This design comes from an exercise in tuning for small area on the open sky130 flow, not from production work.
At most, simulation tests tie the RTL to the original design; equivalence was not proved.
Not every run is shown, and edits may drop behaviour that the tests do not exercise.
No functional check of the RTL was part of runs 2, 7 and 8.

<file path="run.sh">
#!/bin/bash
# synth_recipe.tcl (not shown) runs the flow's synth.tcl, then flattens the netlist and writes it again
# the make line also repeats each setting of config.mk as NAME=value (left out here)
make -C /OpenROAD-flow-scripts/flow DESIGN_CONFIG=/design/flow/config.mk WORK_HOME=/design/flow/orfs CLKGATE_MAP_FILE= SYNTH_SCRIPT=/design/flow/synth_recipe.tcl finish
</file>
<file path="config.mk">
export PLATFORM = sky130hd
export DESIGN_NAME = Cajero
export DESIGN_NICKNAME = Cajero
export VERILOG_FILES = /design/flow/design.v
export SDC_FILE = /design/flow/constraint.sdc
export NUM_CORES = 4
export LEC_CHECK = 0
export CAP_MARGIN = 20
export CORE_MARGIN = 2
export CORE_UTILIZATION = 40
export PLACE_DENSITY = 0.6
export SLEW_MARGIN = 20
</file>
<file path="constraint.sdc">
create_clock -name core_clock -period 6.0 [get_ports {CLK}]
set_input_delay 1.2000 -clock core_clock [delete_from_list [all_inputs] [get_ports {CLK}]]
set_output_delay 1.2000 -clock core_clock [all_outputs]
set_load 0.01 [all_outputs]
</file>
<file path="design.v">
module Cajero (
    input CLK,
    input RESET,
    input TARJETA_RECIBIDA,
    input [15:0] PIN_CORRECTO, 
    input [3:0] DIGITO,
    input DIGITO_STB,
    input TIPO_TRANS,
    input [31:0] MONTO,
    input MONTO_STB,
    input [63:0] BALANCE_INICIAL,
    output reg [63:0] BALANCE_ACTUALIZADO,
    output reg BALANCE_STB,
    output reg ENTREGAR_DINERO,
    output reg FONDOS_INSUFICIENTES,
    output reg PIN_INCORRECTO,
    output reg ADVERTENCIA,
    output reg BLOQUEO
    );
    reg [1:0] intentos_fallidos;
    reg [15:0] PIN_ACTUAL;
    reg [2:0] estado;
    reg [1:0] cantidad_digitos;
    localparam ESPERANDO_TARJETA      = 3'b000,  
               INGRESANDO_PIN         = 3'b001,  
               ANALIZANDO_PIN         = 3'b010,  
               DETERMINAR_TRANSACCION = 3'b011,  
               PROCESANDO_DEPOSITO    = 3'b100,  
               PROCESANDO_RETIRO      = 3'b101,  
               FIN                    = 3'b110,  
               BLOQUEADO              = 3'b111;  
    always @(posedge CLK) begin
        if (!RESET) begin  
            estado                  <= ESPERANDO_TARJETA;
	        cantidad_digitos        <= 0;
	        PIN_ACTUAL              <= 0;
	        intentos_fallidos       <= 0;
            PIN_INCORRECTO          <= 0;
            ADVERTENCIA             <= 0;
            BLOQUEO                 <= 0;
            BALANCE_STB             <= 0;
            FONDOS_INSUFICIENTES    <= 0;
            ENTREGAR_DINERO         <= 0;
            BALANCE_ACTUALIZADO     <= 0;
        end else begin  
            case (estado)
		        ESPERANDO_TARJETA: begin
    		        if (TARJETA_RECIBIDA) begin
        		        estado <= INGRESANDO_PIN;
    		        end else begin
        		        estado <= ESPERANDO_TARJETA;
    	            end
		        end
                INGRESANDO_PIN: begin
                    if (intentos_fallidos == 2'd1) begin
                        PIN_INCORRECTO <= 1;
                    end else if (intentos_fallidos == 2'd2) begin
                        ADVERTENCIA <= 1;
                        PIN_INCORRECTO <= 0;
                    end else if (intentos_fallidos == 2'd3) begin
                        ADVERTENCIA <= 0;
                        BLOQUEO <= 1;
                        estado <= BLOQUEADO;
                    end else begin
                        ADVERTENCIA <= 0;
                    end
                    if (DIGITO_STB && (intentos_fallidos < 3)) begin
                        case (cantidad_digitos) 
                            2'b00: begin
                                PIN_ACTUAL[15:12] <= DIGITO;
                                cantidad_digitos <= cantidad_digitos + 1;
                            end
                            2'b01: begin
                                PIN_ACTUAL[11:8] <= DIGITO;
                                cantidad_digitos <= cantidad_digitos + 1;
                            end
                            2'b10: begin
                                PIN_ACTUAL[7:4] <= DIGITO;
                                cantidad_digitos <= cantidad_digitos + 1;
                            end
                            2'b11: begin
                                PIN_ACTUAL[3:0] <= DIGITO;
                                cantidad_digitos <= 0;
                                estado <= ANALIZANDO_PIN;
                            end
                        endcase
                    end else if (intentos_fallidos < 3) begin
                        estado <= INGRESANDO_PIN;
                    end
                end
                ANALIZANDO_PIN: begin
                    if (PIN_ACTUAL != PIN_CORRECTO) begin
                        intentos_fallidos <= intentos_fallidos + 1;
                        estado <= INGRESANDO_PIN;
                        if (intentos_fallidos < 3) begin
                            estado <= INGRESANDO_PIN;
                        end else begin
                            estado <= BLOQUEADO;
                        end
                    end else begin
                        estado <= DETERMINAR_TRANSACCION;
                    end
                end
                DETERMINAR_TRANSACCION: begin
                    if (TIPO_TRANS == 0) begin
                       estado <= PROCESANDO_DEPOSITO;
                    end else if (TIPO_TRANS == 1) begin
                       estado <= PROCESANDO_RETIRO;
                    end else begin
                       estado <= ESPERANDO_TARJETA;
                    end
                end
                PROCESANDO_DEPOSITO: begin
                    if (MONTO_STB) begin
                        BALANCE_ACTUALIZADO <= BALANCE_INICIAL + MONTO;
                        BALANCE_STB <= 1;
                        estado <= FIN;
                    end else begin
                        estado <= PROCESANDO_DEPOSITO;
                    end
                end
                PROCESANDO_RETIRO: begin
                    if (MONTO_STB) begin
                        if (MONTO > BALANCE_ACTUALIZADO) begin
                            FONDOS_INSUFICIENTES <= 1;
                            BALANCE_STB <= 1;
                            estado <= FIN;
                        end else begin
                            BALANCE_ACTUALIZADO  <= BALANCE_ACTUALIZADO - MONTO;
                            BALANCE_STB <= 1;
                            ENTREGAR_DINERO <= 1;
                            estado <= FIN;
                        end
                    end else begin
                        estado <= PROCESANDO_RETIRO;
                    end
                end
                FIN: begin
                    if (BALANCE_STB) begin
                        cantidad_digitos        <= 0;
                        intentos_fallidos       <= 0;
                        PIN_ACTUAL              <= 0;
                        estado                  <= ESPERANDO_TARJETA;
                        ADVERTENCIA             <= 0;
                        BLOQUEO                 <= 0;
                        BALANCE_STB             <= 0;
                        ENTREGAR_DINERO         <= 0;
                        PIN_INCORRECTO          <= 0;
                        FONDOS_INSUFICIENTES    <= 0;
                    end else begin
                        estado <= FIN;
                    end
                end
                BLOQUEADO: begin
                    if (!RESET) begin
                        estado <= ESPERANDO_TARJETA;
                    end else begin
                    	estado <= BLOQUEADO;
                    end 
                end
            endcase
        end
    end
endmodule
</file>
Figure 1. I/O pins on the die edge (run 1).
Bar = 50 um. Pins as bars across the die edge, other pins in gray.
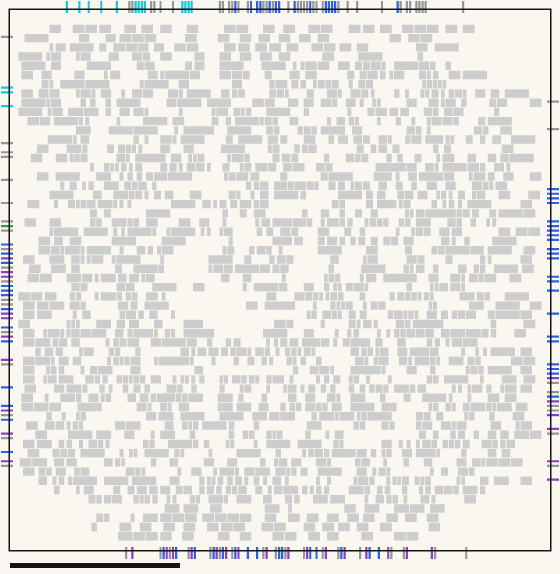
Key: PIN_CORRECTO = cyan [pins 16, direction input, edge 13 top, 3 left]; FONDOS_INSUFICIENTES = green [pins 1, direction output, edge left]; BALANCE_ACTUALIZADO = blue [pins 64, direction output, edge 22 right, 15 bottom, 14 top, 13 left]; MONTO = purple [pins 32, direction input, edge 16 bottom, 10 left, 6 right]
All pins by edge: 62 top, 49 bottom, 45 left, 36 right.

Figure 2. Close-up of the layout (run 1).
Bar = 5 um. Window x 30 to 50, y 30 to 50 um. Cells in gray, sequential cells in the stronger gray; small squares are vias.
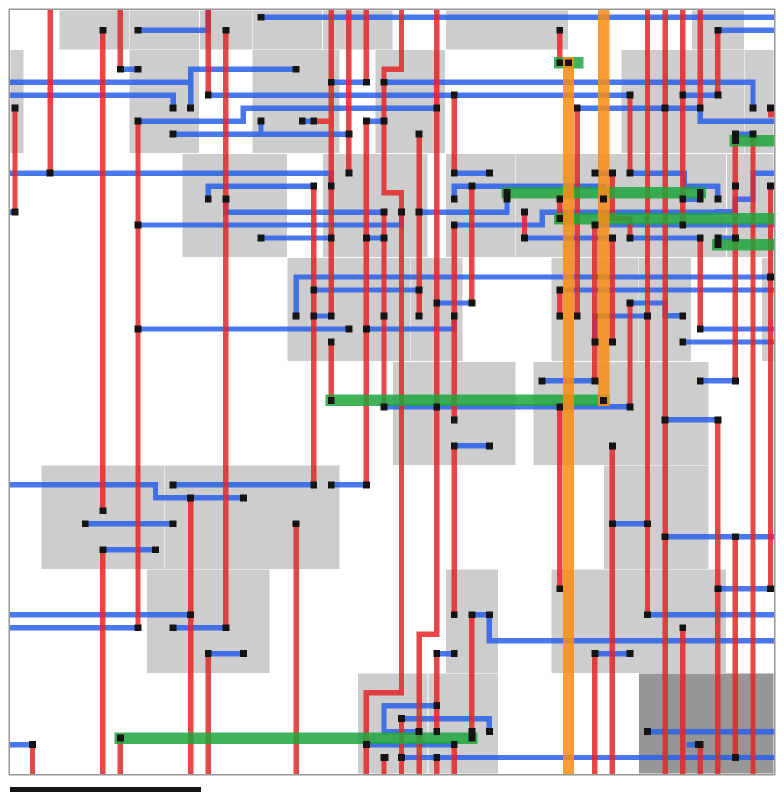
Key: metal 1 = blue; metal 4 = orange; metal 2 = red; metal 3 = green
23 logic cells have their middle in the window. Sequential cells in the window: 0. Most frequent: a21oi_1 (6), xnor2_1 (4), ha_1 (3).

Figure 3. Wires after detailed routing (run 1).
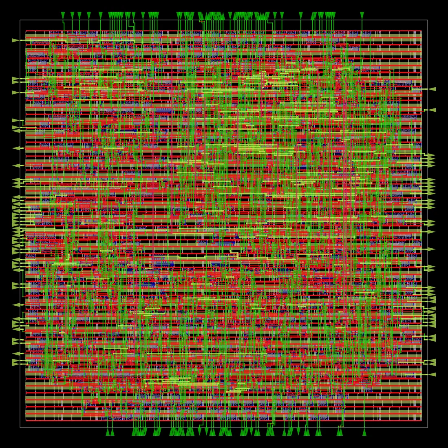
Routed WL per cell: 19.1 um
met3 routed WL: 2290 um

Figure 4. Wiring heat map (run 1).
32 x 32 tiles, from white (low) to dark blue (high), scaled to the fullest tile. Values are wire area over tile area, all layers added.
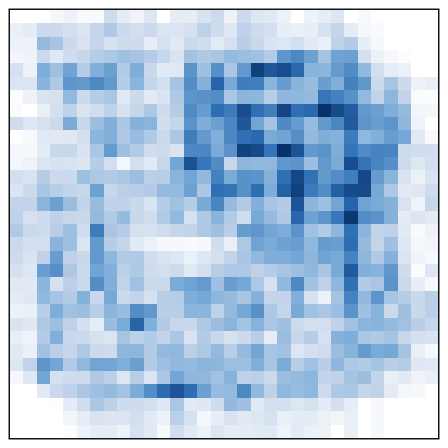
19% of the tiles are over half the peak. The fullest tile reaches 0.68. 6.0% of the tiles are nearly empty. The mean over all tiles is 0.22.

==> impl_metrics.yaml, run 1 <==
status:
  status: "complete, no violations"
logic_synthesis:
  syn_inst: 1347
  synth_cell_types: 85
  synth.largest_area_cell: "dfxtp_1"
  syn-cell-area_um2: 9640
  synth.top_cell.area_share: 0.193
  ys_top_cells_by_area: "dfxtp_1 19%, ha_1 9.3%, a21oi_1 7.0%"
  syn_nets: 1543
  synth_seq_cells: 93
  synth_edf_count: 0
  ys_async_sr_fraction: 0
  yosys_warnings: 1
  synth_ff_type: "dfxtp_1"
  syn-mean-instance-area_um2: 7.16
  synth-seq-area-share: 0.193
critical_path:
  cp-start-kind: "input port"
  crit_end: "BALANCE_ACTUALIZADO[46]"
  setup.worst_path.class: "in -> reg"
  arrival_ps: 5100
  crit_path_max_fanout: 24
  crit_path_start: "MONTO[0]"
  r2r-end: "BALANCE_ACTUALIZADO[15]"
  worst_ep_required_time_ps: 6310
  end_kind: "flop"
  r2r-start: "BALANCE_ACTUALIZADO[0]"
  r2r_slack_ps: 2190
  ff2ff_path_depth: 14
finish:
  regMostFlops: "BALANCE_ACTUALIZADO"
  antenna_cells: 0
  num-nets-final: 1691
  largest_reg_flops: 64
  drive_gt1_frac: 0.0460
  top_regs: "BALANCE_ACTUALIZADO x64, PIN_ACTUAL x16, estado x3"
  final_common_cell: "clkdlybuf4s50_1"
  syn2layout_area_growth_pct: 25.5
  final_cell_mix: "191 x clkdlybuf4s50_1, 141 x nor2_1, 134 x a21oi_1"
clock_network:
  clock_path_buffers: 2
  cts_buffers: 9
  clk_latency_ps: 360
  cts.clk_slew.worst_paths_ps: 80
  hold_buffers: 0
  cts-htree-levels: 3
  cts_setup_buffers: 0
  cts.sinks: 93
  post_cts_resized: 0
  cts_root_buffer: "clkbuf_16"
  cts_tree: "done"
route:
  dr_total_vias: 10886
  totalWireLength_um: 34700
  vias_per_cell: 5.98
  drt_iter0_markers: 971
  drc_errors: 0
  ant_nets: 0
  drt_pre_antenna_iters: 5
floorplan:
  fp.dieH_um: 159
  io-pin-count: 192
  rows: 56
  die_area_um2: 25400
  core_area_um2: 23500
  start_util: 0.410
  die_w_um: 159
sta:
  fmax_mhz: 209
  finalHoldViolCount: 0
  finalMaxSlewViolations: 0
  setup_viol: 0
  period_share: 0.798
  finalSetupTns_ps: 0
  worst_pin_slew_ps: 921
  skew_ps: 16.2
  rsz0062_at_grt: "no"
  finalCriticalPeriod_ps: 4790
  relSlewSlack: 0.386
global_route:
  grt_antenna_before_repair: 0
  grt_usage: 0.265
  grt_max_degree: 64
  grt_overflow: 0
  grt_pass1_vias: 10354
  grt_pass1_wl_um: 55100
place:
  place_congestion: 0.929
  io_buffers: 191
  hpwl_um: 26600
worst_hold_path:
  hp-start: "BALANCE_ACTUALIZADO[0]"
  hp-class: "reg -> reg"
  min_to: "BALANCE_ACTUALIZADO[0]"
  holdPathStages: 2
run:
  max_cap_viol_count: 0
==> run 1: logic make-up (layout without fill, tap and decap cells) <==
family / after synthesis / count (layout) / share of synthesized area
flops: 93 / 93 / 0.193
compound gates: 442 / 442 / 0.303
buf+inv: 128 / 281 / 0.0539
xor+xnor: 83 / 83 / 0.0754
mux: 10 / 10 / 0.0104
fa+ha+maj: 74 / 74 / 0.0976
simple gates: 517 / 517 / 0.267
==> run 1: final cells by class <==
| class | count | area (um2) |
|---|---|---|
| clock inverter | 7 | 91.3 |
| tap | 319 | 399 |
| clock buffer | 9 | 225 |
| inverter | 59 | 221 |
| fill | 2496 | 11400 |
| multi-input combinational | 1126 | 7270 |
| timing repair buffer | 206 | 2020 |
| sequential | 93 | 1860 |
==> run 1: worst max-delay path, stage by stage <==
cell	delay [ps]
clkdlybuf4s50_1	490
ha_1	190
inv_1	60
fa_1	400
nor2b_1	160
o31a_1	190
a41o_1	280
o21ai_1	200
o31ai_2	490
a41oi_2	200
buf_4	270
or4_1	530
a21oi_1	240
o31a_1	180
==> run 1: stage by stage <==
step / setup slack, ps / instances / hold WS [ps] / utilization / area, um2
after floorplan: 2050 / 1347 / 473 / - / 9640
after global placement: 865 / 1803 / 479 / 0.500 / 11800
after detailed placement: 848 / 1803 / 485 / 0.500 / 11800
after CTS: 1220 / 1819 / 504 / 0.514 / 12100
after global routing: 966 / 1819 / 521 / 0.514 / 12100
final: 1210 / 1819 / 502 / 0.514 / 12100
==> run 1: synthesized netlist by cell type (12+ instances only) <==
cell type,n
nor2_1,142
a21oi_1,134
nand2_1,120
dfxtp_1,93
o21ai_0,89
ha_1,72
inv_1,58
clkbuf_1,55
xnor2_1,44
nor3_1,39
xor2_1,39
nand3_1,38
nand4_1,33
a21o_1,27
a31oi_1,27
or3_1,26
nor4_1,24
a211oi_1,22
a32oi_1,18
and3_1,18
o211ai_1,14
or4_1,14
nor2b_1,12
o21a_1,12
==> run 1: layer usage <==
layer / track usage / part of all wire
met5: 0 / 0
met4: 0.0802 / 0.022
met3: 0.0391 / 0.066
met2: 0.439 / 0.46
met1: 0.358 / 0.45
Figure 5. Clock tree branches (run 1).
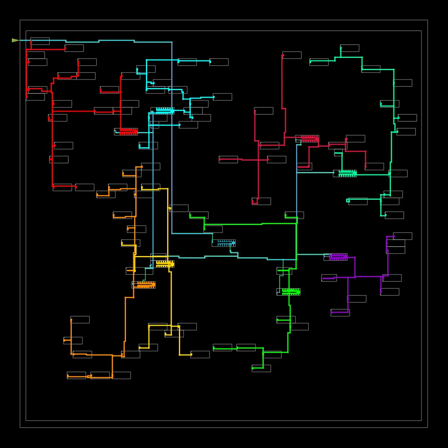

==> run 2: a larger rewrite; changed files in full <==
==> design.v <==
module Cajero (
    input CLK,
    input RESET,
    input TARJETA_RECIBIDA,
    input [15:0] PIN_CORRECTO,
    input [3:0] DIGITO,
    input DIGITO_STB,
    input TIPO_TRANS,
    input [31:0] MONTO,
    input MONTO_STB,
    input [63:0] BALANCE_INICIAL,
    output reg [63:0] BALANCE_ACTUALIZADO,
    output BALANCE_STB,
    output ENTREGAR_DINERO,
    output FONDOS_INSUFICIENTES,
    output reg PIN_INCORRECTO,
    output reg ADVERTENCIA,
    output BLOQUEO
    );
    localparam ESP = 3'd0, ING = 3'd1, ANA = 3'd2, DET = 3'd3,
               DEP = 3'd4, RET = 3'd5, FIN = 3'd6, BLQ = 3'd7;
    reg [2:0]  estado;
    reg [1:0]  cnt;         
    reg [1:0]  intentos;
    reg [15:0] pin;
    wire s_ing = (estado == ING);
    wire s_fin = (estado == FIN);
    wire md    = (estado == DEP) & MONTO_STB;
    wire mw    = (estado == RET) & MONTO_STB;
    assign BALANCE_STB          = s_fin;
    assign ENTREGAR_DINERO      = s_fin & cnt[0];
    assign FONDOS_INSUFICIENTES = s_fin & cnt[1];
    assign BLOQUEO              = (estado == BLQ);
    wire [63:0] x  = md ? BALANCE_INICIAL : BALANCE_ACTUALIZADO;
    wire [31:0] b  = {32{md}} & MONTO | {32{mw}} & ~MONTO;
    wire        ci = mw;
    wire [31:0] ap = x[31:0] ^ b;
    wire [31:0] ag = x[31:0] & b;
    wire [32:0] cc;
    assign cc[0] = ci;
    wire [31:0] g0 = {ag[31:1], ag[0] | (ap[0] & ci)};
    wire bg1 = g0[1] | (ap[1] & g0[0]);
    wire bp1 = ap[1] & ap[0];
    wire bg2 = g0[3] | (ap[3] & g0[2]);
    wire bp2 = ap[3] & ap[2];
    wire bg3 = g0[5] | (ap[5] & g0[4]);
    wire bp3 = ap[5] & ap[4];
    wire bg4 = g0[7] | (ap[7] & g0[6]);
    wire bp4 = ap[7] & ap[6];
    wire bg5 = g0[9] | (ap[9] & g0[8]);
    wire bp5 = ap[9] & ap[8];
    wire bg6 = g0[11] | (ap[11] & g0[10]);
    wire bp6 = ap[11] & ap[10];
    wire bg7 = g0[13] | (ap[13] & g0[12]);
    wire bp7 = ap[13] & ap[12];
    wire bg8 = g0[15] | (ap[15] & g0[14]);
    wire bp8 = ap[15] & ap[14];
    wire bg9 = g0[17] | (ap[17] & g0[16]);
    wire bp9 = ap[17] & ap[16];
    wire bg10 = g0[19] | (ap[19] & g0[18]);
    wire bp10 = ap[19] & ap[18];
    wire bg11 = g0[21] | (ap[21] & g0[20]);
    wire bp11 = ap[21] & ap[20];
    wire bg12 = g0[23] | (ap[23] & g0[22]);
    wire bp12 = ap[23] & ap[22];
    wire bg13 = g0[25] | (ap[25] & g0[24]);
    wire bp13 = ap[25] & ap[24];
    wire bg14 = g0[27] | (ap[27] & g0[26]);
    wire bp14 = ap[27] & ap[26];
    wire bg15 = g0[29] | (ap[29] & g0[28]);
    wire bp15 = ap[29] & ap[28];
    wire bg16 = g0[31] | (ap[31] & g0[30]);
    wire bp16 = ap[31] & ap[30];
    wire bg17 = bg2 | (bp2 & bg1);
    wire bp17 = bp2 & bp1;
    wire bg18 = bg4 | (bp4 & bg3);
    wire bp18 = bp4 & bp3;
    wire bg19 = bg6 | (bp6 & bg5);
    wire bp19 = bp6 & bp5;
    wire bg20 = bg8 | (bp8 & bg7);
    wire bp20 = bp8 & bp7;
    wire bg21 = bg10 | (bp10 & bg9);
    wire bp21 = bp10 & bp9;
    wire bg22 = bg12 | (bp12 & bg11);
    wire bp22 = bp12 & bp11;
    wire bg23 = bg14 | (bp14 & bg13);
    wire bp23 = bp14 & bp13;
    wire bg24 = bg16 | (bp16 & bg15);
    wire bp24 = bp16 & bp15;
    wire bg25 = bg18 | (bp18 & bg17);
    wire bp25 = bp18 & bp17;
    wire bg26 = bg20 | (bp20 & bg19);
    wire bp26 = bp20 & bp19;
    wire bg27 = bg22 | (bp22 & bg21);
    wire bp27 = bp22 & bp21;
    wire bg28 = bg24 | (bp24 & bg23);
    wire bp28 = bp24 & bp23;
    wire bg29 = bg26 | (bp26 & bg25);
    wire bp29 = bp26 & bp25;
    wire bg30 = bg28 | (bp28 & bg27);
    wire bp30 = bp28 & bp27;
    wire bg31 = bg30 | (bp30 & bg29);
    wire bp31 = bp30 & bp29;
    wire bg32 = bg27 | (bp27 & bg29);
    wire bp32 = bp27 & bp29;
    wire bg33 = bg19 | (bp19 & bg25);
    wire bp33 = bp19 & bp25;
    wire bg34 = bg21 | (bp21 & bg29);
    wire bp34 = bp21 & bp29;
    wire bg35 = bg23 | (bp23 & bg32);
    wire bp35 = bp23 & bp32;
    wire bg36 = bg3 | (bp3 & bg17);
    wire bp36 = bp3 & bp17;
    wire bg37 = bg5 | (bp5 & bg25);
    wire bp37 = bp5 & bp25;
    wire bg38 = bg7 | (bp7 & bg33);
    wire bp38 = bp7 & bp33;
    wire bg39 = bg9 | (bp9 & bg29);
    wire bp39 = bp9 & bp29;
    wire bg40 = bg11 | (bp11 & bg34);
    wire bp40 = bp11 & bp34;
    wire bg41 = bg13 | (bp13 & bg32);
    wire bp41 = bp13 & bp32;
    wire bg42 = bg15 | (bp15 & bg35);
    wire bp42 = bp15 & bp35;
    wire bg43 = g0[2] | (ap[2] & bg1);
    wire bp43 = ap[2] & bp1;
    wire bg44 = g0[4] | (ap[4] & bg17);
    wire bp44 = ap[4] & bp17;
    wire bg45 = g0[6] | (ap[6] & bg36);
    wire bp45 = ap[6] & bp36;
    wire bg46 = g0[8] | (ap[8] & bg25);
    wire bp46 = ap[8] & bp25;
    wire bg47 = g0[10] | (ap[10] & bg37);
    wire bp47 = ap[10] & bp37;
    wire bg48 = g0[12] | (ap[12] & bg33);
    wire bp48 = ap[12] & bp33;
    wire bg49 = g0[14] | (ap[14] & bg38);
    wire bp49 = ap[14] & bp38;
    wire bg50 = g0[16] | (ap[16] & bg29);
    wire bp50 = ap[16] & bp29;
    wire bg51 = g0[18] | (ap[18] & bg39);
    wire bp51 = ap[18] & bp39;
    wire bg52 = g0[20] | (ap[20] & bg34);
    wire bp52 = ap[20] & bp34;
    wire bg53 = g0[22] | (ap[22] & bg40);
    wire bp53 = ap[22] & bp40;
    wire bg54 = g0[24] | (ap[24] & bg32);
    wire bp54 = ap[24] & bp32;
    wire bg55 = g0[26] | (ap[26] & bg41);
    wire bp55 = ap[26] & bp41;
    wire bg56 = g0[28] | (ap[28] & bg35);
    wire bp56 = ap[28] & bp35;
    wire bg57 = g0[30] | (ap[30] & bg42);
    wire bp57 = ap[30] & bp42;
    assign cc[1] = g0[0];
    assign cc[2] = bg1;
    assign cc[3] = bg43;
    assign cc[4] = bg17;
    assign cc[5] = bg44;
    assign cc[6] = bg36;
    assign cc[7] = bg45;
    assign cc[8] = bg25;
    assign cc[9] = bg46;
    assign cc[10] = bg37;
    assign cc[11] = bg47;
    assign cc[12] = bg33;
    assign cc[13] = bg48;
    assign cc[14] = bg38;
    assign cc[15] = bg49;
    assign cc[16] = bg29;
    assign cc[17] = bg50;
    assign cc[18] = bg39;
    assign cc[19] = bg51;
    assign cc[20] = bg34;
    assign cc[21] = bg52;
    assign cc[22] = bg40;
    assign cc[23] = bg53;
    assign cc[24] = bg32;
    assign cc[25] = bg54;
    assign cc[26] = bg41;
    assign cc[27] = bg55;
    assign cc[28] = bg35;
    assign cc[29] = bg56;
    assign cc[30] = bg42;
    assign cc[31] = bg57;
    assign cc[32] = bg31;
    wire [31:0] slo = ap ^ cc[31:0];
    wire        c   = cc[32];
    wire [31:0] y = x[63:32] ^ {32{~md}};    
    wire [32:0] t;
    assign t[0] = 1'b1;
    genvar k;
    generate for (k = 0; k < 32; k = k + 1) begin : pf
        assign t[k+1] = t[k] & y[k];
    end endgenerate
    wire        hi_zero = t[32] & ~md;       
    wire        flip = md ? c : (mw & ~c & ~hi_zero);
    wire [31:0] shi = x[63:32] ^ ({32{flip}} & t[31:0]);
    wire        refused = mw & ~c & hi_zero;
    wire [63:0] nbal = {shi, refused ? BALANCE_ACTUALIZADO[31:0] : slo};
    wire dig = s_ing & DIGITO_STB & ~(&intentos);
    always @(posedge CLK) begin
        if (!RESET) begin
            estado <= ESP;
            cnt <= 0;
            intentos <= 0;
            PIN_INCORRECTO <= 0;
            ADVERTENCIA <= 0;
            BALANCE_ACTUALIZADO <= 0;
        end else begin
            BALANCE_ACTUALIZADO <= nbal;
            if (dig) pin <= {pin[11:0], DIGITO};
            if (s_ing) begin
                PIN_INCORRECTO <= (intentos == 2'd1);
                ADVERTENCIA    <= (intentos == 2'd2);
            end
            case (estado)
                ESP: if (TARJETA_RECIBIDA) estado <= ING;
                ING: begin
                    if (&intentos) estado <= BLQ;
                    else if (DIGITO_STB) begin
                        cnt <= cnt + 2'd1;
                        if (&cnt) estado <= ANA;
                    end
                end
                ANA: begin
                    if (pin != PIN_CORRECTO) begin
                        intentos <= intentos + 2'd1;
                        estado <= ING;
                    end else
                        estado <= DET;
                end
                DET: estado <= TIPO_TRANS ? RET : DEP;
                DEP: if (MONTO_STB) estado <= FIN;
                RET: if (MONTO_STB) begin
                    estado <= FIN;
                    cnt <= refused ? 2'b10 : 2'b01;
                end
                FIN: begin
                    estado <= ESP;
                    cnt <= 0;
                    intentos <= 0;
                    PIN_INCORRECTO <= 0;
                    ADVERTENCIA <= 0;
                end
                BLQ: ;
            endcase
        end
    end
endmodule
Figure 6. Clock tree branches (run 2).
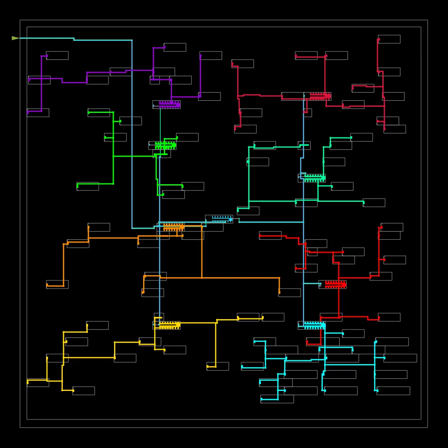
CTS buffer count: 9
clk sinks: 89
CTS Root Cell: clkbuf_16
seq_cells: 89
H-tree Lvls: 3

==> run 2 against run 1 <==
Final cell count shrank 30%; synthesized cell count shrank 36%; fmax shrank 10%; global-route usage shrank 3.0 points; flip-flop and latch count shrank 4; routed wire length shrank 39%; critical path depth grew 7; clock skew shrank 7.3 ps; final area shrank 21%; first-iteration DRC count shrank 64%; critical path type unchanged.
==> impl_metrics.yaml, run 2 <==
status:
  status: "complete, no violations"
run:
  max_cap_viol_count: 0
critical_path:
  end_kind: "flop"
  cp_num_buf_inv: 4
  worst_ep_required_time_ps: 6290
  critPathTopFamily: "simple AND/OR/NAND/NOR gates"
  max_stage_delay_ps: 570
  arrival_ps: 5630
  crit_end: "BALANCE_ACTUALIZADO[31]"
  crit_path_max_fanout: 9
  r2r-start: "estado[1]"
  cp.depth: 21
  crit_path_start: "MONTO_STB"
sta:
  finalHoldViolCount: 0
  finalMaxSlewViolations: 0
  period_share: 0.890
  finalSetupTns_ps: 0
  rsz0062_at_grt: "no"
  finalCriticalPeriod_ps: 5340
route:
  dr_total_vias: 6766
  drt_iter0_markers: 351
  ant_nets: 0
  vias_per_cell: 5.31
logic_synthesis:
  ys_top_cells_by_area: "dfxtp_1 21%, nand2_1 7.5%, edfxtp_1 6.9%"
  synth-seq-area-share: 0.280
  synth_seq_cells: 89
  synth_cell_types: 71
  synth.top_cell.area_share: 0.211
  syn-cell-area_um2: 6930
  synth_ff_type: "dfxtp_1"
  synthTopCellsByCount: "138 x nand2_1, 73 x dfxtp_1, 71 x nor2_1, 54 x inv_1, 53 x a21oi_1"
  yosys_warnings: 1
  syn_inst: 863
  post-synth-top-count-cell: "nand2_1"
finish:
  top_regs: "BALANCE_ACTUALIZADO x64, pin x16, estado x3"
  regArea_um2: 1940
  regMostFlops: "BALANCE_ACTUALIZADO"
  fin_util: 0.555
  antenna_cells: 0
  nFillCells: 1691
  num-nets-final: 1218
  syn2layout_area_growth_pct: 37.1
  largest_reg_flops: 64
global_route:
  grt_pass1_vias: 6727
  grt_pass1_wl_um: 34600
  grt_overflow: 0
  grt_antenna_before_repair: 0
  grt_usage: 0.236
place:
  hpwl_um: 15800
  io_buffers: 191
  dp_cells: 1259
  place_congestion: 0.863
floorplan:
  core_area_um2: 17100
  die_area_um2: 18400
  fp.dieH_um: 136
  rows: 48
clock_network:
  cts_setup_buffers: 0
  hold_buffers: 0
  post_cts_resized: 0
worst_hold_path:
  hp-class: "reg -> reg"
Figure 7. I/O pins on the die edge (run 2).
Bar = 50 um. Pins as bars across the die edge, other pins in gray.
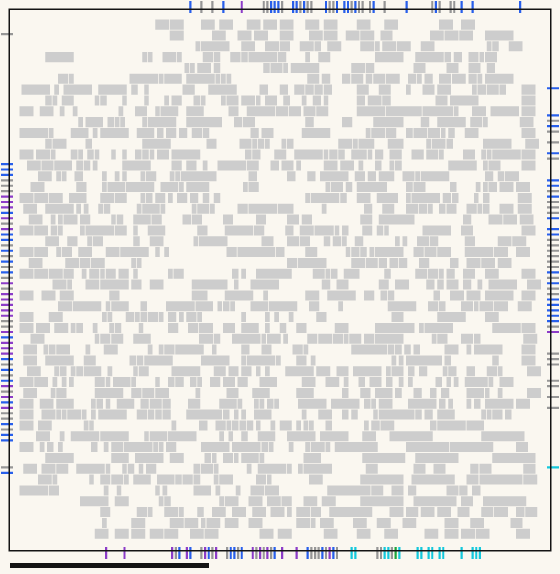
Key: FONDOS_INSUFICIENTES = green [pins 1, direction output, edge bottom]; MONTO = purple [pins 32, direction input, edge 18 left, 12 bottom, 1 top, 1 right]; PIN_CORRECTO = cyan [pins 16, direction input, edge 15 bottom, 1 right]; BALANCE_ACTUALIZADO = blue [pins 64, direction output, edge 19 top, 18 left, 17 right, 10 bottom]
All pins by edge: 55 left, 54 bottom, 44 right, 39 top.

## run 2: cell families (layout without fill, tap and decap cells)
kind of cell / count (synthesis) / after routing / synth area share
xor+xnor: 62 / 62 / 0.0784
compound gates: 217 / 217 / 0.220
simple gates: 311 / 311 / 0.205
mux: 32 / 32 / 0.0468
fa+ha+maj: 51 / 51 / 0.111
buf+inv: 101 / 288 / 0.0589
flops: 89 / 89 / 0.280
## run 2: cell type report
| type | instances | area share |
|---|---|---|
| clock buffer | 9 | 0.0237 |
| clock inverter | 7 | 0.00764 |
| inverter | 55 | 0.0217 |
| multi-input combinational | 673 | 0.488 |
| sequential | 89 | 0.204 |
| tap | 225 | 0.0296 |
| timing repair buffer | 217 | 0.224 |
## run 2: how the worst min path moves through the flow
stage	slack, ps	cells past startpoint	to	startpoint
finish	470	2	BALANCE_ACTUALIZADO[9]	BALANCE_ACTUALIZADO[9]
global route	480	2	BALANCE_ACTUALIZADO[9]	BALANCE_ACTUALIZADO[9]
CTS	470	2	BALANCE_ACTUALIZADO[9]	BALANCE_ACTUALIZADO[9]
detailed placement	460	0	pin[7]	pin[3]
global placement	450	0	pin[7]	pin[3]
floorplan	450	0	pin[10]	pin[6]
## run 2: worst register-to-register path: stages (launching register included)
cell and delay, ps:
dfxtp_1 790, nor4bb_4 190, buf_4 230, nand2_1 80, nand2_1 70, fa_1 380, inv_1 100, fa_1 240
nor2b_1 80, o31a_1 250, o41ai_1 240, buf_4 190, nand3_1 90, a311o_1 380, a311oi_1 350, o21bai_1 90
a21oi_1 210, fa_1 420, a211oi_1 190
## run 2: routing by layer
metal,GRT usage,wire length (um),vias up
li1,-,-,3436
met1,0.332,10300,3143
met3,0.0348,1050,18
met2,0.377,9400,169
met5,0,0,-
met4,0.0654,325,0
## run 2: through the flow
| step | setup WS, ps | instance area (um2) |
|---|---|---|
| 6_report | 659 | 9500 |
| 5_1_grt | 226 | 9500 |
| 2_1_floorplan | 306 | 6930 |
| 3_3_place_gp | 370 | 9200 |
| 3_5_place_dp | 310 | 9200 |
| 4_1_cts | 642 | 9490 |
Figure 8. Wiring heat map (run 2).
27 x 27 tiles, from white (low) to dark blue (high), scaled to the fullest tile. Values are wire area over tile area, all layers added.
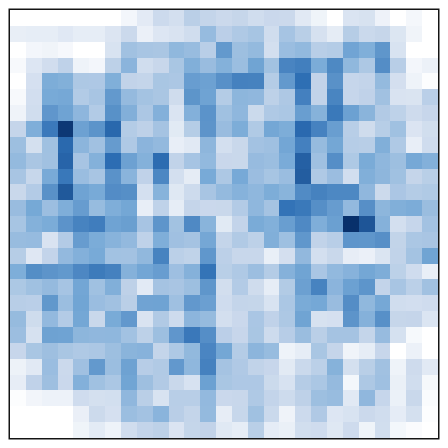

==> run 3: a larger rewrite; changed files in full <==
removed: run.sh
==> design.v <==
module Cajero (
    input CLK,
    input RESET,
    input TARJETA_RECIBIDA,
    input [15:0] PIN_CORRECTO,
    input [3:0] DIGITO,
    input DIGITO_STB,
    input TIPO_TRANS,
    input [31:0] MONTO,
    input MONTO_STB,
    input [63:0] BALANCE_INICIAL,
    output reg [63:0] BALANCE_ACTUALIZADO,
    output BALANCE_STB,
    output ENTREGAR_DINERO,
    output FONDOS_INSUFICIENTES,
    output reg PIN_INCORRECTO,
    output reg ADVERTENCIA,
    output BLOQUEO
    );
    localparam ESP = 3'd0, ING = 3'd1, ANA = 3'd2, DET = 3'd3,
               DEP = 3'd4, RET = 3'd5, FIN = 3'd6, BLQ = 3'd7;
    reg [2:0]  estado;
    reg [1:0]  cnt;         
    reg [1:0]  intentos;
    reg [15:0] pin;
    wire s_ing = (estado == ING);
    wire s_fin = (estado == FIN);
    wire md    = RESET & (estado == DEP) & MONTO_STB;
    wire mw    = RESET & (estado == RET) & MONTO_STB;
    wire hold  = RESET & ~md;
    assign BALANCE_STB          = s_fin;
    assign ENTREGAR_DINERO      = s_fin & cnt[0];
    assign FONDOS_INSUFICIENTES = s_fin & cnt[1];
    assign BLOQUEO              = (estado == BLQ);
    wire [63:0] x  = {64{md}} & BALANCE_INICIAL | {64{hold}} & BALANCE_ACTUALIZADO;
    wire [31:0] b  = {32{md}} & MONTO | {32{mw}} & ~MONTO;
    wire        ci = mw;
    wire [31:0] y = x[63:32] ^ {32{~md}};    
    wire [31:0] ap = x[31:0] ^ b;
    wire [31:0] ag = x[31:0] & b;
    wire q1 = ag[1] | (ap[1] & (ag[0] | (ap[0] & ci)));
    wire q2 = ap[1] & ap[0];
    wire q3 = ag[3] | (ap[3] & ag[2]);
    wire q4 = ap[3] & ap[2];
    wire q5 = ag[5] | (ap[5] & ag[4]);
    wire q6 = ap[5] & ap[4];
    wire q7 = ag[7] | (ap[7] & ag[6]);
    wire q8 = ap[7] & ap[6];
    wire q9 = ag[9] | (ap[9] & ag[8]);
    wire q10 = ap[9] & ap[8];
    wire q11 = ag[11] | (ap[11] & ag[10]);
    wire q12 = ap[11] & ap[10];
    wire q13 = ag[13] | (ap[13] & ag[12]);
    wire q14 = ap[13] & ap[12];
    wire q15 = ag[15] | (ap[15] & ag[14]);
    wire q16 = ap[15] & ap[14];
    wire q17 = ag[17] | (ap[17] & ag[16]);
    wire q18 = ap[17] & ap[16];
    wire q19 = ag[19] | (ap[19] & ag[18]);
    wire q20 = ap[19] & ap[18];
    wire q21 = ag[21] | (ap[21] & ag[20]);
    wire q22 = ap[21] & ap[20];
    wire q23 = ag[23] | (ap[23] & ag[22]);
    wire q24 = ap[23] & ap[22];
    wire q25 = ag[25] | (ap[25] & ag[24]);
    wire q26 = ap[25] & ap[24];
    wire q27 = ag[27] | (ap[27] & ag[26]);
    wire q28 = ap[27] & ap[26];
    wire q29 = ag[29] | (ap[29] & ag[28]);
    wire q30 = ap[29] & ap[28];
    wire q31 = ag[31] | (ap[31] & ag[30]);
    wire q32 = ap[31] & ap[30];
    wire q33 = q3 | (q4 & q1);
    wire q34 = q4 & q2;
    wire q35 = q7 | (q8 & q5);
    wire q36 = q8 & q6;
    wire q37 = q11 | (q12 & q9);
    wire q38 = q12 & q10;
    wire q39 = q15 | (q16 & q13);
    wire q40 = q16 & q14;
    wire q41 = q19 | (q20 & q17);
    wire q42 = q20 & q18;
    wire q43 = q23 | (q24 & q21);
    wire q44 = q24 & q22;
    wire q45 = q27 | (q28 & q25);
    wire q46 = q28 & q26;
    wire q47 = q31 | (q32 & q29);
    wire q48 = q32 & q30;
    wire q49 = q35 | (q36 & q33);
    wire q50 = q36 & q34;
    wire q51 = q39 | (q40 & q37);
    wire q52 = q40 & q38;
    wire q53 = q43 | (q44 & q41);
    wire q54 = q44 & q42;
    wire q55 = q47 | (q48 & q45);
    wire q56 = q48 & q46;
    wire q57 = q51 | (q52 & q49);
    wire q58 = q52 & q50;
    wire q59 = q55 | (q56 & q53);
    wire q60 = q56 & q54;
    wire q61 = q59 | (q60 & q57);
    wire q62 = q60 & q58;
    wire q63 = q53 | (q54 & q57);
    wire q64 = q54 & q58;
    wire q65 = q37 | (q38 & q49);
    wire q66 = q38 & q50;
    wire q67 = q41 | (q42 & q57);
    wire q68 = q42 & q58;
    wire q69 = q45 | (q46 & q63);
    wire q70 = q46 & q64;
    wire q71 = q5 | (q6 & q33);
    wire q72 = q6 & q34;
    wire q73 = q9 | (q10 & q49);
    wire q74 = q10 & q50;
    wire q75 = q13 | (q14 & q65);
    wire q76 = q14 & q66;
    wire q77 = q17 | (q18 & q57);
    wire q78 = q18 & q58;
    wire q79 = q21 | (q22 & q67);
    wire q80 = q22 & q68;
    wire q81 = q25 | (q26 & q63);
    wire q82 = q26 & q64;
    wire q83 = q29 | (q30 & q69);
    wire q84 = q30 & q70;
    wire q85 = ag[2] | (ap[2] & q1);
    wire q86 = ap[2] & q2;
    wire q87 = ag[4] | (ap[4] & q33);
    wire q88 = ap[4] & q34;
    wire q89 = ag[6] | (ap[6] & q71);
    wire q90 = ap[6] & q72;
    wire q91 = ag[8] | (ap[8] & q49);
    wire q92 = ap[8] & q50;
    wire q93 = ag[10] | (ap[10] & q73);
    wire q94 = ap[10] & q74;
    wire q95 = ag[12] | (ap[12] & q65);
    wire q96 = ap[12] & q66;
    wire q97 = ag[14] | (ap[14] & q75);
    wire q98 = ap[14] & q76;
    wire q99 = ag[16] | (ap[16] & q57);
    wire q100 = ap[16] & q58;
    wire q101 = ag[18] | (ap[18] & q77);
    wire q102 = ap[18] & q78;
    wire q103 = ag[20] | (ap[20] & q67);
    wire q104 = ap[20] & q68;
    wire q105 = ag[22] | (ap[22] & q79);
    wire q106 = ap[22] & q80;
    wire q107 = ag[24] | (ap[24] & q63);
    wire q108 = ap[24] & q64;
    wire q109 = ag[26] | (ap[26] & q81);
    wire q110 = ap[26] & q82;
    wire q111 = ag[28] | (ap[28] & q69);
    wire q112 = ap[28] & q70;
    wire q113 = ag[30] | (ap[30] & q83);
    wire q114 = ap[30] & q84;
    wire [32:0] cc = {q61, q113, q83, q111, q69, q109, q81, q107, q63, q105, q79, q103, q67, q101, q77, q99, q57, q97, q75, q95, q65, q93, q73, q91, q49, q89, q71, q87, q33, q85, q1, (ag[0] | (ap[0] & ci)), ci};
    wire [31:0] slo = ap ^ cc[31:0];
    wire        c   = cc[32];
    wire q115 = y[1] & y[0];
    wire q116 = y[3] & y[2];
    wire q117 = y[5] & y[4];
    wire q118 = y[7] & y[6];
    wire q119 = y[9] & y[8];
    wire q120 = y[11] & y[10];
    wire q121 = y[13] & y[12];
    wire q122 = y[15] & y[14];
    wire q123 = y[17] & y[16];
    wire q124 = y[19] & y[18];
    wire q125 = y[21] & y[20];
    wire q126 = y[23] & y[22];
    wire q127 = y[25] & y[24];
    wire q128 = y[27] & y[26];
    wire q129 = y[29] & y[28];
    wire q130 = y[31] & y[30];
    wire q131 = q116 & q115;
    wire q132 = q118 & q117;
    wire q133 = q120 & q119;
    wire q134 = q122 & q121;
    wire q135 = q124 & q123;
    wire q136 = q126 & q125;
    wire q137 = q128 & q127;
    wire q138 = q130 & q129;
    wire q139 = q132 & q131;
    wire q140 = q134 & q133;
    wire q141 = q136 & q135;
    wire q142 = q138 & q137;
    wire q143 = q140 & q139;
    wire q144 = q142 & q141;
    wire q145 = q144 & q143;
    wire q146 = q141 & q143;
    wire q147 = q133 & q139;
    wire q148 = q135 & q143;
    wire q149 = q137 & q146;
    wire q150 = q117 & q131;
    wire q151 = q119 & q139;
    wire q152 = q121 & q147;
    wire q153 = q123 & q143;
    wire q154 = q125 & q148;
    wire q155 = q127 & q146;
    wire q156 = q129 & q149;
    wire q157 = y[2] & q115;
    wire q158 = y[4] & q131;
    wire q159 = y[6] & q150;
    wire q160 = y[8] & q139;
    wire q161 = y[10] & q151;
    wire q162 = y[12] & q147;
    wire q163 = y[14] & q152;
    wire q164 = y[16] & q143;
    wire q165 = y[18] & q153;
    wire q166 = y[20] & q148;
    wire q167 = y[22] & q154;
    wire q168 = y[24] & q146;
    wire q169 = y[26] & q155;
    wire q170 = y[28] & q149;
    wire q171 = y[30] & q156;
    wire [32:0] t = {q145, q171, q156, q170, q149, q169, q155, q168, q146, q167, q154, q166, q148, q165, q153, q164, q143, q163, q152, q162, q147, q161, q151, q160, q139, q159, q150, q158, q131, q157, q115, y[0], 1'b1};
    wire        hi_zero = t[32] & ~md;       
    wire        flip = md ? c : (mw & ~c & ~hi_zero);
    wire [31:0] shi = x[63:32] ^ ({32{flip}} & t[31:0]);
    wire        refused = mw & ~c & hi_zero;
    wire [63:0] nbal = {shi, refused ? BALANCE_ACTUALIZADO[31:0] : slo};
    wire dig = s_ing & DIGITO_STB & ~(&intentos);
    always @(posedge CLK) BALANCE_ACTUALIZADO <= nbal;
    always @(posedge CLK) begin
        if (!RESET) begin
            estado <= ESP;
            cnt <= 0;
            intentos <= 0;
            PIN_INCORRECTO <= 0;
            ADVERTENCIA <= 0;
        end else begin
            if (dig) pin <= {pin[11:0], DIGITO};
            if (s_ing) begin
                PIN_INCORRECTO <= (intentos == 2'd1);
                ADVERTENCIA    <= (intentos == 2'd2);
            end
            case (estado)
                ESP: if (TARJETA_RECIBIDA) estado <= ING;
                ING: begin
                    if (&intentos) estado <= BLQ;
                    else if (DIGITO_STB) begin
                        cnt <= cnt + 2'd1;
                        if (&cnt) estado <= ANA;
                    end
                end
                ANA: begin
                    if (pin != PIN_CORRECTO) begin
                        intentos <= intentos + 2'd1;
                        estado <= ING;
                    end else
                        estado <= DET;
                end
                DET: estado <= TIPO_TRANS ? RET : DEP;
                DEP: if (MONTO_STB) estado <= FIN;
                RET: if (MONTO_STB) begin
                    estado <= FIN;
                    cnt <= refused ? 2'b10 : 2'b01;
                end
                FIN: begin
                    estado <= ESP;
                    cnt <= 0;
                    intentos <= 0;
                    PIN_INCORRECTO <= 0;
                    ADVERTENCIA <= 0;
                end
                BLQ: ;
            endcase
        end
    end
endmodule
==> flow/run.sh <==
#!/bin/bash
# The standard ORFS layout (standard.sh) with two changes:
#  - synthesis maps logic with flow/abc.script (see flow/abc_override.tcl);
#  - port buffers are sky130_fd_sc_hd__buf_1 instead of the resizer's default pick.
set -euo pipefail
W=$PWD
{ head -n 1 synth_recipe.tcl; cat flow/abc_override.tcl; tail -n +2 synth_recipe.tcl; } > synth_custom.tcl
export CUSTOM_ABC_SCRIPT=$W/flow/abc.script
bash standard.sh finish \
  SYNTH_SCRIPT=$W/synth_custom.tcl \
  BUFFER_PORTS_ARGS="-buffer_cell sky130_fd_sc_hd__buf_1" \
  > standard_flow.log 2>&1
==> flow/abc.script <==
strash
&get -n
&fraig -x
&put
scorr
dc2
strash
&get -n
&dch -f
&nf -R 1000 -p
&put
==> flow/abc_override.tcl <==
# Same synthesis as synth_recipe.tcl, except that the ABC call uses flow/abc.script
# (an area-recovering mapping) instead of the ORFS script; registers are mapped
# before ABC runs, so they are the standard synthesis's.
proc abc {args} {
  set i [lsearch -exact $args -script]
  if { $i >= 0 } {
    set args [lreplace $args [expr {$i + 1}] [expr {$i + 1}] $::env(CUSTOM_ABC_SCRIPT)]
  }
  yosys abc {*}$args
}
==> standard.sh <==
#!/bin/bash
# synth_recipe.tcl (not shown) runs the flow's synth.tcl, then flattens the netlist and writes it again
# the make line also repeats each setting of config.mk as NAME=value (left out here)
make -C /OpenROAD-flow-scripts/flow DESIGN_CONFIG=/design/flow/config.mk WORK_HOME=/design/flow/orfs CLKGATE_MAP_FILE= SYNTH_SCRIPT=/design/flow/synth_recipe.tcl "${@:-finish}"
Figure 9. Wiring heat map (run 3).
24 x 24 tiles, from white (low) to dark blue (high), scaled to the fullest tile. Values are wire area over tile area, all layers added.
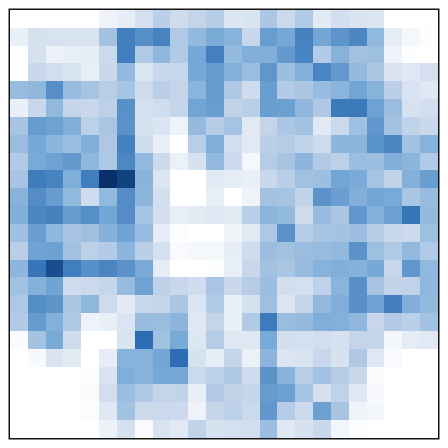
18% of the tiles are over half the peak. The fullest tile reaches 0.59. The mean over all tiles is 0.18. 11% of the tiles are nearly empty. The densest ninth of the die: middle left.

Figure 10. Close-up of the layout (run 3).
Bar = 5 um. Window x 21 to 41, y 21 to 41 um. Cells in gray, sequential cells in the stronger gray; small squares are vias.
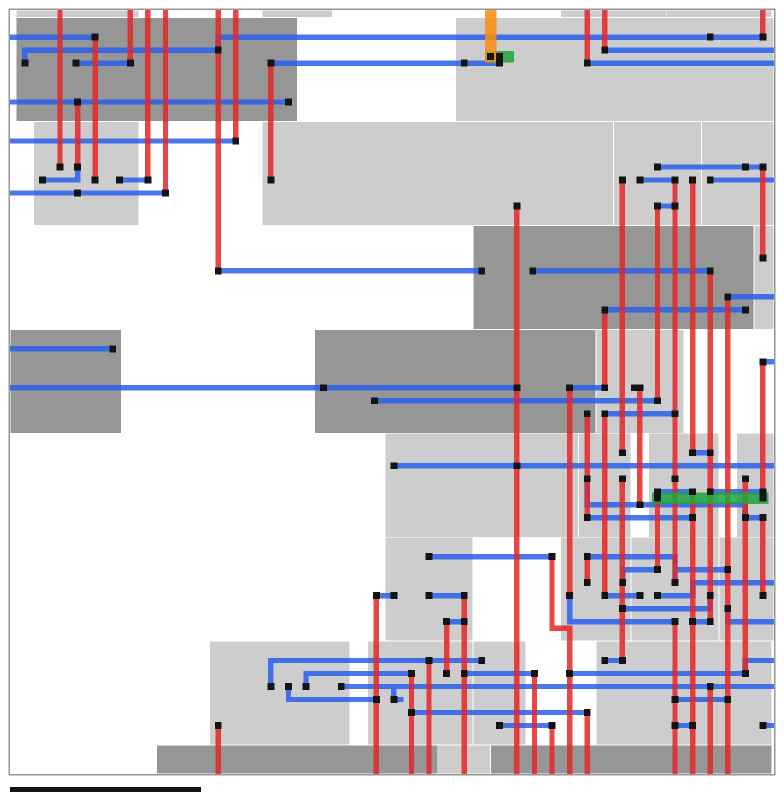

==> run 3 against run 2 <==
The layout now fails its checks (negative setup slack); flip-flop and latch count unchanged; fmax decreased by 23%; first-iteration DRC count increased by 15%; largest cell class unchanged.
==> impl_metrics.yaml, run 3 <==
logic_synthesis:
  synth_seq_cells: 89
  synth_cell_types: 40
  synth_ff_type: "edfxtp_1"
  syn-mean-instance-area_um2: 9.87
  synth.largest_area_cell: "edfxtp_1"
  post-synth-top-count-cell: "nand2_1"
  ys_async_sr_fraction: 0
  syn_nets: 739
  synth-seq-area-share: 0.405
  synthTopCellsByCount: "62 x nand2_1, 48 x edfxtp_1, 47 x o21ai_0, 45 x nor2_1, 41 x dfxtp_1"
  ys_top_cells_by_area: "edfxtp_1 26%, dfxtp_1 15%, ha_1 7.6%"
critical_path:
  crit_path_start: "RESET"
  cp-start-kind: "input port"
  slowest_stage: "or3_4"
  crit_path_max_fanout: 2
  r2r-start: "estado[1]"
  max_stage_delay_ps: 360
  setup.worst_path.class: "in -> reg"
  end_kind: "flop"
  arrival_ps: 7010
  crit_top_cell: "buf_4"
  worst_ep_required_time_ps: 6100
floorplan:
  start_util: 0.405
  rows: 43
  die_area_um2: 14900
  core_area_um2: 13800
  io-pin-count: 192
  die_w_um: 122
finish:
  syn2layout_area_growth_pct: 49.5
  largest_reg_flops: 64
  antenna_cells: 0
  num-nets-final: 1088
  final_cells: 1100
  regMostFlops: "BALANCE_ACTUALIZADO"
  top_regs: "BALANCE_ACTUALIZADO x64, pin x16, estado x3"
  fin_util: 0.606
  final_common_cell: "buf_1"
  final_cell_mix: "189 x buf_1, 126 x buf_4, 56 x nand2_1"
route:
  vias_per_cell: 5.17
  drc_errors: 0
  drt_iter0_markers: 402
  routedWlPerCell_um: 15.3
  totalWireLength_um: 16800
  dr_total_vias: 5689
  drt_pre_antenna_iters: 5
  ant_nets: 0
global_route:
  grt_usage: 0.221
  grt_antenna_before_repair: 1
  grt_pass1_wl_um: 26200
  grt_max_degree: 55
  grt_pass1_vias: 5613
  grt_overflow: 0
clock_network:
  clock_path_buffers: 2
  cts_buffers: 9
  cts.clk_slew.worst_paths_ps: 70
  cts_tree: "done"
  cts.sinks: 89
  clk_latency_ps: 350
worst_hold_path:
  hp-start: "pin[11]"
  hp-class: "reg -> reg"
status:
  status: "finished with violations"
  violations: "negative setup slack"
sta:
  setup_ws_ps: -916
  whs_ps: 467
  setup_viol: 24
  finalMaxSlewViolations: 0
  relSlewSlack: 0.566
  rsz0062_at_grt: "yes"
  finalHoldViolCount: 0
  fmax_mhz: 145
  skew_ps: 10.1
  worst_pin_slew_ps: 643
run:
  max_cap_viol_count: 0
place:
  hpwl_um: 11900
-- run 3: cell types whose count changed after synthesis, sizes merged, moves of 26 or more --
| cell | delta |
|---|---|
| dfxtp | -32 |
| mux2i | -30 |
| nand2 | -77 |
| edfxtp | +32 |
| inv | -55 |
| nor2 | -26 |
| a22oi | +32 |
| clkbuf | -29 |
| a22o | +26 |
-- run 3: cells by family after synthesis --
logic type | count (synthesis) | synth area share
AOI/OAI and AO/OA | 178 | 0.209
xor gates and xnor gates | 62 | 0.0972
adders and majority gates | 51 | 0.137
buffers and inverters | 23 | 0.0155
DFF | 89 | 0.405
muxes | 2 | 0.00359
and+or+nand+nor | 161 | 0.132
-- run 3: per-layer routing --
layer	global-route usage	vias to the layer above	part of all wire
met5	0	-	0
met4	0.0833	0	0.018
met3	0.0538	20	0.072
met2	0.370	167	0.48
met1	0.276	2719	0.43
li1	-	2783	-
-- run 3: path summary, 6_finish.rpt --
| kind | end | cells past startpoint | slack [ps] |
|---|---|---|---|
| setup / recovery | BALANCE_ACTUALIZADO[21] | 41 | -920 |
| hold / removal | pin[15] | 0 | 470 |
| setup reg to reg | BALANCE_ACTUALIZADO[55] | 45 | -400 |
| hold reg to reg | pin[15] | 0 | 470 |
-- run 3: final cells by class --
cell class                      count  area (um2)
Fill cell                        1216        5430
Multi-Input combinational cell    454        3510
Sequential cell                    89        2260
Timing Repair Buffer              338        1940
Clock buffer                       14         285
Tap cell                          180         225
Inverter                           23        87.6
Clock inverter                      2        35.0
-- run 3: critical path, delay by kind of cell --
kind,cells,cell delay [ps]
AOI/OAI and AO/OA,10,1550
and+or+nand+nor,9,1050
buffers and inverters,18,2130
adders and majority gates,3,920
xor gates and xnor gates,1,160
-- run 3: stage by stage --
| step | setup TNS [ps] | worst slack [ps] | area (um2) |
|---|---|---|---|
| 2_1_floorplan | -135290 | -2810 | 5730 |
| 3_3_place_gp | -30810 | -1580 | 7310 |
| 3_5_place_dp | -42960 | -1790 | 7310 |
| 4_1_cts | -14250 | -899 | 8210 |
| 5_1_grt | -23220 | -1350 | 8350 |
| 6_report | -14090 | -916 | 8350 |
-- run 3: timing repair --
action                                  CTS  global route
pin swaps                                37            13
gates resized for setup                  44            14
endpoints found under the setup margin   57            63
setup buffers                            54            10
hold buffers                              0             0
cloned                                    0             0
Figure 11. Clock tree branches (run 3).
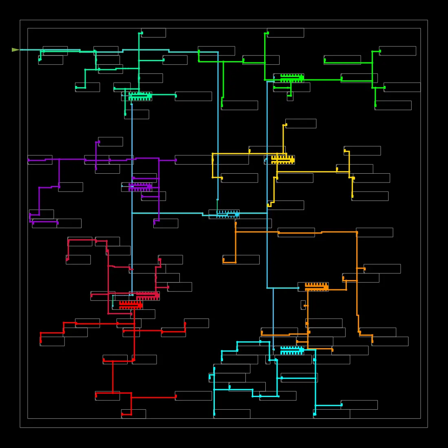

==> run 4: changes to the inputs <==
==> flow/abc.script (replaced) <==
strash
&get -n
&fraig -x
&put
scorr
dc2
strash
&get -n
&dch -f
&nf -R 20 -p
&put
Figure 12. Clock tree branches (run 4).
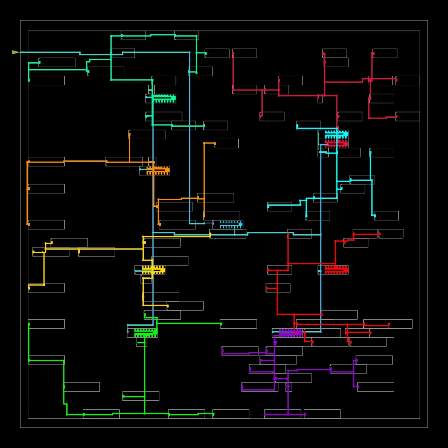

==> run 4 against run 3 <==
Global-route usage is 0.57 points lower; synthesized cell count is 0.53% higher; flip-flop and latch count stayed put; highest routed layer unchanged; die area is 1.1% higher; sequential share of layout area is 1.2 points higher; non-clock buffer count is 43 lower; count of clock-buffer cells in the layout is 5 lower; clock skew is 4.1 ps lower; still fails the layout checks on negative setup slack; worst setup slack worse by 280 ps; first-iteration DRC count is 1.0% lower.
==> impl_metrics.yaml, run 4 <==
status:
  status: "finished with violations"
  violations: "negative setup slack"
sta:
  setup_ws_ps: -1200
  skew_ps: 6.05
  finalHoldViolCount: 0
  finalSetupTns_ps: -15960
  setup_viol: 22
  worst_pin_slew_ps: 755
logic_synthesis:
  synth_edf_count: 48
  synth_cell_types: 48
  syn_nets: 742
  ys_top_cells_by_area: "edfxtp_1 26%, dfxtp_1 15%, ha_1 7.5%"
  synthTopCellsByCount: "64 x nand2_1, 54 x o21ai_0, 48 x edfxtp_1, 41 x dfxtp_1, 39 x nor2_1"
  synth-seq-area-share: 0.400
  synth_ff_type: "edfxtp_1"
  yosys_warnings: 1
  ys_async_sr_fraction: 0
  syn-mean-instance-area_um2: 9.93
floorplan:
  rows: 43
  fp.dieH_um: 123
  die_w_um: 123
  die_area_um2: 15100
  io-pin-count: 192
critical_path:
  max_stage_delay_ps: 450
  ff2ff_path_depth: 33
  crit_path_start: "RESET"
  worst_ep_required_time_ps: 6230
  r2r-start: "estado[1]"
  crit_path_max_fanout: 2
  crit_end: "BALANCE_ACTUALIZADO[62]"
  r2r-end: "BALANCE_ACTUALIZADO[62]"
clock_network:
  cts-htree-levels: 3
  clk_latency_ps: 350
  clock_path_buffers: 2
  cts.clk_slew.worst_paths_ps: 70
  cts_root_buffer: "clkbuf_16"
  hold_buffers: 0
finish:
  final_cells: 1060
  largest_reg_flops: 64
  syn2layout_area_growth_pct: 41.5
  fin_area_um2: 7990
  regMostFlops: "BALANCE_ACTUALIZADO"
  fin_util: 0.578
  antenna_cells: 0
  num-nets-final: 1048
global_route:
  grt_max_degree: 71
  grt_pass1_vias: 5481
  grt_overflow: 0
route:
  routedWlPerCell_um: 15.6
  drc_errors: 0
  drt_pre_antenna_iters: 7
place:
  placed_area_um2: 7360
  dp_cells: 1023
Figure 13. Wiring heat map (run 4).
25 x 25 tiles, from white (low) to dark blue (high), scaled to the fullest tile. Values are wire area over tile area, all layers added.
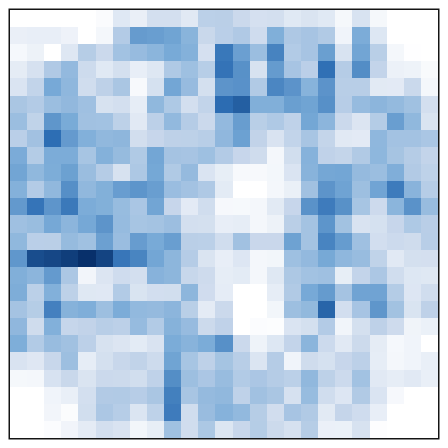
The mean over all tiles is 0.18. 14% of the tiles are over half the peak. The densest ninth of the die: middle left.

run 4: cell count changes in the layout (fill, tap and decap cells not counted), moves of 5 or more:
cell	change
clkinv_1	+6
buf_4	-37
a21oi_1	-6
o21ai_0	+7
nand2_1	+5
buf_6	-6
nand3_2	-6
run 4: layer usage:
layer  track usage  vias up  share of wire
li1              -     2733              -
met1         0.277     2645           0.43
met2         0.362      174           0.48
met3        0.0474       18          0.071
met4        0.0668        0          0.017
met5             0        -              0
run 4: cells by family after synthesis:
group | count (synthesis) | share of synthesized area
AOI/OAI and AO/OA | 187 | 0.220
xor gates and xnor gates | 62 | 0.0961
adders and majority gates | 51 | 0.136
buffers and inverters | 28 | 0.0186
DFF | 89 | 0.400
muxes | 2 | 0.00354
and+or+nand+nor | 150 | 0.126
run 4: critical path: cells and delay by family:
kind | cells | cell delay [ps]
compound gates | 16 | 2560
xor+xnor | 1 | 130
fa+ha+maj | 2 | 600
buf+inv | 3 | 290
simple gates | 11 | 2620
run 4: timing repair:
action | 4_1_cts | 5_1_grt
hold endpoints to repair | 0 | 0
setup endpoints to repair | 72 | 66
pin swaps | 18 | 7
buffers inserted | 12 | 10
cloned | 0 | 2
gates resized for setup | 28 | 15
run 4: area by class of cell:
type / instances / area (um2) / share of cell area
multi-input cells: 452 / 3520 / 0.440
flip-flops and latches: 89 / 2260 / 0.283
repair buffers: 295 / 1610 / 0.201
clock buffers: 9 / 225 / 0.0282
well taps: 180 / 225 / 0.0282
inverters: 28 / 106 / 0.0133
clock inverters: 7 / 46.3 / 0.00579
run 4: worst min-delay path by stage:
stage	from	end
5_1_grt	pin[11]	pin[15]
3_3_place_gp	pin[11]	pin[15]
3_5_place_dp	pin[1]	pin[5]
2_1_floorplan	pin[11]	pin[15]
4_1_cts	pin[1]	pin[5]
6_report	pin[11]	pin[15]
Figure 14. Close-up of the layout (run 4).
Bar = 5 um. Window x 21 to 41, y 21 to 41 um. Cells in gray, sequential cells in the stronger gray; small squares are vias.
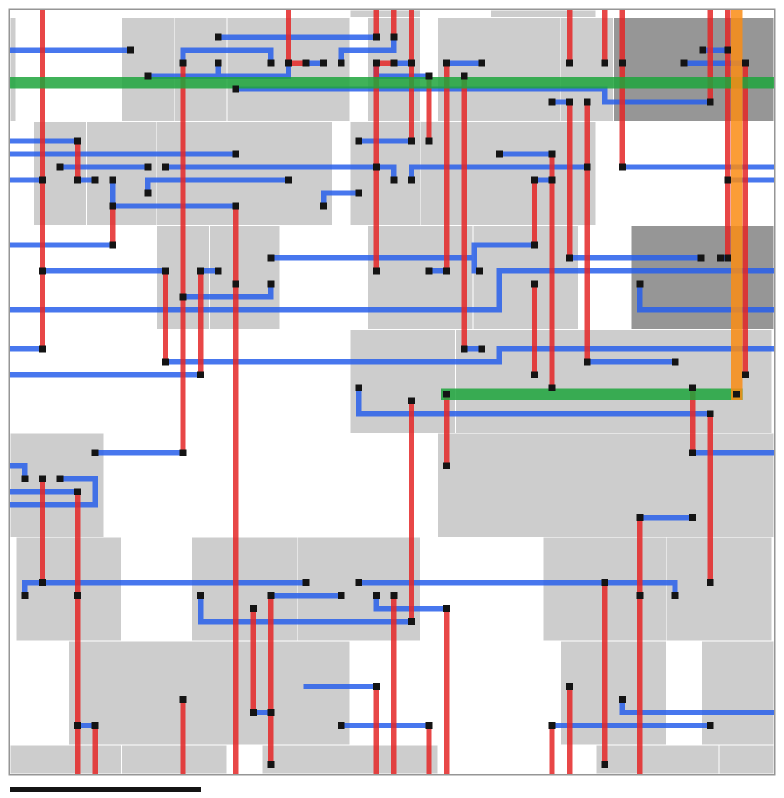

==> run 5: changes to the inputs <==
==> flow/abc.script (replaced) <==
strash
&get -n
&dch
&nf -p
&put
Figure 15. Close-up of the layout (run 5).
Bar = 5 um. Window x 21 to 41, y 21 to 41 um. Cells in gray, sequential cells in the stronger gray; small squares are vias.
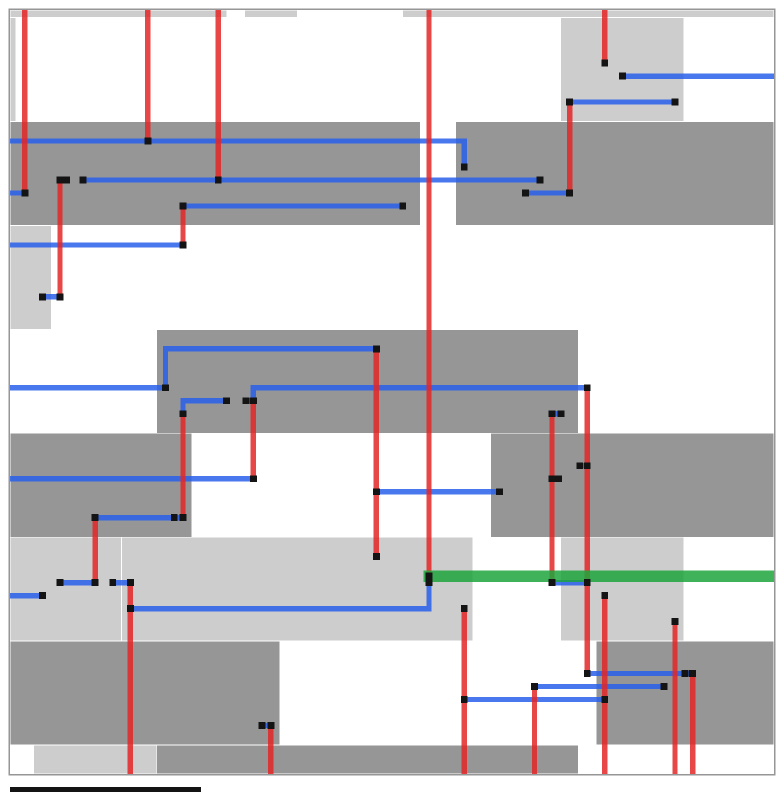
Key: metal 3 = green; metal 2 = red; metal 1 = blue
9 logic cells have their middle in the window. Sequential cells in the window: 5. Netlist names of flops here include pin (3), BALANCE_ACTUALIZADO (2). Most frequent: edfxtp_1 (5), xor2_1 (2).

Figure 16. Clock tree branches (run 5).
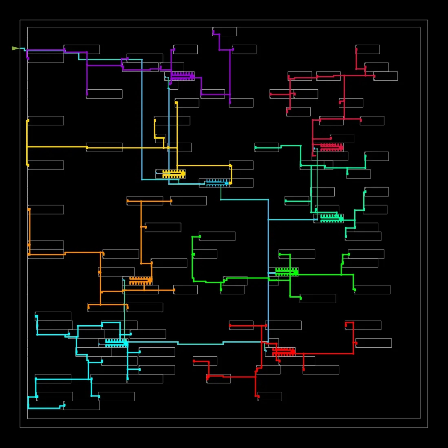

==> run 5 against run 4 <==
The run now finishes clean; worst hold slack got worse by 7.8 ps; synthesized cell count up 3.9%; via count shrank 4.4%; final cell count shrank 6.2%; first-iteration DRC count is 27% lower; flip-flop and latch count unchanged; sequential share of layout area rose by 3.0 points; fmax rose by 39%; non-clock buffer count is 92 lower; core utilization shrank 7.4 points; worst setup slack better by 2000 ps.
==> impl_metrics.yaml, run 5 <==
status:
  status: "complete, no violations"
critical_path:
  crit_path_max_fanout: 96
  crit_path_start: "RESET"
  cp-start-kind: "input port"
  r2r_slack_ps: 1200
  max_stage_delay_ps: 460
  cp_cell_sequence: "buf_1 > clkinv_1 > a21oi_4 > buf_12 > a22o_1 > ha_1 > a21oi_1 > nand2_1 > a21oi_1 > or4b_1 > nand2_1 > a221oi_1 > nand2b_1 > o22ai_2 > buf_4 > nor2b_1 > xnor2_1"
  arrival_ps: 5450
global_route:
  grt_overflow: 0
  grt_pass1_wl_um: 26000
  grt_max_degree: 97
  grt_pass1_vias: 5319
  grt_usage: 0.206
sta:
  worst_pin_slew_ps: 852
  finalHoldViolCount: 0
  relSlewSlack: 0.430
  period_share: 0.862
  finalMaxSlewViolations: 0
  fmax_mhz: 193
logic_synthesis:
  synth_edf_count: 48
  synth_cell_types: 47
  synth_ff_type: "edfxtp_1"
  synthTopCellsByCount: "77 x nand2_1, 48 x edfxtp_1, 41 x dfxtp_1, 40 x xor2_1, 38 x o21ai_0"
  ys_top_cells_by_area: "edfxtp_1 25%, dfxtp_1 14%, ha_1 7.3%"
  syn-mean-instance-area_um2: 9.84
  synth-seq-area-share: 0.389
  synth.top_cell.area_share: 0.248
  syn_inst: 591
clock_network:
  cts_root_buffer: "clkbuf_16"
  cts_buffers: 9
  cts.sinks: 89
  cts_tree: "done"
  hold_buffers: 0
  clk_latency_ps: 340
  post_cts_resized: 0
  cts_setup_buffers: 0
route:
  drc_errors: 0
  totalWireLength_um: 16000
  vias_per_cell: 5.36
  dr_total_vias: 5324
  routedWlPerCell_um: 16.1
floorplan:
  core_area_um2: 14400
  io-pin-count: 192
  die_w_um: 125
  die_area_um2: 15500
  start_util: 0.405
  fp.dieH_um: 125
finish:
  fin_area_um2: 7230
  antenna_cells: 0
  regMostFlops: "BALANCE_ACTUALIZADO"
  num-nets-final: 978
  drive_gt1_frac: 0.0395
  top_regs: "BALANCE_ACTUALIZADO x64, pin x16, estado x3"
  largest_reg_flops: 64
  final_cell_mix: "191 x buf_1, 77 x nand2_1, 48 x edfxtp_1"
worst_hold_path:
  hp-class: "reg -> reg"
  min_to: "pin[11]"
  holdPathStages: 0
place:
  hpwl_um: 12000
  placed_area_um2: 6910
[run 5: cell families (layout without fill, tap and decap cells)]
| group | after synthesis | in the layout | share of synthesized area |
|---|---|---|---|
| buf+inv | 23 | 242 | 0.0148 |
| fa+ha+maj | 51 | 51 | 0.132 |
| compound gates | 181 | 181 | 0.218 |
| xor+xnor | 63 | 63 | 0.0948 |
| simple gates | 184 | 184 | 0.151 |
| flops | 89 | 89 | 0.389 |
[run 5: stage by stage]
stage	instances	hold slack, ps	utilization
6_report	994	469	0.503
5_1_grt	994	492	0.503
4_1_cts	994	471	0.503
3_5_place_dp	978	455	0.481
3_3_place_gp	978	450	0.481
2_1_floorplan	591	447	-
[run 5: metal layers]
metal	vias up	wire length, um	GRT usage	share of wire
met5	-	0	0	0
met2	180	7590	0.341	0.47
met4	0	438	0.0773	0.027
li1	2653	-	-	-
met3	28	1050	0.0537	0.066
met1	2463	6950	0.260	0.43
[run 5: how the worst max path moves through the flow]
| stage | endpoint | slack, ps | depth (start not counted) |
|---|---|---|---|
| CTS | BALANCE_ACTUALIZADO[56] | 810 | 17 |
| global placement | BALANCE_ACTUALIZADO[30] | 600 | 16 |
| detailed placement | BALANCE_ACTUALIZADO[30] | 460 | 16 |
| global route | BALANCE_ACTUALIZADO[56] | 330 | 18 |
| floorplan | BALANCE_ACTUALIZADO[0] | 60 | 14 |
| finish | BALANCE_ACTUALIZADO[56] | 830 | 17 |
[run 5: layout make-up]
class	instances	area, um2
clock inverter	7	101
multi-input combinational	479	3500
timing repair buffer	203	832
inverter	23	86.3
clock buffer	9	225
tap	184	230
sequential	89	2260
fill	1388	7130
[run 5: critical path: cells and delay by family]
kind                       cells  cell delay, ps
buffers and inverters          4            1280
AOI/OAI and AO/OA              6            1730
xor gates and xnor gates       1             140
and+or+nand+nor                5             790
adders and majority gates      1             260
Figure 17. I/O pins on the die edge (run 5).
Bar = 20 um. Pins as bars across the die edge, other pins in gray.
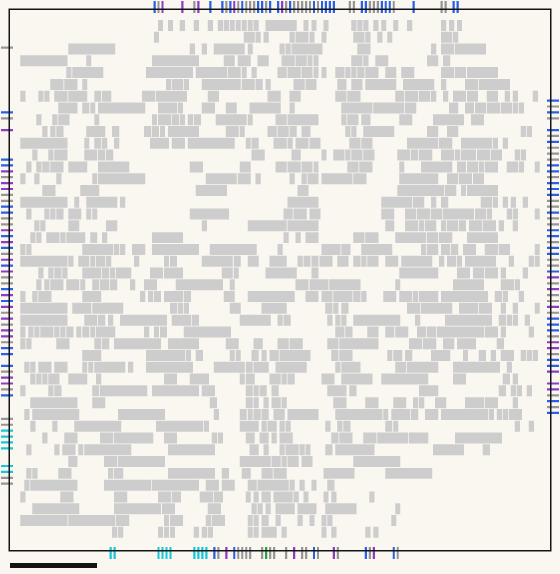

==> run 6: changes to the inputs <==
==> flow/run.sh (replaced) <==
#!/bin/bash
# Standard ORFS layout (standard.sh, unchanged synthesis), except that the
# port buffers are the smallest buffer instead of the resizer's default choice.
set -euo pipefail
bash standard.sh finish \
  BUFFER_PORTS_ARGS="-buffer_cell sky130_fd_sc_hd__buf_1" \
  > standard_flow.log 2>&1
--- a/config.mk
+++ b/config.mk
@@ -5,6 +5,7 @@
 export SDC_FILE = /design/flow/constraint.sdc
 export NUM_CORES = 4
 export LEC_CHECK = 0
+export ABC_AREA = 1
 export CAP_MARGIN = 20
 export CORE_MARGIN = 2
 export CORE_UTILIZATION = 40
removed: flow/abc.script
removed: flow/abc_override.tcl
Figure 18. I/O pins on the die edge (run 6).
Bar = 50 um. Pins as bars across the die edge, other pins in gray.
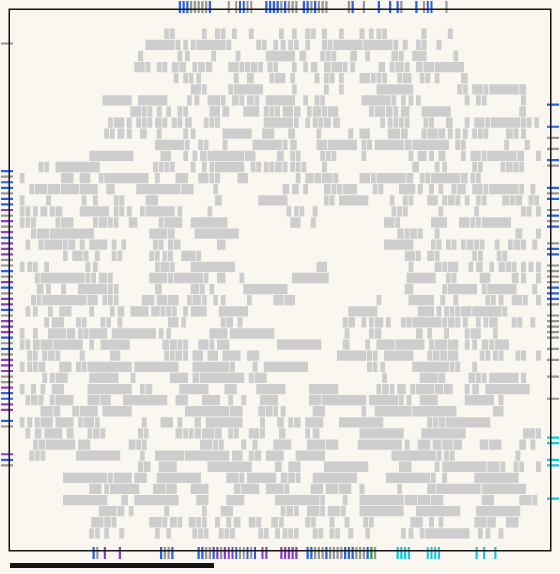
Die Y: 132 um
Chip Width: 132 um

Figure 19. Close-up of the layout (run 6).
Bar = 5 um. Window x 23 to 43, y 23 to 43 um. Cells in gray, sequential cells in the stronger gray; small squares are vias.
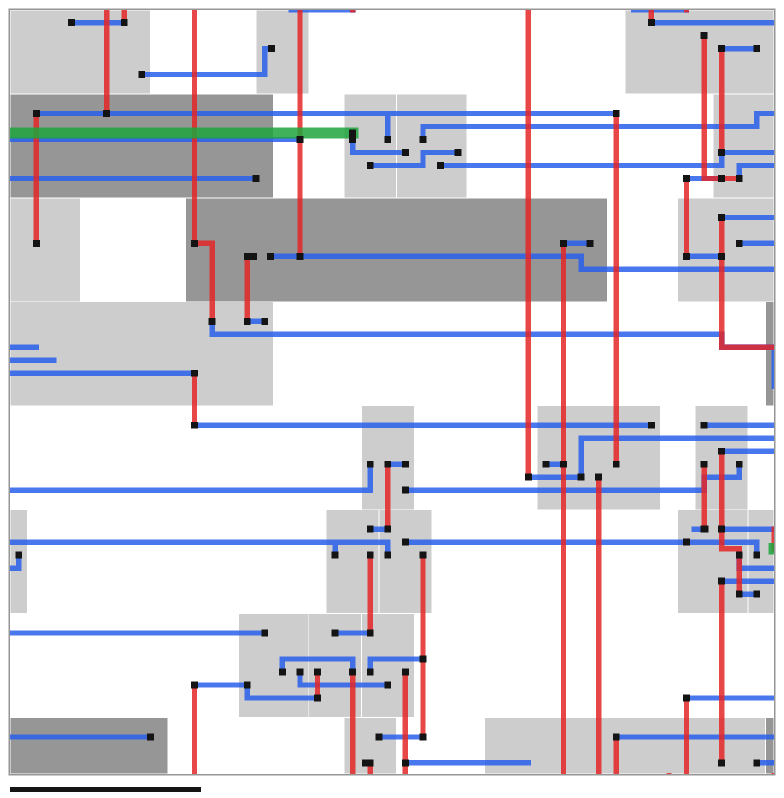
Key: metal 1 = blue; metal 3 = green; metal 2 = red
Sequential cells in the window: 2. Most frequent: nand2_1 (6), fa_1 (3). 21 logic cells have their middle in the window. Netlist names of flops here include BALANCE_ACTUALIZADO (2).

==> run 6 against run 5 <==
Still clean on timing, DRC and antenna; sequential share of layout area fell by 2.2 points; via count rose by 15%; core utilization is 1.8 points lower; worst hold slack improved by 0.50 ps; routed wire length increased by 5.3%; count of clock-buffer cells in the layout unchanged; final cell count rose by 27%; non-clock buffer count is 3 lower; final area up 7.4%; critical path type unchanged.
==> impl_metrics.yaml, run 6 <==
status:
  status: "complete, no violations"
logic_synthesis:
  synth_cell_types: 44
  synth_ff_type: "edfxtp_1"
  syn_inst: 866
  ys_async_sr_fraction: 0
  synth.largest_area_cell: "edfxtp_1"
  ys_top_cells_by_area: "edfxtp_1 22%, nand2_1 15%, dfxtp_1 12%"
  synth.top_cell.area_share: 0.219
  syn-mean-instance-area_um2: 7.60
global_route:
  grt_pass1_wl_um: 27900
  grt_max_degree: 64
  grt_antenna_before_repair: 0
finish:
  fin_util: 0.486
  multi_input_area_um2: 3730
  final_cells: 1267
  syn2layout_area_growth_pct: 18.0
  top_regs: "BALANCE_ACTUALIZADO x64, pin x16, estado x3"
  fin_area_um2: 7770
place:
  hpwl_um: 12600
  placed_area_um2: 7460
route:
  routedWlPerCell_um: 13.3
critical_path:
  cp-start-kind: "input port"
  crit_top_cell: "nand2_1"
  arrival_ps: 4950
  critPathTopFamily: "simple AND/OR/NAND/NOR gates"
  crit_path_max_fanout: 18
sta:
  rsz0062_at_grt: "no"
  relSlewSlack: 0.567
  fmax_mhz: 207
  setup_ws_ps: 1170
  skew_ps: 10.6
  finalHoldViolCount: 0
clock_network:
  post_cts_resized: 0
  cts_buffers: 9
  cts-htree-levels: 3
  cts_root_buffer: "clkbuf_16"
  clk_latency_ps: 360
run 6: changes by cell type in the layout (fill, tap and decap cells not counted), moves of 11 or more:
cell | previous run | this run
nor2b_1 | 14 | 0
a22oi_1 | 36 | 0
a2bb2oi_1 | 11 | 0
nand3_1 | 12 | 33
nand3b_1 | 9 | 32
inv_1 | 0 | 105
nor2_1 | 32 | 51
o21ai_0 | 38 | 66
xor2_1 | 40 | 15
clkinv_1 | 23 | 1
nand2_1 | 77 | 268
run 6: path summary, 6_finish.rpt:
path / startpoint / end / slack [ps] / cells past startpoint
max: MONTO_STB / BALANCE_ACTUALIZADO[31] / 1170 / 27
min: pin[9] / pin[13] / 470 / 0
max reg2reg: estado[1] / BALANCE_ACTUALIZADO[31] / 1740 / 26
min reg2reg: pin[9] / pin[13] / 470 / 0
run 6: final cells by class:
| cell class | count | area share |
|---|---|---|
| Multi-Input combinational cell | 638 | 0.481 |
| Sequential cell | 89 | 0.291 |
| Timing Repair Buffer | 200 | 0.101 |
| Inverter | 108 | 0.0525 |
| Tap cell | 216 | 0.0348 |
| Clock buffer | 9 | 0.0290 |
| Clock inverter | 7 | 0.0108 |
run 6: worst register-to-register path, stage by stage, from the launching register on:
cell and delay [ps]:
dfxtp_1 440, inv_1 140, nand2_1 130, nor2_1 110, nand2_1 90, buf_4 230, nor2_1 60, a21oi_1 210
fa_1 220, inv_1 60, fa_1 440, nand2_1 70, nand2_1 50, nand2_1 70, inv_1 70, nand2_1 60
nand2_1 90, nand2_1 80, nand2_1 170, nand3_1 120, nand3_1 150, nand2_1 90, nand3_1 120, nand3_1 100
nand2_1 70, fa_1 430, xor2_1 150
run 6: cell families (layout without fill, tap and decap cells):
group	count (synthesis)	after routing	synth area share
simple gates	418	418	0.280
compound gates	140	140	0.130
buf+inv	139	324	0.0908
flops	89	89	0.344
fa+ha+maj	51	51	0.116
xor+xnor	29	29	0.0386
run 6: metal layers:
layer,GRT usage,vias up,share of wire
met5,0,-,0
met4,0.0657,0,0.016
met3,0.0315,20,0.047
met2,0.325,154,0.46
met1,0.262,2764,0.47
li1,-,3209,-
Figure 20. Wiring heat map (run 6).
26 x 26 tiles, from white (low) to dark blue (high), scaled to the fullest tile. Values are wire area over tile area, all layers added.
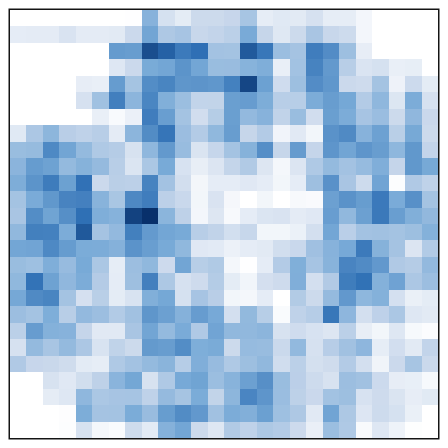

==> run 7: changes to the inputs <==
--- a/design.v
+++ b/design.v
@@ -156,63 +156,37 @@
     wire [31:0] slo = ap ^ cc[31:0];
     wire        c   = cc[32];
     wire q115 = y[1] & y[0];
-    wire q116 = y[3] & y[2];
-    wire q117 = y[5] & y[4];
-    wire q118 = y[7] & y[6];
-    wire q119 = y[9] & y[8];
-    wire q120 = y[11] & y[10];
-    wire q121 = y[13] & y[12];
-    wire q122 = y[15] & y[14];
-    wire q123 = y[17] & y[16];
-    wire q124 = y[19] & y[18];
-    wire q125 = y[21] & y[20];
-    wire q126 = y[23] & y[22];
-    wire q127 = y[25] & y[24];
-    wire q128 = y[27] & y[26];
-    wire q129 = y[29] & y[28];
-    wire q130 = y[31] & y[30];
-    wire q131 = q116 & q115;
-    wire q132 = q118 & q117;
-    wire q133 = q120 & q119;
-    wire q134 = q122 & q121;
-    wire q135 = q124 & q123;
-    wire q136 = q126 & q125;
-    wire q137 = q128 & q127;
-    wire q138 = q130 & q129;
-    wire q139 = q132 & q131;
-    wire q140 = q134 & q133;
-    wire q141 = q136 & q135;
-    wire q142 = q138 & q137;
-    wire q143 = q140 & q139;
-    wire q144 = q142 & q141;
-    wire q145 = q144 & q143;
-    wire q146 = q141 & q143;
-    wire q147 = q133 & q139;
-    wire q148 = q135 & q143;
-    wire q149 = q137 & q146;
-    wire q150 = q117 & q131;
-    wire q151 = q119 & q139;
-    wire q152 = q121 & q147;
-    wire q153 = q123 & q143;
-    wire q154 = q125 & q148;
-    wire q155 = q127 & q146;
-    wire q156 = q129 & q149;
-    wire q157 = y[2] & q115;
-    wire q158 = y[4] & q131;
-    wire q159 = y[6] & q150;
-    wire q160 = y[8] & q139;
-    wire q161 = y[10] & q151;
-    wire q162 = y[12] & q147;
-    wire q163 = y[14] & q152;
-    wire q164 = y[16] & q143;
-    wire q165 = y[18] & q153;
-    wire q166 = y[20] & q148;
-    wire q167 = y[22] & q154;
-    wire q168 = y[24] & q146;
-    wire q169 = y[26] & q155;
-    wire q170 = y[28] & q149;
-    wire q171 = y[30] & q156;
-    wire [32:0] t = {q145, q171, q156, q170, q149, q169, q155, q168, q146, q167, q154, q166, q148, q165, q153, q164, q143, q163, q152, q162, q147, q161, q151, q160, q139, q159, q150, q158, q131, q157, q115, y[0], 1'b1};
+    wire q116 = y[2] & q115;
+    wire q117 = y[3] & q116;
+    wire q118 = y[4] & q117;
+    wire q119 = y[5] & q118;
+    wire q120 = y[6] & q119;
+    wire q121 = y[7] & q120;
+    wire q122 = y[8] & q121;
+    wire q123 = y[9] & q122;
+    wire q124 = y[10] & q123;
+    wire q125 = y[11] & q124;
+    wire q126 = y[12] & q125;
+    wire q127 = y[13] & q126;
+    wire q128 = y[14] & q127;
+    wire q129 = y[15] & q128;
+    wire q130 = y[16] & q129;
+    wire q131 = y[17] & q130;
+    wire q132 = y[18] & q131;
+    wire q133 = y[19] & q132;
+    wire q134 = y[20] & q133;
+    wire q135 = y[21] & q134;
+    wire q136 = y[22] & q135;
+    wire q137 = y[23] & q136;
+    wire q138 = y[24] & q137;
+    wire q139 = y[25] & q138;
+    wire q140 = y[26] & q139;
+    wire q141 = y[27] & q140;
+    wire q142 = y[28] & q141;
+    wire q143 = y[29] & q142;
+    wire q144 = y[30] & q143;
+    wire q145 = y[31] & q144;
+    wire [32:0] t = {q145, q144, q143, q142, q141, q140, q139, q138, q137, q136, q135, q134, q133, q132, q131, q130, q129, q128, q127, q126, q125, q124, q123, q122, q121, q120, q119, q118, q117, q116, q115, y[0], 1'b1};
     wire        hi_zero = t[32] & ~md;       
     wire        flip = md ? c : (mw & ~c & ~hi_zero);
     wire [31:0] shi = x[63:32] ^ ({32{flip}} & t[31:0]);
==> flow/run.sh (replaced) <==
#!/bin/bash
# The standard ORFS layout (standard.sh) with two changes:
#  - synthesis maps logic with flow/abc.script (see flow/abc_override.tcl);
#  - port buffers are sky130_fd_sc_hd__buf_1 instead of the resizer's default pick.
set -euo pipefail
W=$PWD
{ head -n 1 synth_recipe.tcl; cat flow/abc_override.tcl; tail -n +2 synth_recipe.tcl; } > synth_custom.tcl
export CUSTOM_ABC_SCRIPT=$W/flow/abc.script
bash standard.sh finish \
  SYNTH_SCRIPT=$W/synth_custom.tcl \
  BUFFER_PORTS_ARGS="-buffer_cell sky130_fd_sc_hd__buf_1" \
  > standard_flow.log 2>&1
==> flow/abc.script (new file) <==
strash
&get -n
&dch
&nf -p
&put
==> flow/abc_override.tcl (new file) <==
# Same synthesis as synth_recipe.tcl, except that the ABC call uses flow/abc.script
# (an area-recovering mapping) instead of the ORFS script; registers are mapped
# before ABC runs, so they are the standard synthesis's.
proc abc {args} {
  set i [lsearch -exact $args -script]
  if { $i >= 0 } {
    set args [lreplace $args [expr {$i + 1}] [expr {$i + 1}] $::env(CUSTOM_ABC_SCRIPT)]
  }
  yosys abc {*}$args
}
--- a/config.mk
+++ b/config.mk
@@ -5,7 +5,6 @@
 export SDC_FILE = /design/flow/constraint.sdc
 export NUM_CORES = 4
 export LEC_CHECK = 0
-export ABC_AREA = 1
 export CAP_MARGIN = 20
 export CORE_MARGIN = 2
 export CORE_UTILIZATION = 40
Figure 21. Wiring heat map (run 7).
24 x 24 tiles, from white (low) to dark blue (high), scaled to the fullest tile. Values are wire area over tile area, all layers added.
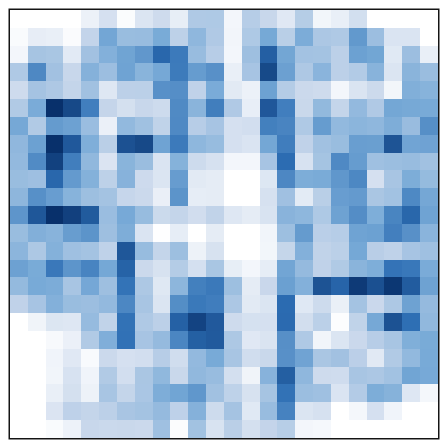
Routed WL per cell: 15.6 um
drt total wl: 16200 um
GRT Overall Usage: 0.217
DR vias: 5515

==> run 7 against run 6 <==
The layout now fails its checks (negative setup slack); die area decreased by 15%; critical path depth decreased by 5; register-to-register slack got worse by 2000 ps; fmax decreased by 25%; final area increased by 3.3%; synthesized area decreased by 15%; clock skew about the same; flip-flop and latch count unchanged.
==> impl_metrics.yaml, run 7 <==
finish:
  drive_gt1_frac: 0.186
  final_cells: 1038
  nFillCells: 1254
  largest_reg_flops: 64
  fin_area_um2: 8030
  regMostFlops: "BALANCE_ACTUALIZADO"
  regArea_um2: 2260
  num-nets-final: 1026
  final_cell_mix: "189 x buf_1, 74 x buf_4, 68 x nand2_1"
  syn2layout_area_growth_pct: 43.6
  antenna_cells: 0
  top_regs: "BALANCE_ACTUALIZADO x64, pin x16, estado x3"
  multi_input_area_um2: 3620
floorplan:
  io-pin-count: 192
  core_area_um2: 13800
  start_util: 0.406
  rows: 43
  die_w_um: 122
  die_area_um2: 14900
  fp.dieH_um: 122
critical_path:
  crit_top_cell: "nand3b_1"
  cp-start-kind: "input port"
  arrival_ps: 6590
  setup.worst_path.class: "in -> reg"
  max_stage_delay_ps: 550
  cp_cell_sequence: "buf_8 > clkinv_4 > o211a_1 > nor4b_2 > buf_4 > nand4b_1 > or3_1 > nand3b_1 > or3_4 > nand3b_1 > or3_4 > nand3b_1 > or3_4 > nand3b_1 > or3_4 > nand3b_1 > or3_1 > nand3b_1 > or3_4 > or4b_4 > buf_4 > buf_8"
  crit_path_max_fanout: 9
  slowest_stage: "or4b_4"
  end_kind: "flop"
place:
  hpwl_um: 11600
  io_buffers: 191
  place_congestion: 0.856
  placed_area_um2: 7160
  dp_cells: 996
sta:
  skew_ps: 11.1
  finalCriticalPeriod_ps: 6480
  worst_pin_slew_ps: 722
  setup_ws_ps: -475
  finalSetupTns_ps: -26350
  relSlewSlack: 0.518
  finalHoldViolCount: 0
  finalMaxSlewViolations: 0
  setup_viol: 66
  rsz0062_at_grt: "yes"
  fmax_mhz: 154
  period_share: 1.08
  whs_ps: 477
logic_synthesis:
  synth_edf_count: 48
  synth-seq-area-share: 0.405
  syn_nets: 728
  synth_ff_type: "edfxtp_1"
  synth.top_cell.area_share: 0.258
  yosys_warnings: 1
  synth_cell_types: 40
  syn-mean-instance-area_um2: 10.1
  synth_seq_cells: 89
  syn_inst: 555
  ys_async_sr_fraction: 0
  post-synth-top-count-cell: "nand2_1"
  synth.largest_area_cell: "edfxtp_1"
  ys_top_cells_by_area: "edfxtp_1 26%, dfxtp_1 15%, ha_1 7.6%"
  synthTopCellsByCount: "69 x nand2_1, 58 x o21ai_0, 48 x edfxtp_1, 44 x a22oi_1, 41 x dfxtp_1"
route:
  ant_nets: 0
  vias_per_cell: 5.31
  drt_iter0_markers: 314
  drt_pre_antenna_iters: 5
  drc_errors: 0
status:
  violations: "negative setup slack"
  status: "finished with violations"
clock_network:
  hold_buffers: 0
  clk_latency_ps: 350
  cts-htree-levels: 3
  cts.sinks: 89
  clock_path_buffers: 2
  cts_root_buffer: "clkbuf_16"
  cts.clk_slew.worst_paths_ps: 60
  cts_tree: "done"
  cts_buffers: 9
global_route:
  grt_pass1_wl_um: 25600
  grt_pass1_vias: 5496
  grt_overflow: 0
  grt_max_degree: 55
  grt_antenna_before_repair: 0
run:
  max_cap_viol_count: 0
worst_hold_path:
  hp-class: "reg -> reg"
Figure 22. Met4 routing (run 7).
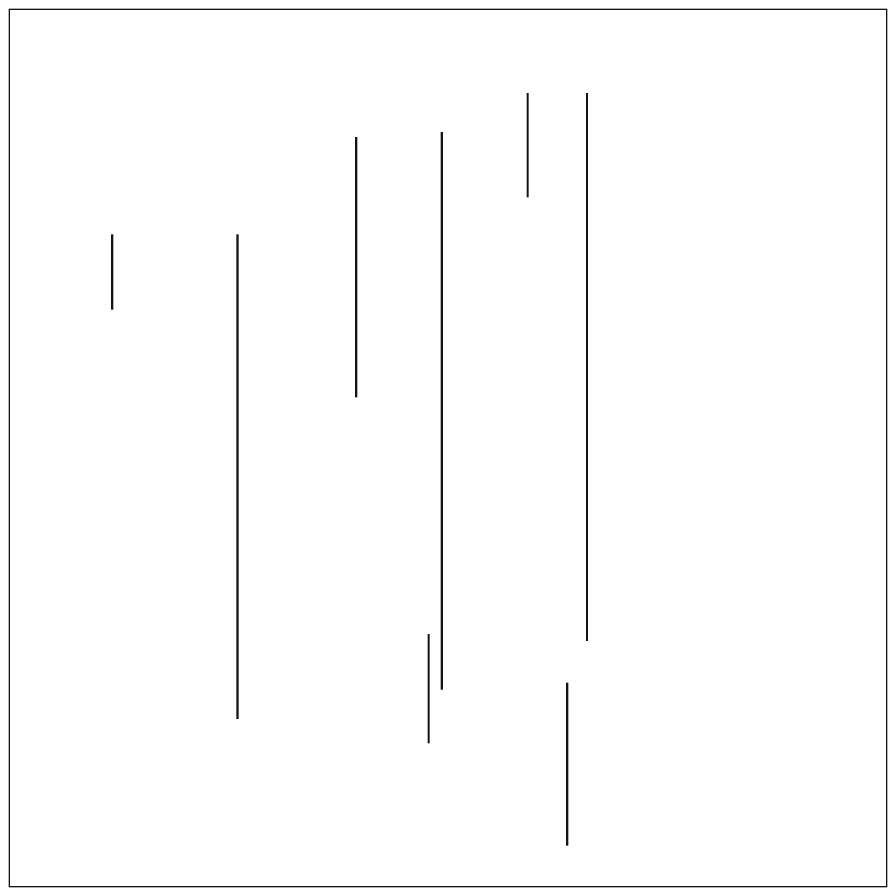
The wires run mostly vertical. The layer holds 2.0% of the routed length. 7 nets have wire on it. The layer carries 319 um of wire.

[run 7: cell types whose count changed after synthesis, moves of 15 or more]
cell and change:
xnor2_1 +19, nor2_1 -21, nand3b_1 -25, inv_1 -105, xor2_1 +15, a22oi_1 +44, nand3_1 -23, nand2_1 -199
or3_1 +15
[run 7: final timing paths]
path,start,end,slack (ps),cells past startpoint
worst max-delay path,MONTO_STB,BALANCE_ACTUALIZADO[28],-480,22
worst min-delay path,pin[8],pin[12],480,0
worst max register to register,estado[2],BALANCE_ACTUALIZADO[28],-260,21
worst min register to register,pin[8],pin[12],480,0
[run 7: routing by layer]
metal  routed length (um)  part of all wire  global-route usage  vias up
met5                    0                 0                   0        -
met4                  318             0.020              0.0855        0
met3                 1140             0.070              0.0418       22
met2                 7630              0.47               0.352      208
met1                 7110              0.44               0.285     2599
li1                     -                 -                   -     2686
[run 7: through the flow]
step,util,worst slack (ps)
after floorplan,-,-1160
after global placement,0.520,-837
after detailed placement,0.520,-908
after CTS,0.564,-469
after global routing,0.583,-682
final,0.583,-475
[run 7: cell families after synthesis]
family	count (synthesis)	synth area share
AOI/OAI and AO/OA	174	0.205
and+or+nand+nor	164	0.142
DFF	89	0.405
xor gates and xnor gates	63	0.0987
adders and majority gates	51	0.137
buffers and inverters	11	0.00738
muxes	3	0.00537
[run 7: timing repair]
item / CTS / global route
setup endpoints to repair: 66 / 69
gates resized for setup: 44 / 51
pin swaps: 9 / 33
buffers inserted: 14 / 10
endpoints found under the hold margin: 0 / 0
gates cloned: 5 / 0
[run 7: critical path, delay by kind of cell]
kind | cells | cell delay, ps
compound gates | 1 | 250
buf+inv | 5 | 590
simple gates | 16 | 4570
[run 7: layout make-up]
type	instances	area share
Clock buffer	10	0.0285
Clock inverter	6	0.00436
Inverter	11	0.00577
Multi-Input combinational cell	455	0.451
Sequential cell	89	0.282
Tap cell	180	0.0281
Timing Repair Buffer	287	0.201
Figure 23. Clock tree branches (run 7).
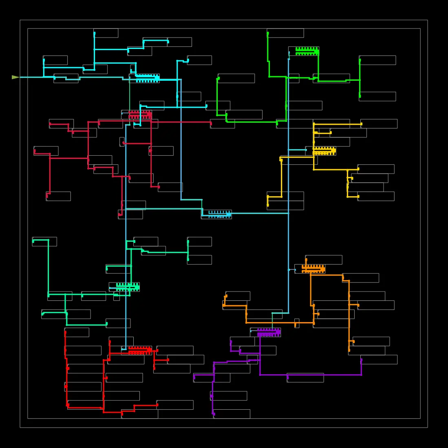

## Run 8: files that changed since run 7, shown whole
==> design.v <==
module Cajero (
    input CLK,
    input RESET,
    input TARJETA_RECIBIDA,
    input [15:0] PIN_CORRECTO,
    input [3:0] DIGITO,
    input DIGITO_STB,
    input TIPO_TRANS,
    input [31:0] MONTO,
    input MONTO_STB,
    input [63:0] BALANCE_INICIAL,
    output reg [63:0] BALANCE_ACTUALIZADO,
    output BALANCE_STB,
    output ENTREGAR_DINERO,
    output FONDOS_INSUFICIENTES,
    output reg PIN_INCORRECTO,
    output reg ADVERTENCIA,
    output BLOQUEO
    );
    localparam ESP = 3'd0, ING = 3'd1, ANA = 3'd2, DET = 3'd3,
               DEP = 3'd4, RET = 3'd5, FIN = 3'd6, BLQ = 3'd7;
    reg [2:0]  estado;
    reg [1:0]  cnt;         
    reg [1:0]  intentos;
    reg [15:0] pin;
    wire s_ing = (estado == ING);
    wire s_fin = (estado == FIN);
    wire md    = RESET & (estado == DEP) & MONTO_STB;
    wire mw    = RESET & (estado == RET) & MONTO_STB;
    wire hold  = RESET & ~md;
    assign BALANCE_STB          = s_fin;
    assign ENTREGAR_DINERO      = s_fin & cnt[0];
    assign FONDOS_INSUFICIENTES = s_fin & cnt[1];
    assign BLOQUEO              = (estado == BLQ);
    wire [63:0] x  = {64{md}} & BALANCE_INICIAL | {64{hold}} & BALANCE_ACTUALIZADO;
    wire [31:0] b  = {32{md}} & MONTO | {32{mw}} & ~MONTO;
    wire        ci = mw;
    wire [31:0] y = x[63:32] ^ {32{~md}};    
    wire [31:0] ap = x[31:0] ^ b;
    wire [31:0] ag = x[31:0] & b;
    wire q1 = ag[1] | (ap[1] & (ag[0] | (ap[0] & ci)));
    wire q2 = ap[1] & ap[0];
    wire q3 = ag[3] | (ap[3] & ag[2]);
    wire q4 = ap[3] & ap[2];
    wire q5 = ag[5] | (ap[5] & ag[4]);
    wire q6 = ap[5] & ap[4];
    wire q7 = ag[7] | (ap[7] & ag[6]);
    wire q8 = ap[7] & ap[6];
    wire q9 = ag[9] | (ap[9] & ag[8]);
    wire q10 = ap[9] & ap[8];
    wire q11 = ag[11] | (ap[11] & ag[10]);
    wire q12 = ap[11] & ap[10];
    wire q13 = ag[13] | (ap[13] & ag[12]);
    wire q14 = ap[13] & ap[12];
    wire q15 = ag[15] | (ap[15] & ag[14]);
    wire q16 = ap[15] & ap[14];
    wire q17 = ag[17] | (ap[17] & ag[16]);
    wire q18 = ap[17] & ap[16];
    wire q19 = ag[19] | (ap[19] & ag[18]);
    wire q20 = ap[19] & ap[18];
    wire q21 = ag[21] | (ap[21] & ag[20]);
    wire q22 = ap[21] & ap[20];
    wire q23 = ag[23] | (ap[23] & ag[22]);
    wire q24 = ap[23] & ap[22];
    wire q25 = ag[25] | (ap[25] & ag[24]);
    wire q26 = ap[25] & ap[24];
    wire q27 = ag[27] | (ap[27] & ag[26]);
    wire q28 = ap[27] & ap[26];
    wire q29 = ag[29] | (ap[29] & ag[28]);
    wire q30 = ap[29] & ap[28];
    wire q31 = ag[31] | (ap[31] & ag[30]);
    wire q32 = ap[31] & ap[30];
    wire q33 = ag[2] | (ap[2] & q1);
    wire q34 = ap[2] & q2;
    wire q35 = q3 | (q4 & q1);
    wire q36 = q4 & q2;
    wire q37 = ag[6] | (ap[6] & q5);
    wire q38 = ap[6] & q6;
    wire q39 = q7 | (q8 & q5);
    wire q40 = q8 & q6;
    wire q41 = ag[10] | (ap[10] & q9);
    wire q42 = ap[10] & q10;
    wire q43 = q11 | (q12 & q9);
    wire q44 = q12 & q10;
    wire q45 = ag[14] | (ap[14] & q13);
    wire q46 = ap[14] & q14;
    wire q47 = q15 | (q16 & q13);
    wire q48 = q16 & q14;
    wire q49 = ag[18] | (ap[18] & q17);
    wire q50 = ap[18] & q18;
    wire q51 = q19 | (q20 & q17);
    wire q52 = q20 & q18;
    wire q53 = ag[22] | (ap[22] & q21);
    wire q54 = ap[22] & q22;
    wire q55 = q23 | (q24 & q21);
    wire q56 = q24 & q22;
    wire q57 = ag[26] | (ap[26] & q25);
    wire q58 = ap[26] & q26;
    wire q59 = q27 | (q28 & q25);
    wire q60 = q28 & q26;
    wire q61 = ag[30] | (ap[30] & q29);
    wire q62 = ap[30] & q30;
    wire q63 = q31 | (q32 & q29);
    wire q64 = q32 & q30;
    wire q65 = ag[4] | (ap[4] & q35);
    wire q66 = ap[4] & q36;
    wire q67 = q5 | (q6 & q35);
    wire q68 = q6 & q36;
    wire q69 = q37 | (q38 & q35);
    wire q70 = q38 & q36;
    wire q71 = q39 | (q40 & q35);
    wire q72 = q40 & q36;
    wire q73 = ag[12] | (ap[12] & q43);
    wire q74 = ap[12] & q44;
    wire q75 = q13 | (q14 & q43);
    wire q76 = q14 & q44;
    wire q77 = q45 | (q46 & q43);
    wire q78 = q46 & q44;
    wire q79 = q47 | (q48 & q43);
    wire q80 = q48 & q44;
    wire q81 = ag[20] | (ap[20] & q51);
    wire q82 = ap[20] & q52;
    wire q83 = q21 | (q22 & q51);
    wire q84 = q22 & q52;
    wire q85 = q53 | (q54 & q51);
    wire q86 = q54 & q52;
    wire q87 = q55 | (q56 & q51);
    wire q88 = q56 & q52;
    wire q89 = ag[28] | (ap[28] & q59);
    wire q90 = ap[28] & q60;
    wire q91 = q29 | (q30 & q59);
    wire q92 = q30 & q60;
    wire q93 = q61 | (q62 & q59);
    wire q94 = q62 & q60;
    wire q95 = q63 | (q64 & q59);
    wire q96 = q64 & q60;
    wire q97 = ag[8] | (ap[8] & q71);
    wire q98 = ap[8] & q72;
    wire q99 = q9 | (q10 & q71);
    wire q100 = q10 & q72;
    wire q101 = q41 | (q42 & q71);
    wire q102 = q42 & q72;
    wire q103 = q43 | (q44 & q71);
    wire q104 = q44 & q72;
    wire q105 = q73 | (q74 & q71);
    wire q106 = q74 & q72;
    wire q107 = q75 | (q76 & q71);
    wire q108 = q76 & q72;
    wire q109 = q77 | (q78 & q71);
    wire q110 = q78 & q72;
    wire q111 = q79 | (q80 & q71);
    wire q112 = q80 & q72;
    wire q113 = ag[24] | (ap[24] & q87);
    wire q114 = ap[24] & q88;
    wire q115 = q25 | (q26 & q87);
    wire q116 = q26 & q88;
    wire q117 = q57 | (q58 & q87);
    wire q118 = q58 & q88;
    wire q119 = q59 | (q60 & q87);
    wire q120 = q60 & q88;
    wire q121 = q89 | (q90 & q87);
    wire q122 = q90 & q88;
    wire q123 = q91 | (q92 & q87);
    wire q124 = q92 & q88;
    wire q125 = q93 | (q94 & q87);
    wire q126 = q94 & q88;
    wire q127 = q95 | (q96 & q87);
    wire q128 = q96 & q88;
    wire q129 = ag[16] | (ap[16] & q111);
    wire q130 = ap[16] & q112;
    wire q131 = q17 | (q18 & q111);
    wire q132 = q18 & q112;
    wire q133 = q49 | (q50 & q111);
    wire q134 = q50 & q112;
    wire q135 = q51 | (q52 & q111);
    wire q136 = q52 & q112;
    wire q137 = q81 | (q82 & q111);
    wire q138 = q82 & q112;
    wire q139 = q83 | (q84 & q111);
    wire q140 = q84 & q112;
    wire q141 = q85 | (q86 & q111);
    wire q142 = q86 & q112;
    wire q143 = q87 | (q88 & q111);
    wire q144 = q88 & q112;
    wire q145 = q113 | (q114 & q111);
    wire q146 = q114 & q112;
    wire q147 = q115 | (q116 & q111);
    wire q148 = q116 & q112;
    wire q149 = q117 | (q118 & q111);
    wire q150 = q118 & q112;
    wire q151 = q119 | (q120 & q111);
    wire q152 = q120 & q112;
    wire q153 = q121 | (q122 & q111);
    wire q154 = q122 & q112;
    wire q155 = q123 | (q124 & q111);
    wire q156 = q124 & q112;
    wire q157 = q125 | (q126 & q111);
    wire q158 = q126 & q112;
    wire q159 = q127 | (q128 & q111);
    wire q160 = q128 & q112;
    wire [32:0] cc = {q159, q157, q155, q153, q151, q149, q147, q145, q143, q141, q139, q137, q135, q133, q131, q129, q111, q109, q107, q105, q103, q101, q99, q97, q71, q69, q67, q65, q35, q33, q1, (ag[0] | (ap[0] & ci)), ci};
    wire [31:0] slo = ap ^ cc[31:0];
    wire        c   = cc[32];
    wire q161 = y[1] & y[0];
    wire q162 = y[3] & y[2];
    wire q163 = y[5] & y[4];
    wire q164 = y[7] & y[6];
    wire q165 = y[9] & y[8];
    wire q166 = y[11] & y[10];
    wire q167 = y[13] & y[12];
    wire q168 = y[15] & y[14];
    wire q169 = y[17] & y[16];
    wire q170 = y[19] & y[18];
    wire q171 = y[21] & y[20];
    wire q172 = y[23] & y[22];
    wire q173 = y[25] & y[24];
    wire q174 = y[27] & y[26];
    wire q175 = y[29] & y[28];
    wire q176 = y[31] & y[30];
    wire q177 = y[2] & q161;
    wire q178 = q162 & q161;
    wire q179 = y[6] & q163;
    wire q180 = q164 & q163;
    wire q181 = y[10] & q165;
    wire q182 = q166 & q165;
    wire q183 = y[14] & q167;
    wire q184 = q168 & q167;
    wire q185 = y[18] & q169;
    wire q186 = q170 & q169;
    wire q187 = y[22] & q171;
    wire q188 = q172 & q171;
    wire q189 = y[26] & q173;
    wire q190 = q174 & q173;
    wire q191 = y[30] & q175;
    wire q192 = q176 & q175;
    wire q193 = y[4] & q178;
    wire q194 = q163 & q178;
    wire q195 = q179 & q178;
    wire q196 = q180 & q178;
    wire q197 = y[12] & q182;
    wire q198 = q167 & q182;
    wire q199 = q183 & q182;
    wire q200 = q184 & q182;
    wire q201 = y[20] & q186;
    wire q202 = q171 & q186;
    wire q203 = q187 & q186;
    wire q204 = q188 & q186;
    wire q205 = y[28] & q190;
    wire q206 = q175 & q190;
    wire q207 = q191 & q190;
    wire q208 = q192 & q190;
    wire q209 = y[8] & q196;
    wire q210 = q165 & q196;
    wire q211 = q181 & q196;
    wire q212 = q182 & q196;
    wire q213 = q197 & q196;
    wire q214 = q198 & q196;
    wire q215 = q199 & q196;
    wire q216 = q200 & q196;
    wire q217 = y[24] & q204;
    wire q218 = q173 & q204;
    wire q219 = q189 & q204;
    wire q220 = q190 & q204;
    wire q221 = q205 & q204;
    wire q222 = q206 & q204;
    wire q223 = q207 & q204;
    wire q224 = q208 & q204;
    wire q225 = y[16] & q216;
    wire q226 = q169 & q216;
    wire q227 = q185 & q216;
    wire q228 = q186 & q216;
    wire q229 = q201 & q216;
    wire q230 = q202 & q216;
    wire q231 = q203 & q216;
    wire q232 = q204 & q216;
    wire q233 = q217 & q216;
    wire q234 = q218 & q216;
    wire q235 = q219 & q216;
    wire q236 = q220 & q216;
    wire q237 = q221 & q216;
    wire q238 = q222 & q216;
    wire q239 = q223 & q216;
    wire q240 = q224 & q216;
    wire [32:0] t = {q240, q239, q238, q237, q236, q235, q234, q233, q232, q231, q230, q229, q228, q227, q226, q225, q216, q215, q214, q213, q212, q211, q210, q209, q196, q195, q194, q193, q178, q177, q161, y[0], 1'b1};
    wire        hi_zero = t[32] & ~md;       
    wire        flip = md ? c : (mw & ~c & ~hi_zero);
    wire [31:0] shi = x[63:32] ^ ({32{flip}} & t[31:0]);
    wire        refused = mw & ~c & hi_zero;
    wire [63:0] nbal = {shi, refused ? BALANCE_ACTUALIZADO[31:0] : slo};
    wire dig = s_ing & DIGITO_STB & ~(&intentos);
    always @(posedge CLK) BALANCE_ACTUALIZADO <= nbal;
    always @(posedge CLK) begin
        if (!RESET) begin
            estado <= ESP;
            cnt <= 0;
            intentos <= 0;
            PIN_INCORRECTO <= 0;
            ADVERTENCIA <= 0;
        end else begin
            if (dig) pin <= {pin[11:0], DIGITO};
            if (s_ing) begin
                PIN_INCORRECTO <= (intentos == 2'd1);
                ADVERTENCIA    <= (intentos == 2'd2);
            end
            case (estado)
                ESP: if (TARJETA_RECIBIDA) estado <= ING;
                ING: begin
                    if (&intentos) estado <= BLQ;
                    else if (DIGITO_STB) begin
                        cnt <= cnt + 2'd1;
                        if (&cnt) estado <= ANA;
                    end
                end
                ANA: begin
                    if (pin != PIN_CORRECTO) begin
                        intentos <= intentos + 2'd1;
                        estado <= ING;
                    end else
                        estado <= DET;
                end
                DET: estado <= TIPO_TRANS ? RET : DEP;
                DEP: if (MONTO_STB) estado <= FIN;
                RET: if (MONTO_STB) begin
                    estado <= FIN;
                    cnt <= refused ? 2'b10 : 2'b01;
                end
                FIN: begin
                    estado <= ESP;
                    cnt <= 0;
                    intentos <= 0;
                    PIN_INCORRECTO <= 0;
                    ADVERTENCIA <= 0;
                end
                BLQ: ;
            endcase
        end
    end
endmodule
Figure 24. Clock tree branches (run 8).
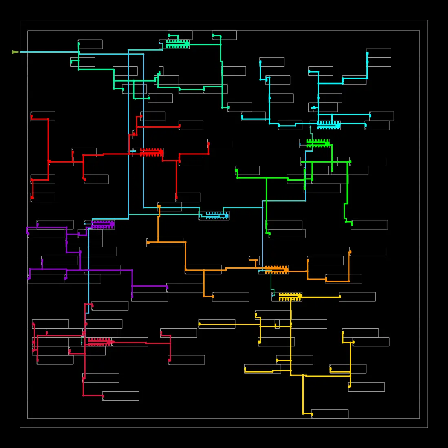

==> run 8 against run 7 <==
Now clean on timing, DRC and antenna; critical path depth fell by 5; die area increased by 1.0%; count of clock-buffer cells in the layout did not move; global-route usage is 1.1 points lower; flip-flop and latch count stayed put; synthesized area is 1.1% higher; fmax is 19% higher; critical path type unchanged.
==> impl_metrics.yaml, run 8 <==
status:
  status: "complete, no violations"
finish:
  num-nets-final: 951
  final_cells: 974
  largest_reg_flops: 64
  regMostFlops: "BALANCE_ACTUALIZADO"
  top_regs: "BALANCE_ACTUALIZADO x64, pin x16, estado x3"
  final_common_cell: "buf_1"
  drive_gt1_frac: 0.0340
logic_synthesis:
  synth_cell_types: 47
  ys_top_cells_by_area: "edfxtp_1 26%, dfxtp_1 15%, ha_1 7.5%"
  yosys_warnings: 1
  post-synth-top-count-cell: "nand2_1"
  synth_edf_count: 48
  synth.largest_area_cell: "edfxtp_1"
  syn-cell-area_um2: 5650
  ys_async_sr_fraction: 0
  synth_ff_type: "edfxtp_1"
  synth_seq_cells: 89
  synth.top_cell.area_share: 0.255
  syn-mean-instance-area_um2: 9.78
  synth-seq-area-share: 0.400
critical_path:
  arrival_ps: 5680
  cp-start-kind: "input port"
  slowest_stage: "o31ai_1"
  max_stage_delay_ps: 580
  worst_ep_required_time_ps: 6230
  cp_cell_sequence: "buf_1 > clkinv_1 > a21oi_4 > a22oi_1 > fa_1 > clkinv_1 > fa_1 > a211o_1 > a41o_1 > a31oi_1 > o31ai_1 > a21oi_1 > o31a_1 > nor2b_1 > a21oi_2 > a221oi_1 > xnor2_1"
  end_kind: "flop"
  crit_path_max_fanout: 13
floorplan:
  core_area_um2: 13800
  start_util: 0.409
  rows: 43
  io-pin-count: 192
global_route:
  grt_pass1_wl_um: 24600
  grt_antenna_before_repair: 0
  grt_overflow: 0
  grt_max_degree: 70
sta:
  relSlewSlack: 0.495
  whs_ps: 479
  setup_viol: 0
  fmax_mhz: 184
  rsz0062_at_grt: "no"
  finalCriticalPeriod_ps: 5440
  finalSetupTns_ps: 0
  finalHoldViolCount: 0
  skew_ps: 8.73
place:
  io_buffers: 191
  hpwl_um: 11500
  dp_cells: 958
  place_congestion: 0.864
clock_network:
  cts.sinks: 89
  clk_latency_ps: 350
  clock_path_buffers: 2
  cts.clk_slew.worst_paths_ps: 60
  cts_root_buffer: "clkbuf_16"
  cts-htree-levels: 3
  hold_buffers: 0
  cts_tree: "done"
route:
  drc_errors: 0
  drt_iter0_markers: 416
  drt_pre_antenna_iters: 7
  totalWireLength_um: 15800
  vias_per_cell: 5.54
  dr_total_vias: 5400
worst_hold_path:
  hp-class: "reg -> reg"
run:
  max_cap_viol_count: 0
Figure 25. Wires after detailed routing (run 8).
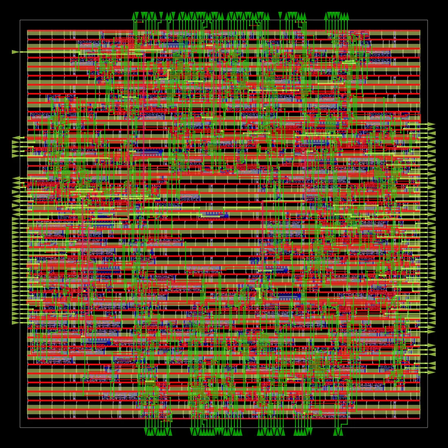
Top Metal Used: met4
Routed WL per cell: 16.2 um

run 8: routing by layer:
layer	up-vias	routed length, um	part of all wire	track usage
met1	2568	7050	0.45	0.265
met4	0	265	0.017	0.0848
met3	22	962	0.061	0.0414
li1	2642	-	-	-
met2	168	7530	0.48	0.335
met5	-	0	0	0
run 8: critical path, delay by kind of cell:
family                     cells  cell delay, ps
AOI/OAI and AO/OA             10            2780
xor gates and xnor gates       1             170
adders and majority gates      2             600
buffers and inverters          3             750
and+or+nand+nor                1             180
run 8: cell families (layout without fill, tap and decap cells):
| family | count (synthesis) | after routing | synth area share |
|---|---|---|---|
| XOR/XNOR | 74 | 74 | 0.115 |
| adder cells (fa/ha/maj) | 40 | 40 | 0.0965 |
| flip-flops | 89 | 89 | 0.400 |
| AO/OA/AOI/OAI | 189 | 189 | 0.233 |
| multiplexers | 1 | 1 | 0.00177 |
| buffers and inverters | 20 | 236 | 0.0133 |
| AND/OR/NAND/NOR | 165 | 165 | 0.141 |
run 8: layout make-up:
| type | instances | share of cell area |
|---|---|---|
| repair buffers | 200 | 0.112 |
| clock inverters | 6 | 0.0116 |
| inverters | 20 | 0.0107 |
| well taps | 180 | 0.0321 |
| flip-flops and latches | 89 | 0.323 |
| clock buffers | 10 | 0.0327 |
| multi-input cells | 469 | 0.478 |
run 8: final timing paths:
check	from	end	slack (ps)	depth (start not counted)
setup reg to reg	estado[2]	BALANCE_ACTUALIZADO[33]	740	16
hold / removal	pin[9]	pin[13]	480	0
hold reg to reg	pin[9]	pin[13]	480	0
setup / recovery	RESET	BALANCE_ACTUALIZADO[33]	560	17
run 8: metrics by stage:
step	instance area, um2	setup WS (ps)	utilization
floorplan	5670	48.4	-
global placement	6690	305	0.484
detailed placement	6700	227	0.484
CTS	7010	578	0.507
global route	7010	60.5	0.507
finish	7010	556	0.507
Figure 26. Wiring heat map (run 8).
25 x 25 tiles, from white (low) to dark blue (high), scaled to the fullest tile. Values are wire area over tile area, all layers added.
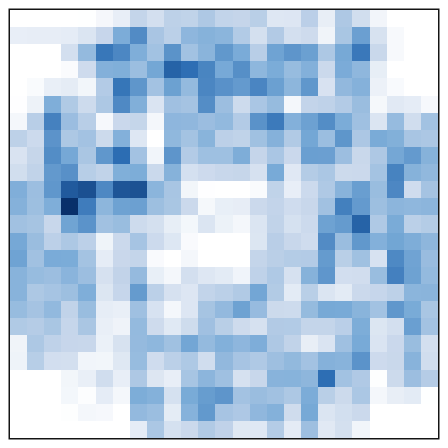

==> run 9: changes to the inputs <==
--- a/design.v
+++ b/design.v
@@ -21,7 +21,7 @@
                DEP = 3'd4, RET = 3'd5, FIN = 3'd6, BLQ = 3'd7;
     reg [2:0]  estado;
     reg [1:0]  cnt;         
-    reg [1:0]  intentos;
+    reg        pend;        
     reg [15:0] pin;
     wire s_ing = (estado == ING);
     wire s_fin = (estado == FIN);
@@ -287,25 +287,27 @@
     wire [31:0] shi = x[63:32] ^ ({32{flip}} & t[31:0]);
     wire        refused = mw & ~c & hi_zero;
     wire [63:0] nbal = {shi, refused ? BALANCE_ACTUALIZADO[31:0] : slo};
-    wire dig = s_ing & DIGITO_STB & ~(&intentos);
+    wire lock = pend & ADVERTENCIA;    
+    wire dig  = s_ing & DIGITO_STB & ~lock;
     always @(posedge CLK) BALANCE_ACTUALIZADO <= nbal;
     always @(posedge CLK) begin
         if (!RESET) begin
             estado <= ESP;
             cnt <= 0;
-            intentos <= 0;
+            pend <= 0;
             PIN_INCORRECTO <= 0;
             ADVERTENCIA <= 0;
         end else begin
             if (dig) pin <= {pin[11:0], DIGITO};
-            if (s_ing) begin
-                PIN_INCORRECTO <= (intentos == 2'd1);
-                ADVERTENCIA    <= (intentos == 2'd2);
-            end
             case (estado)
                 ESP: if (TARJETA_RECIBIDA) estado <= ING;
                 ING: begin
-                    if (&intentos) estado <= BLQ;
+                    pend <= 0;
+                    if (pend) begin
+                        PIN_INCORRECTO <= ~PIN_INCORRECTO & ~ADVERTENCIA;
+                        ADVERTENCIA    <= PIN_INCORRECTO;
+                    end
+                    if (lock) estado <= BLQ;
                     else if (DIGITO_STB) begin
                         cnt <= cnt + 2'd1;
                         if (&cnt) estado <= ANA;
@@ -313,7 +315,7 @@
                 end
                 ANA: begin
                     if (pin != PIN_CORRECTO) begin
-                        intentos <= intentos + 2'd1;
+                        pend <= 1;
                         estado <= ING;
                     end else
                         estado <= DET;
@@ -327,7 +329,6 @@
                 FIN: begin
                     estado <= ESP;
                     cnt <= 0;
-                    intentos <= 0;
                     PIN_INCORRECTO <= 0;
                     ADVERTENCIA <= 0;
                 end
--- a/config.mk
+++ b/config.mk
@@ -7,6 +7,8 @@
 export LEC_CHECK = 0
 export CAP_MARGIN = 20
 export CORE_MARGIN = 2
-export CORE_UTILIZATION = 40
-export PLACE_DENSITY = 0.6
+export CORE_UTILIZATION = 60
+export CTS_BUF_LIST = sky130_fd_sc_hd__clkbuf_8
+export GPL_TIMING_DRIVEN = 0
+export PLACE_DENSITY = 0.75
 export SLEW_MARGIN = 20
Figure 27. Wiring heat map (run 9).
20 x 20 tiles, from white (low) to dark blue (high), scaled to the fullest tile. Values are wire area over tile area, all layers added.
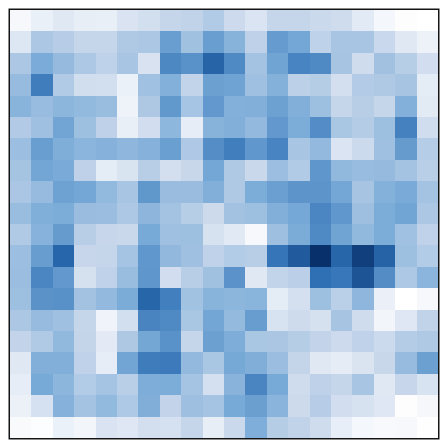
21% of the tiles are over half the peak. The emptiest ninth of the die: lower right. 1.5% of the tiles are nearly empty. The densest ninth of the die: middle right.

==> run 9 against run 8 <==
Sequential share of layout area increased by 0.13 points; highest routed layer unchanged; flip-flop and latch count down 1; final cell count shrank 7.1%; register-to-register slack worse by 140 ps; first-iteration DRC count fell by 24%; clock skew is 4.3 ps higher; critical path depth rose by 3; still clean; final area is 1.3% lower; synthesized area is 0.53% lower; critical endpoint is now BALANCE_ACTUALIZADO[60]; global-route usage rose by 7.9 points; via count shrank 0.22%.
==> impl_metrics.yaml, run 9 <==
global_route:
  grt_max_degree: 39
  grt_pass1_wl_um: 23200
  grt_antenna_before_repair: 0
worst_hold_path:
  min_to: "pin[5]"
  hp-class: "reg -> reg"
logic_synthesis:
  synth_cell_types: 50
  yosys_warnings: 1
  post-synth-top-count-cell: "nand2_1"
  synth.top_cell.area_share: 0.256
  syn_inst: 575
  syn-mean-instance-area_um2: 9.78
  synth_edf_count: 48
  syn_nets: 734
  synth-seq-area-share: 0.399
  synth_seq_cells: 88
critical_path:
  r2r_slack_ps: 600
  end_kind: "flop"
  arrival_ps: 5980
  cp_cell_sequence: "buf_1 > nand2_1 > nor2_4 > buf_12 > buf_16 > a22oi_1 > fa_1 > clkinv_1 > fa_1 > a211o_1 > a41o_1 > a31oi_2 > o21bai_1 > a21oi_2 > clkinv_1 > a21oi_1 > nor2_1 > a21oi_2 > nor3_1 > xnor2_1"
  cp-start-kind: "input port"
  ff2ff_path_depth: 18
route:
  dr_total_vias: 5388
  drc_errors: 0
  drt_pre_antenna_iters: 5
  vias_per_cell: 5.95
sta:
  relSlewSlack: 0.424
  skew_ps: 13.0
  rsz0062_at_grt: "yes"
  period_share: 0.956
  finalCriticalPeriod_ps: 5740
  finalMaxSlewViolations: 0
  whs_ps: 478
  setup_viol: 0
place:
  place_congestion: 0.894
  placed_area_um2: 6680
  io_buffers: 191
status:
  status: "complete, no violations"
finish:
  regMostFlops: "BALANCE_ACTUALIZADO"
  nFillCells: 711
  antenna_cells: 0
  multi_input_area_um2: 3370
  num-nets-final: 948
clock_network:
  cts_root_buffer: "clkbuf_8"
  clk_latency_ps: 370
  cts.sinks: 88
  hold_buffers: 0
floorplan:
  die_w_um: 101
  die_area_um2: 10200
Figure 28. Wires after detailed routing (run 9).
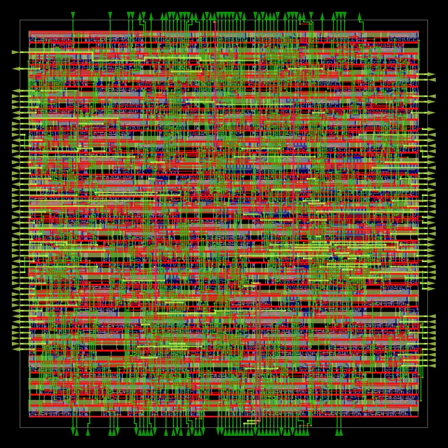
Post-Route M1 WL: 6180 um
wire length on met2: 7290 um
drt total wl: 14800 um

-- run 9: cell count changes after synthesis, sizes merged, moves of 4 or more --
cell,before,now
xnor2,38,54
xor2,36,21
nand3,12,6
a21oi,26,31
a2bb2oi,0,5
nand4b,5,0
nor3,10,15
a221oi,7,3
nor3b,1,5
nor4b,1,5
o2bb2ai,8,4
-- run 9: cell families after synthesis --
logic type | count (synthesis) | synth area share
DFF | 88 | 0.399
adders and majority gates | 37 | 0.0904
buffers and inverters | 17 | 0.0114
and+or+nand+nor | 167 | 0.148
AOI/OAI and AO/OA | 191 | 0.234
xor gates and xnor gates | 75 | 0.117
-- run 9: repair_timing --
action / CTS / global route
endpoints found under the setup margin: 60 / 66
buffers inserted: 3 / 0
cloned: 0 / 1
resized for setup: 1 / 4
pin swaps: 1 / 1
-- run 9: per-stage QoR --
step	setup slack, ps	std cells	util
after global routing	-38.4	905	0.756
after CTS	21.5	904	0.752
after detailed placement	-680	885	0.730
after global placement	-1800	877	0.710
final	262	905	0.756
after floorplan	71.4	575	-
-- run 9: layer usage --
metal / wire [um] / GRT usage
met5: 0 / 0
met4: 225 / 0.0780
met3: 1120 / 0.0624
met2: 7290 / 0.494
met1: 6180 / 0.358
-- run 9: final cells by class --
type	count	share of cell area
clock buffer	9	0.0179
inverter	17	0.0112
timing repair buffer	202	0.131
tap	111	0.0201
sequential	88	0.324
clock inverter	7	0.00778
multi-input combinational	471	0.488
-- run 9: how the worst max path moves through the flow --
stage,startpoint,endpoint,cells past startpoint
3_5_place_dp,RESET,BALANCE_ACTUALIZADO[14],18
3_3_place_gp,RESET,BALANCE_ACTUALIZADO[47],18
5_1_grt,RESET,BALANCE_ACTUALIZADO[39],20
2_1_floorplan,RESET,BALANCE_ACTUALIZADO[47],17
4_1_cts,RESET,BALANCE_ACTUALIZADO[39],20
6_report,RESET,BALANCE_ACTUALIZADO[60],20

==> layout pictures side by side <==
Wires after detailed routing.
Plate I
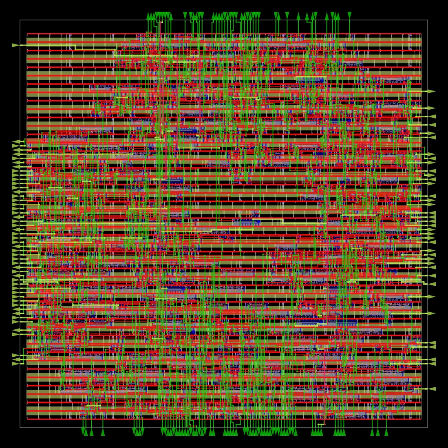
Plate II
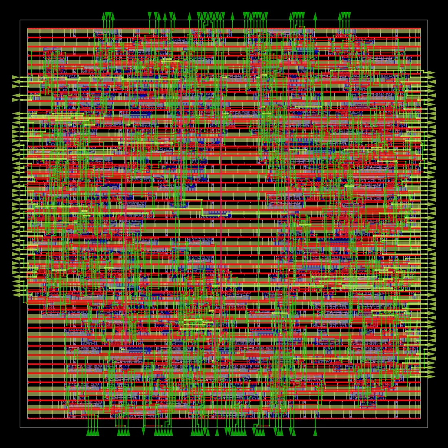
Plate III
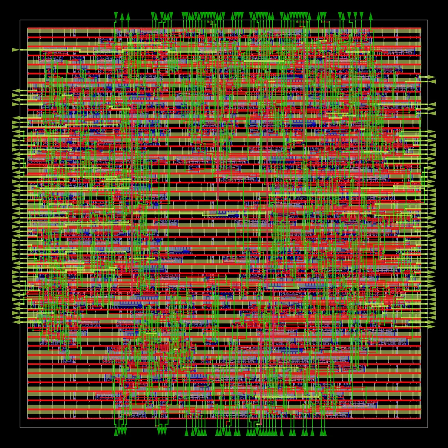
Plate IV
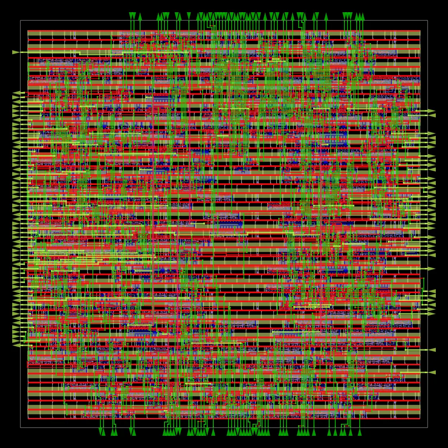
Plate V
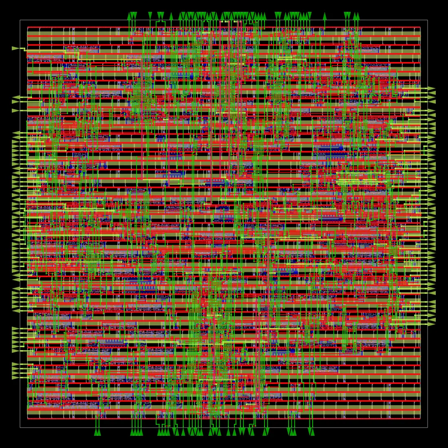
Plate VI
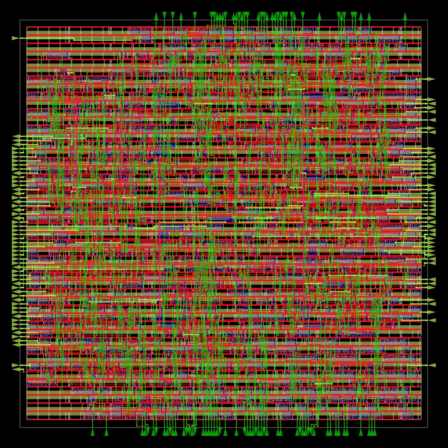
| from | picture |
|---|---|
| run 7 | Plate II |
| run 4 | Plate IV |
| run 3 | Plate III |
| run 5 | Plate V |
| run 2 | Plate VI |
| run 6 | Plate I |
Of these, most wire: Plate VI

## separate check: timing with driven ports
Ports are ideal in the flow. The routed layouts listed here were re-timed in OpenROAD. Step 1 assumes that a clkbuf_16 drives the clock port and a buf_2 every other input. Step 2 moves the port delays by t, midway between the first and last clock arrival at a register: inputs arrive t later, outputs are due t later. That takes back most of the time a late clock gives input paths. Slacks: ideal / step 1 / step 2; pairs: ideal / step 1.
run	t, ns	setup WS [ns]	cell pins on the clock port's net
run 1	0.404	1.214 / 1.237 / 0.833	1
run 2	0.392	0.659 / 0.675 / 0.283	1
run 3	0.383	-0.916 / -0.936 / -1.319	1
run 4	0.385	-1.195 / -1.213 / -1.598	1
run 5	0.381	0.828 / 0.844 / 0.464	1
run 6	0.392	1.167 / 1.185 / 0.793	1
run 7	0.386	-0.475 / -0.503 / -0.889	1
run 8	0.383	0.556 / 0.569 / 0.187	1
run 9	0.397	0.262 / 0.275 / -0.122	1
Met with ideal ports but missed after step 2: setup timing in run 9. For run 7, which loses most, drivers alone change the setup slack by -0.028 ns; drivers and shift together by -0.414 ns.
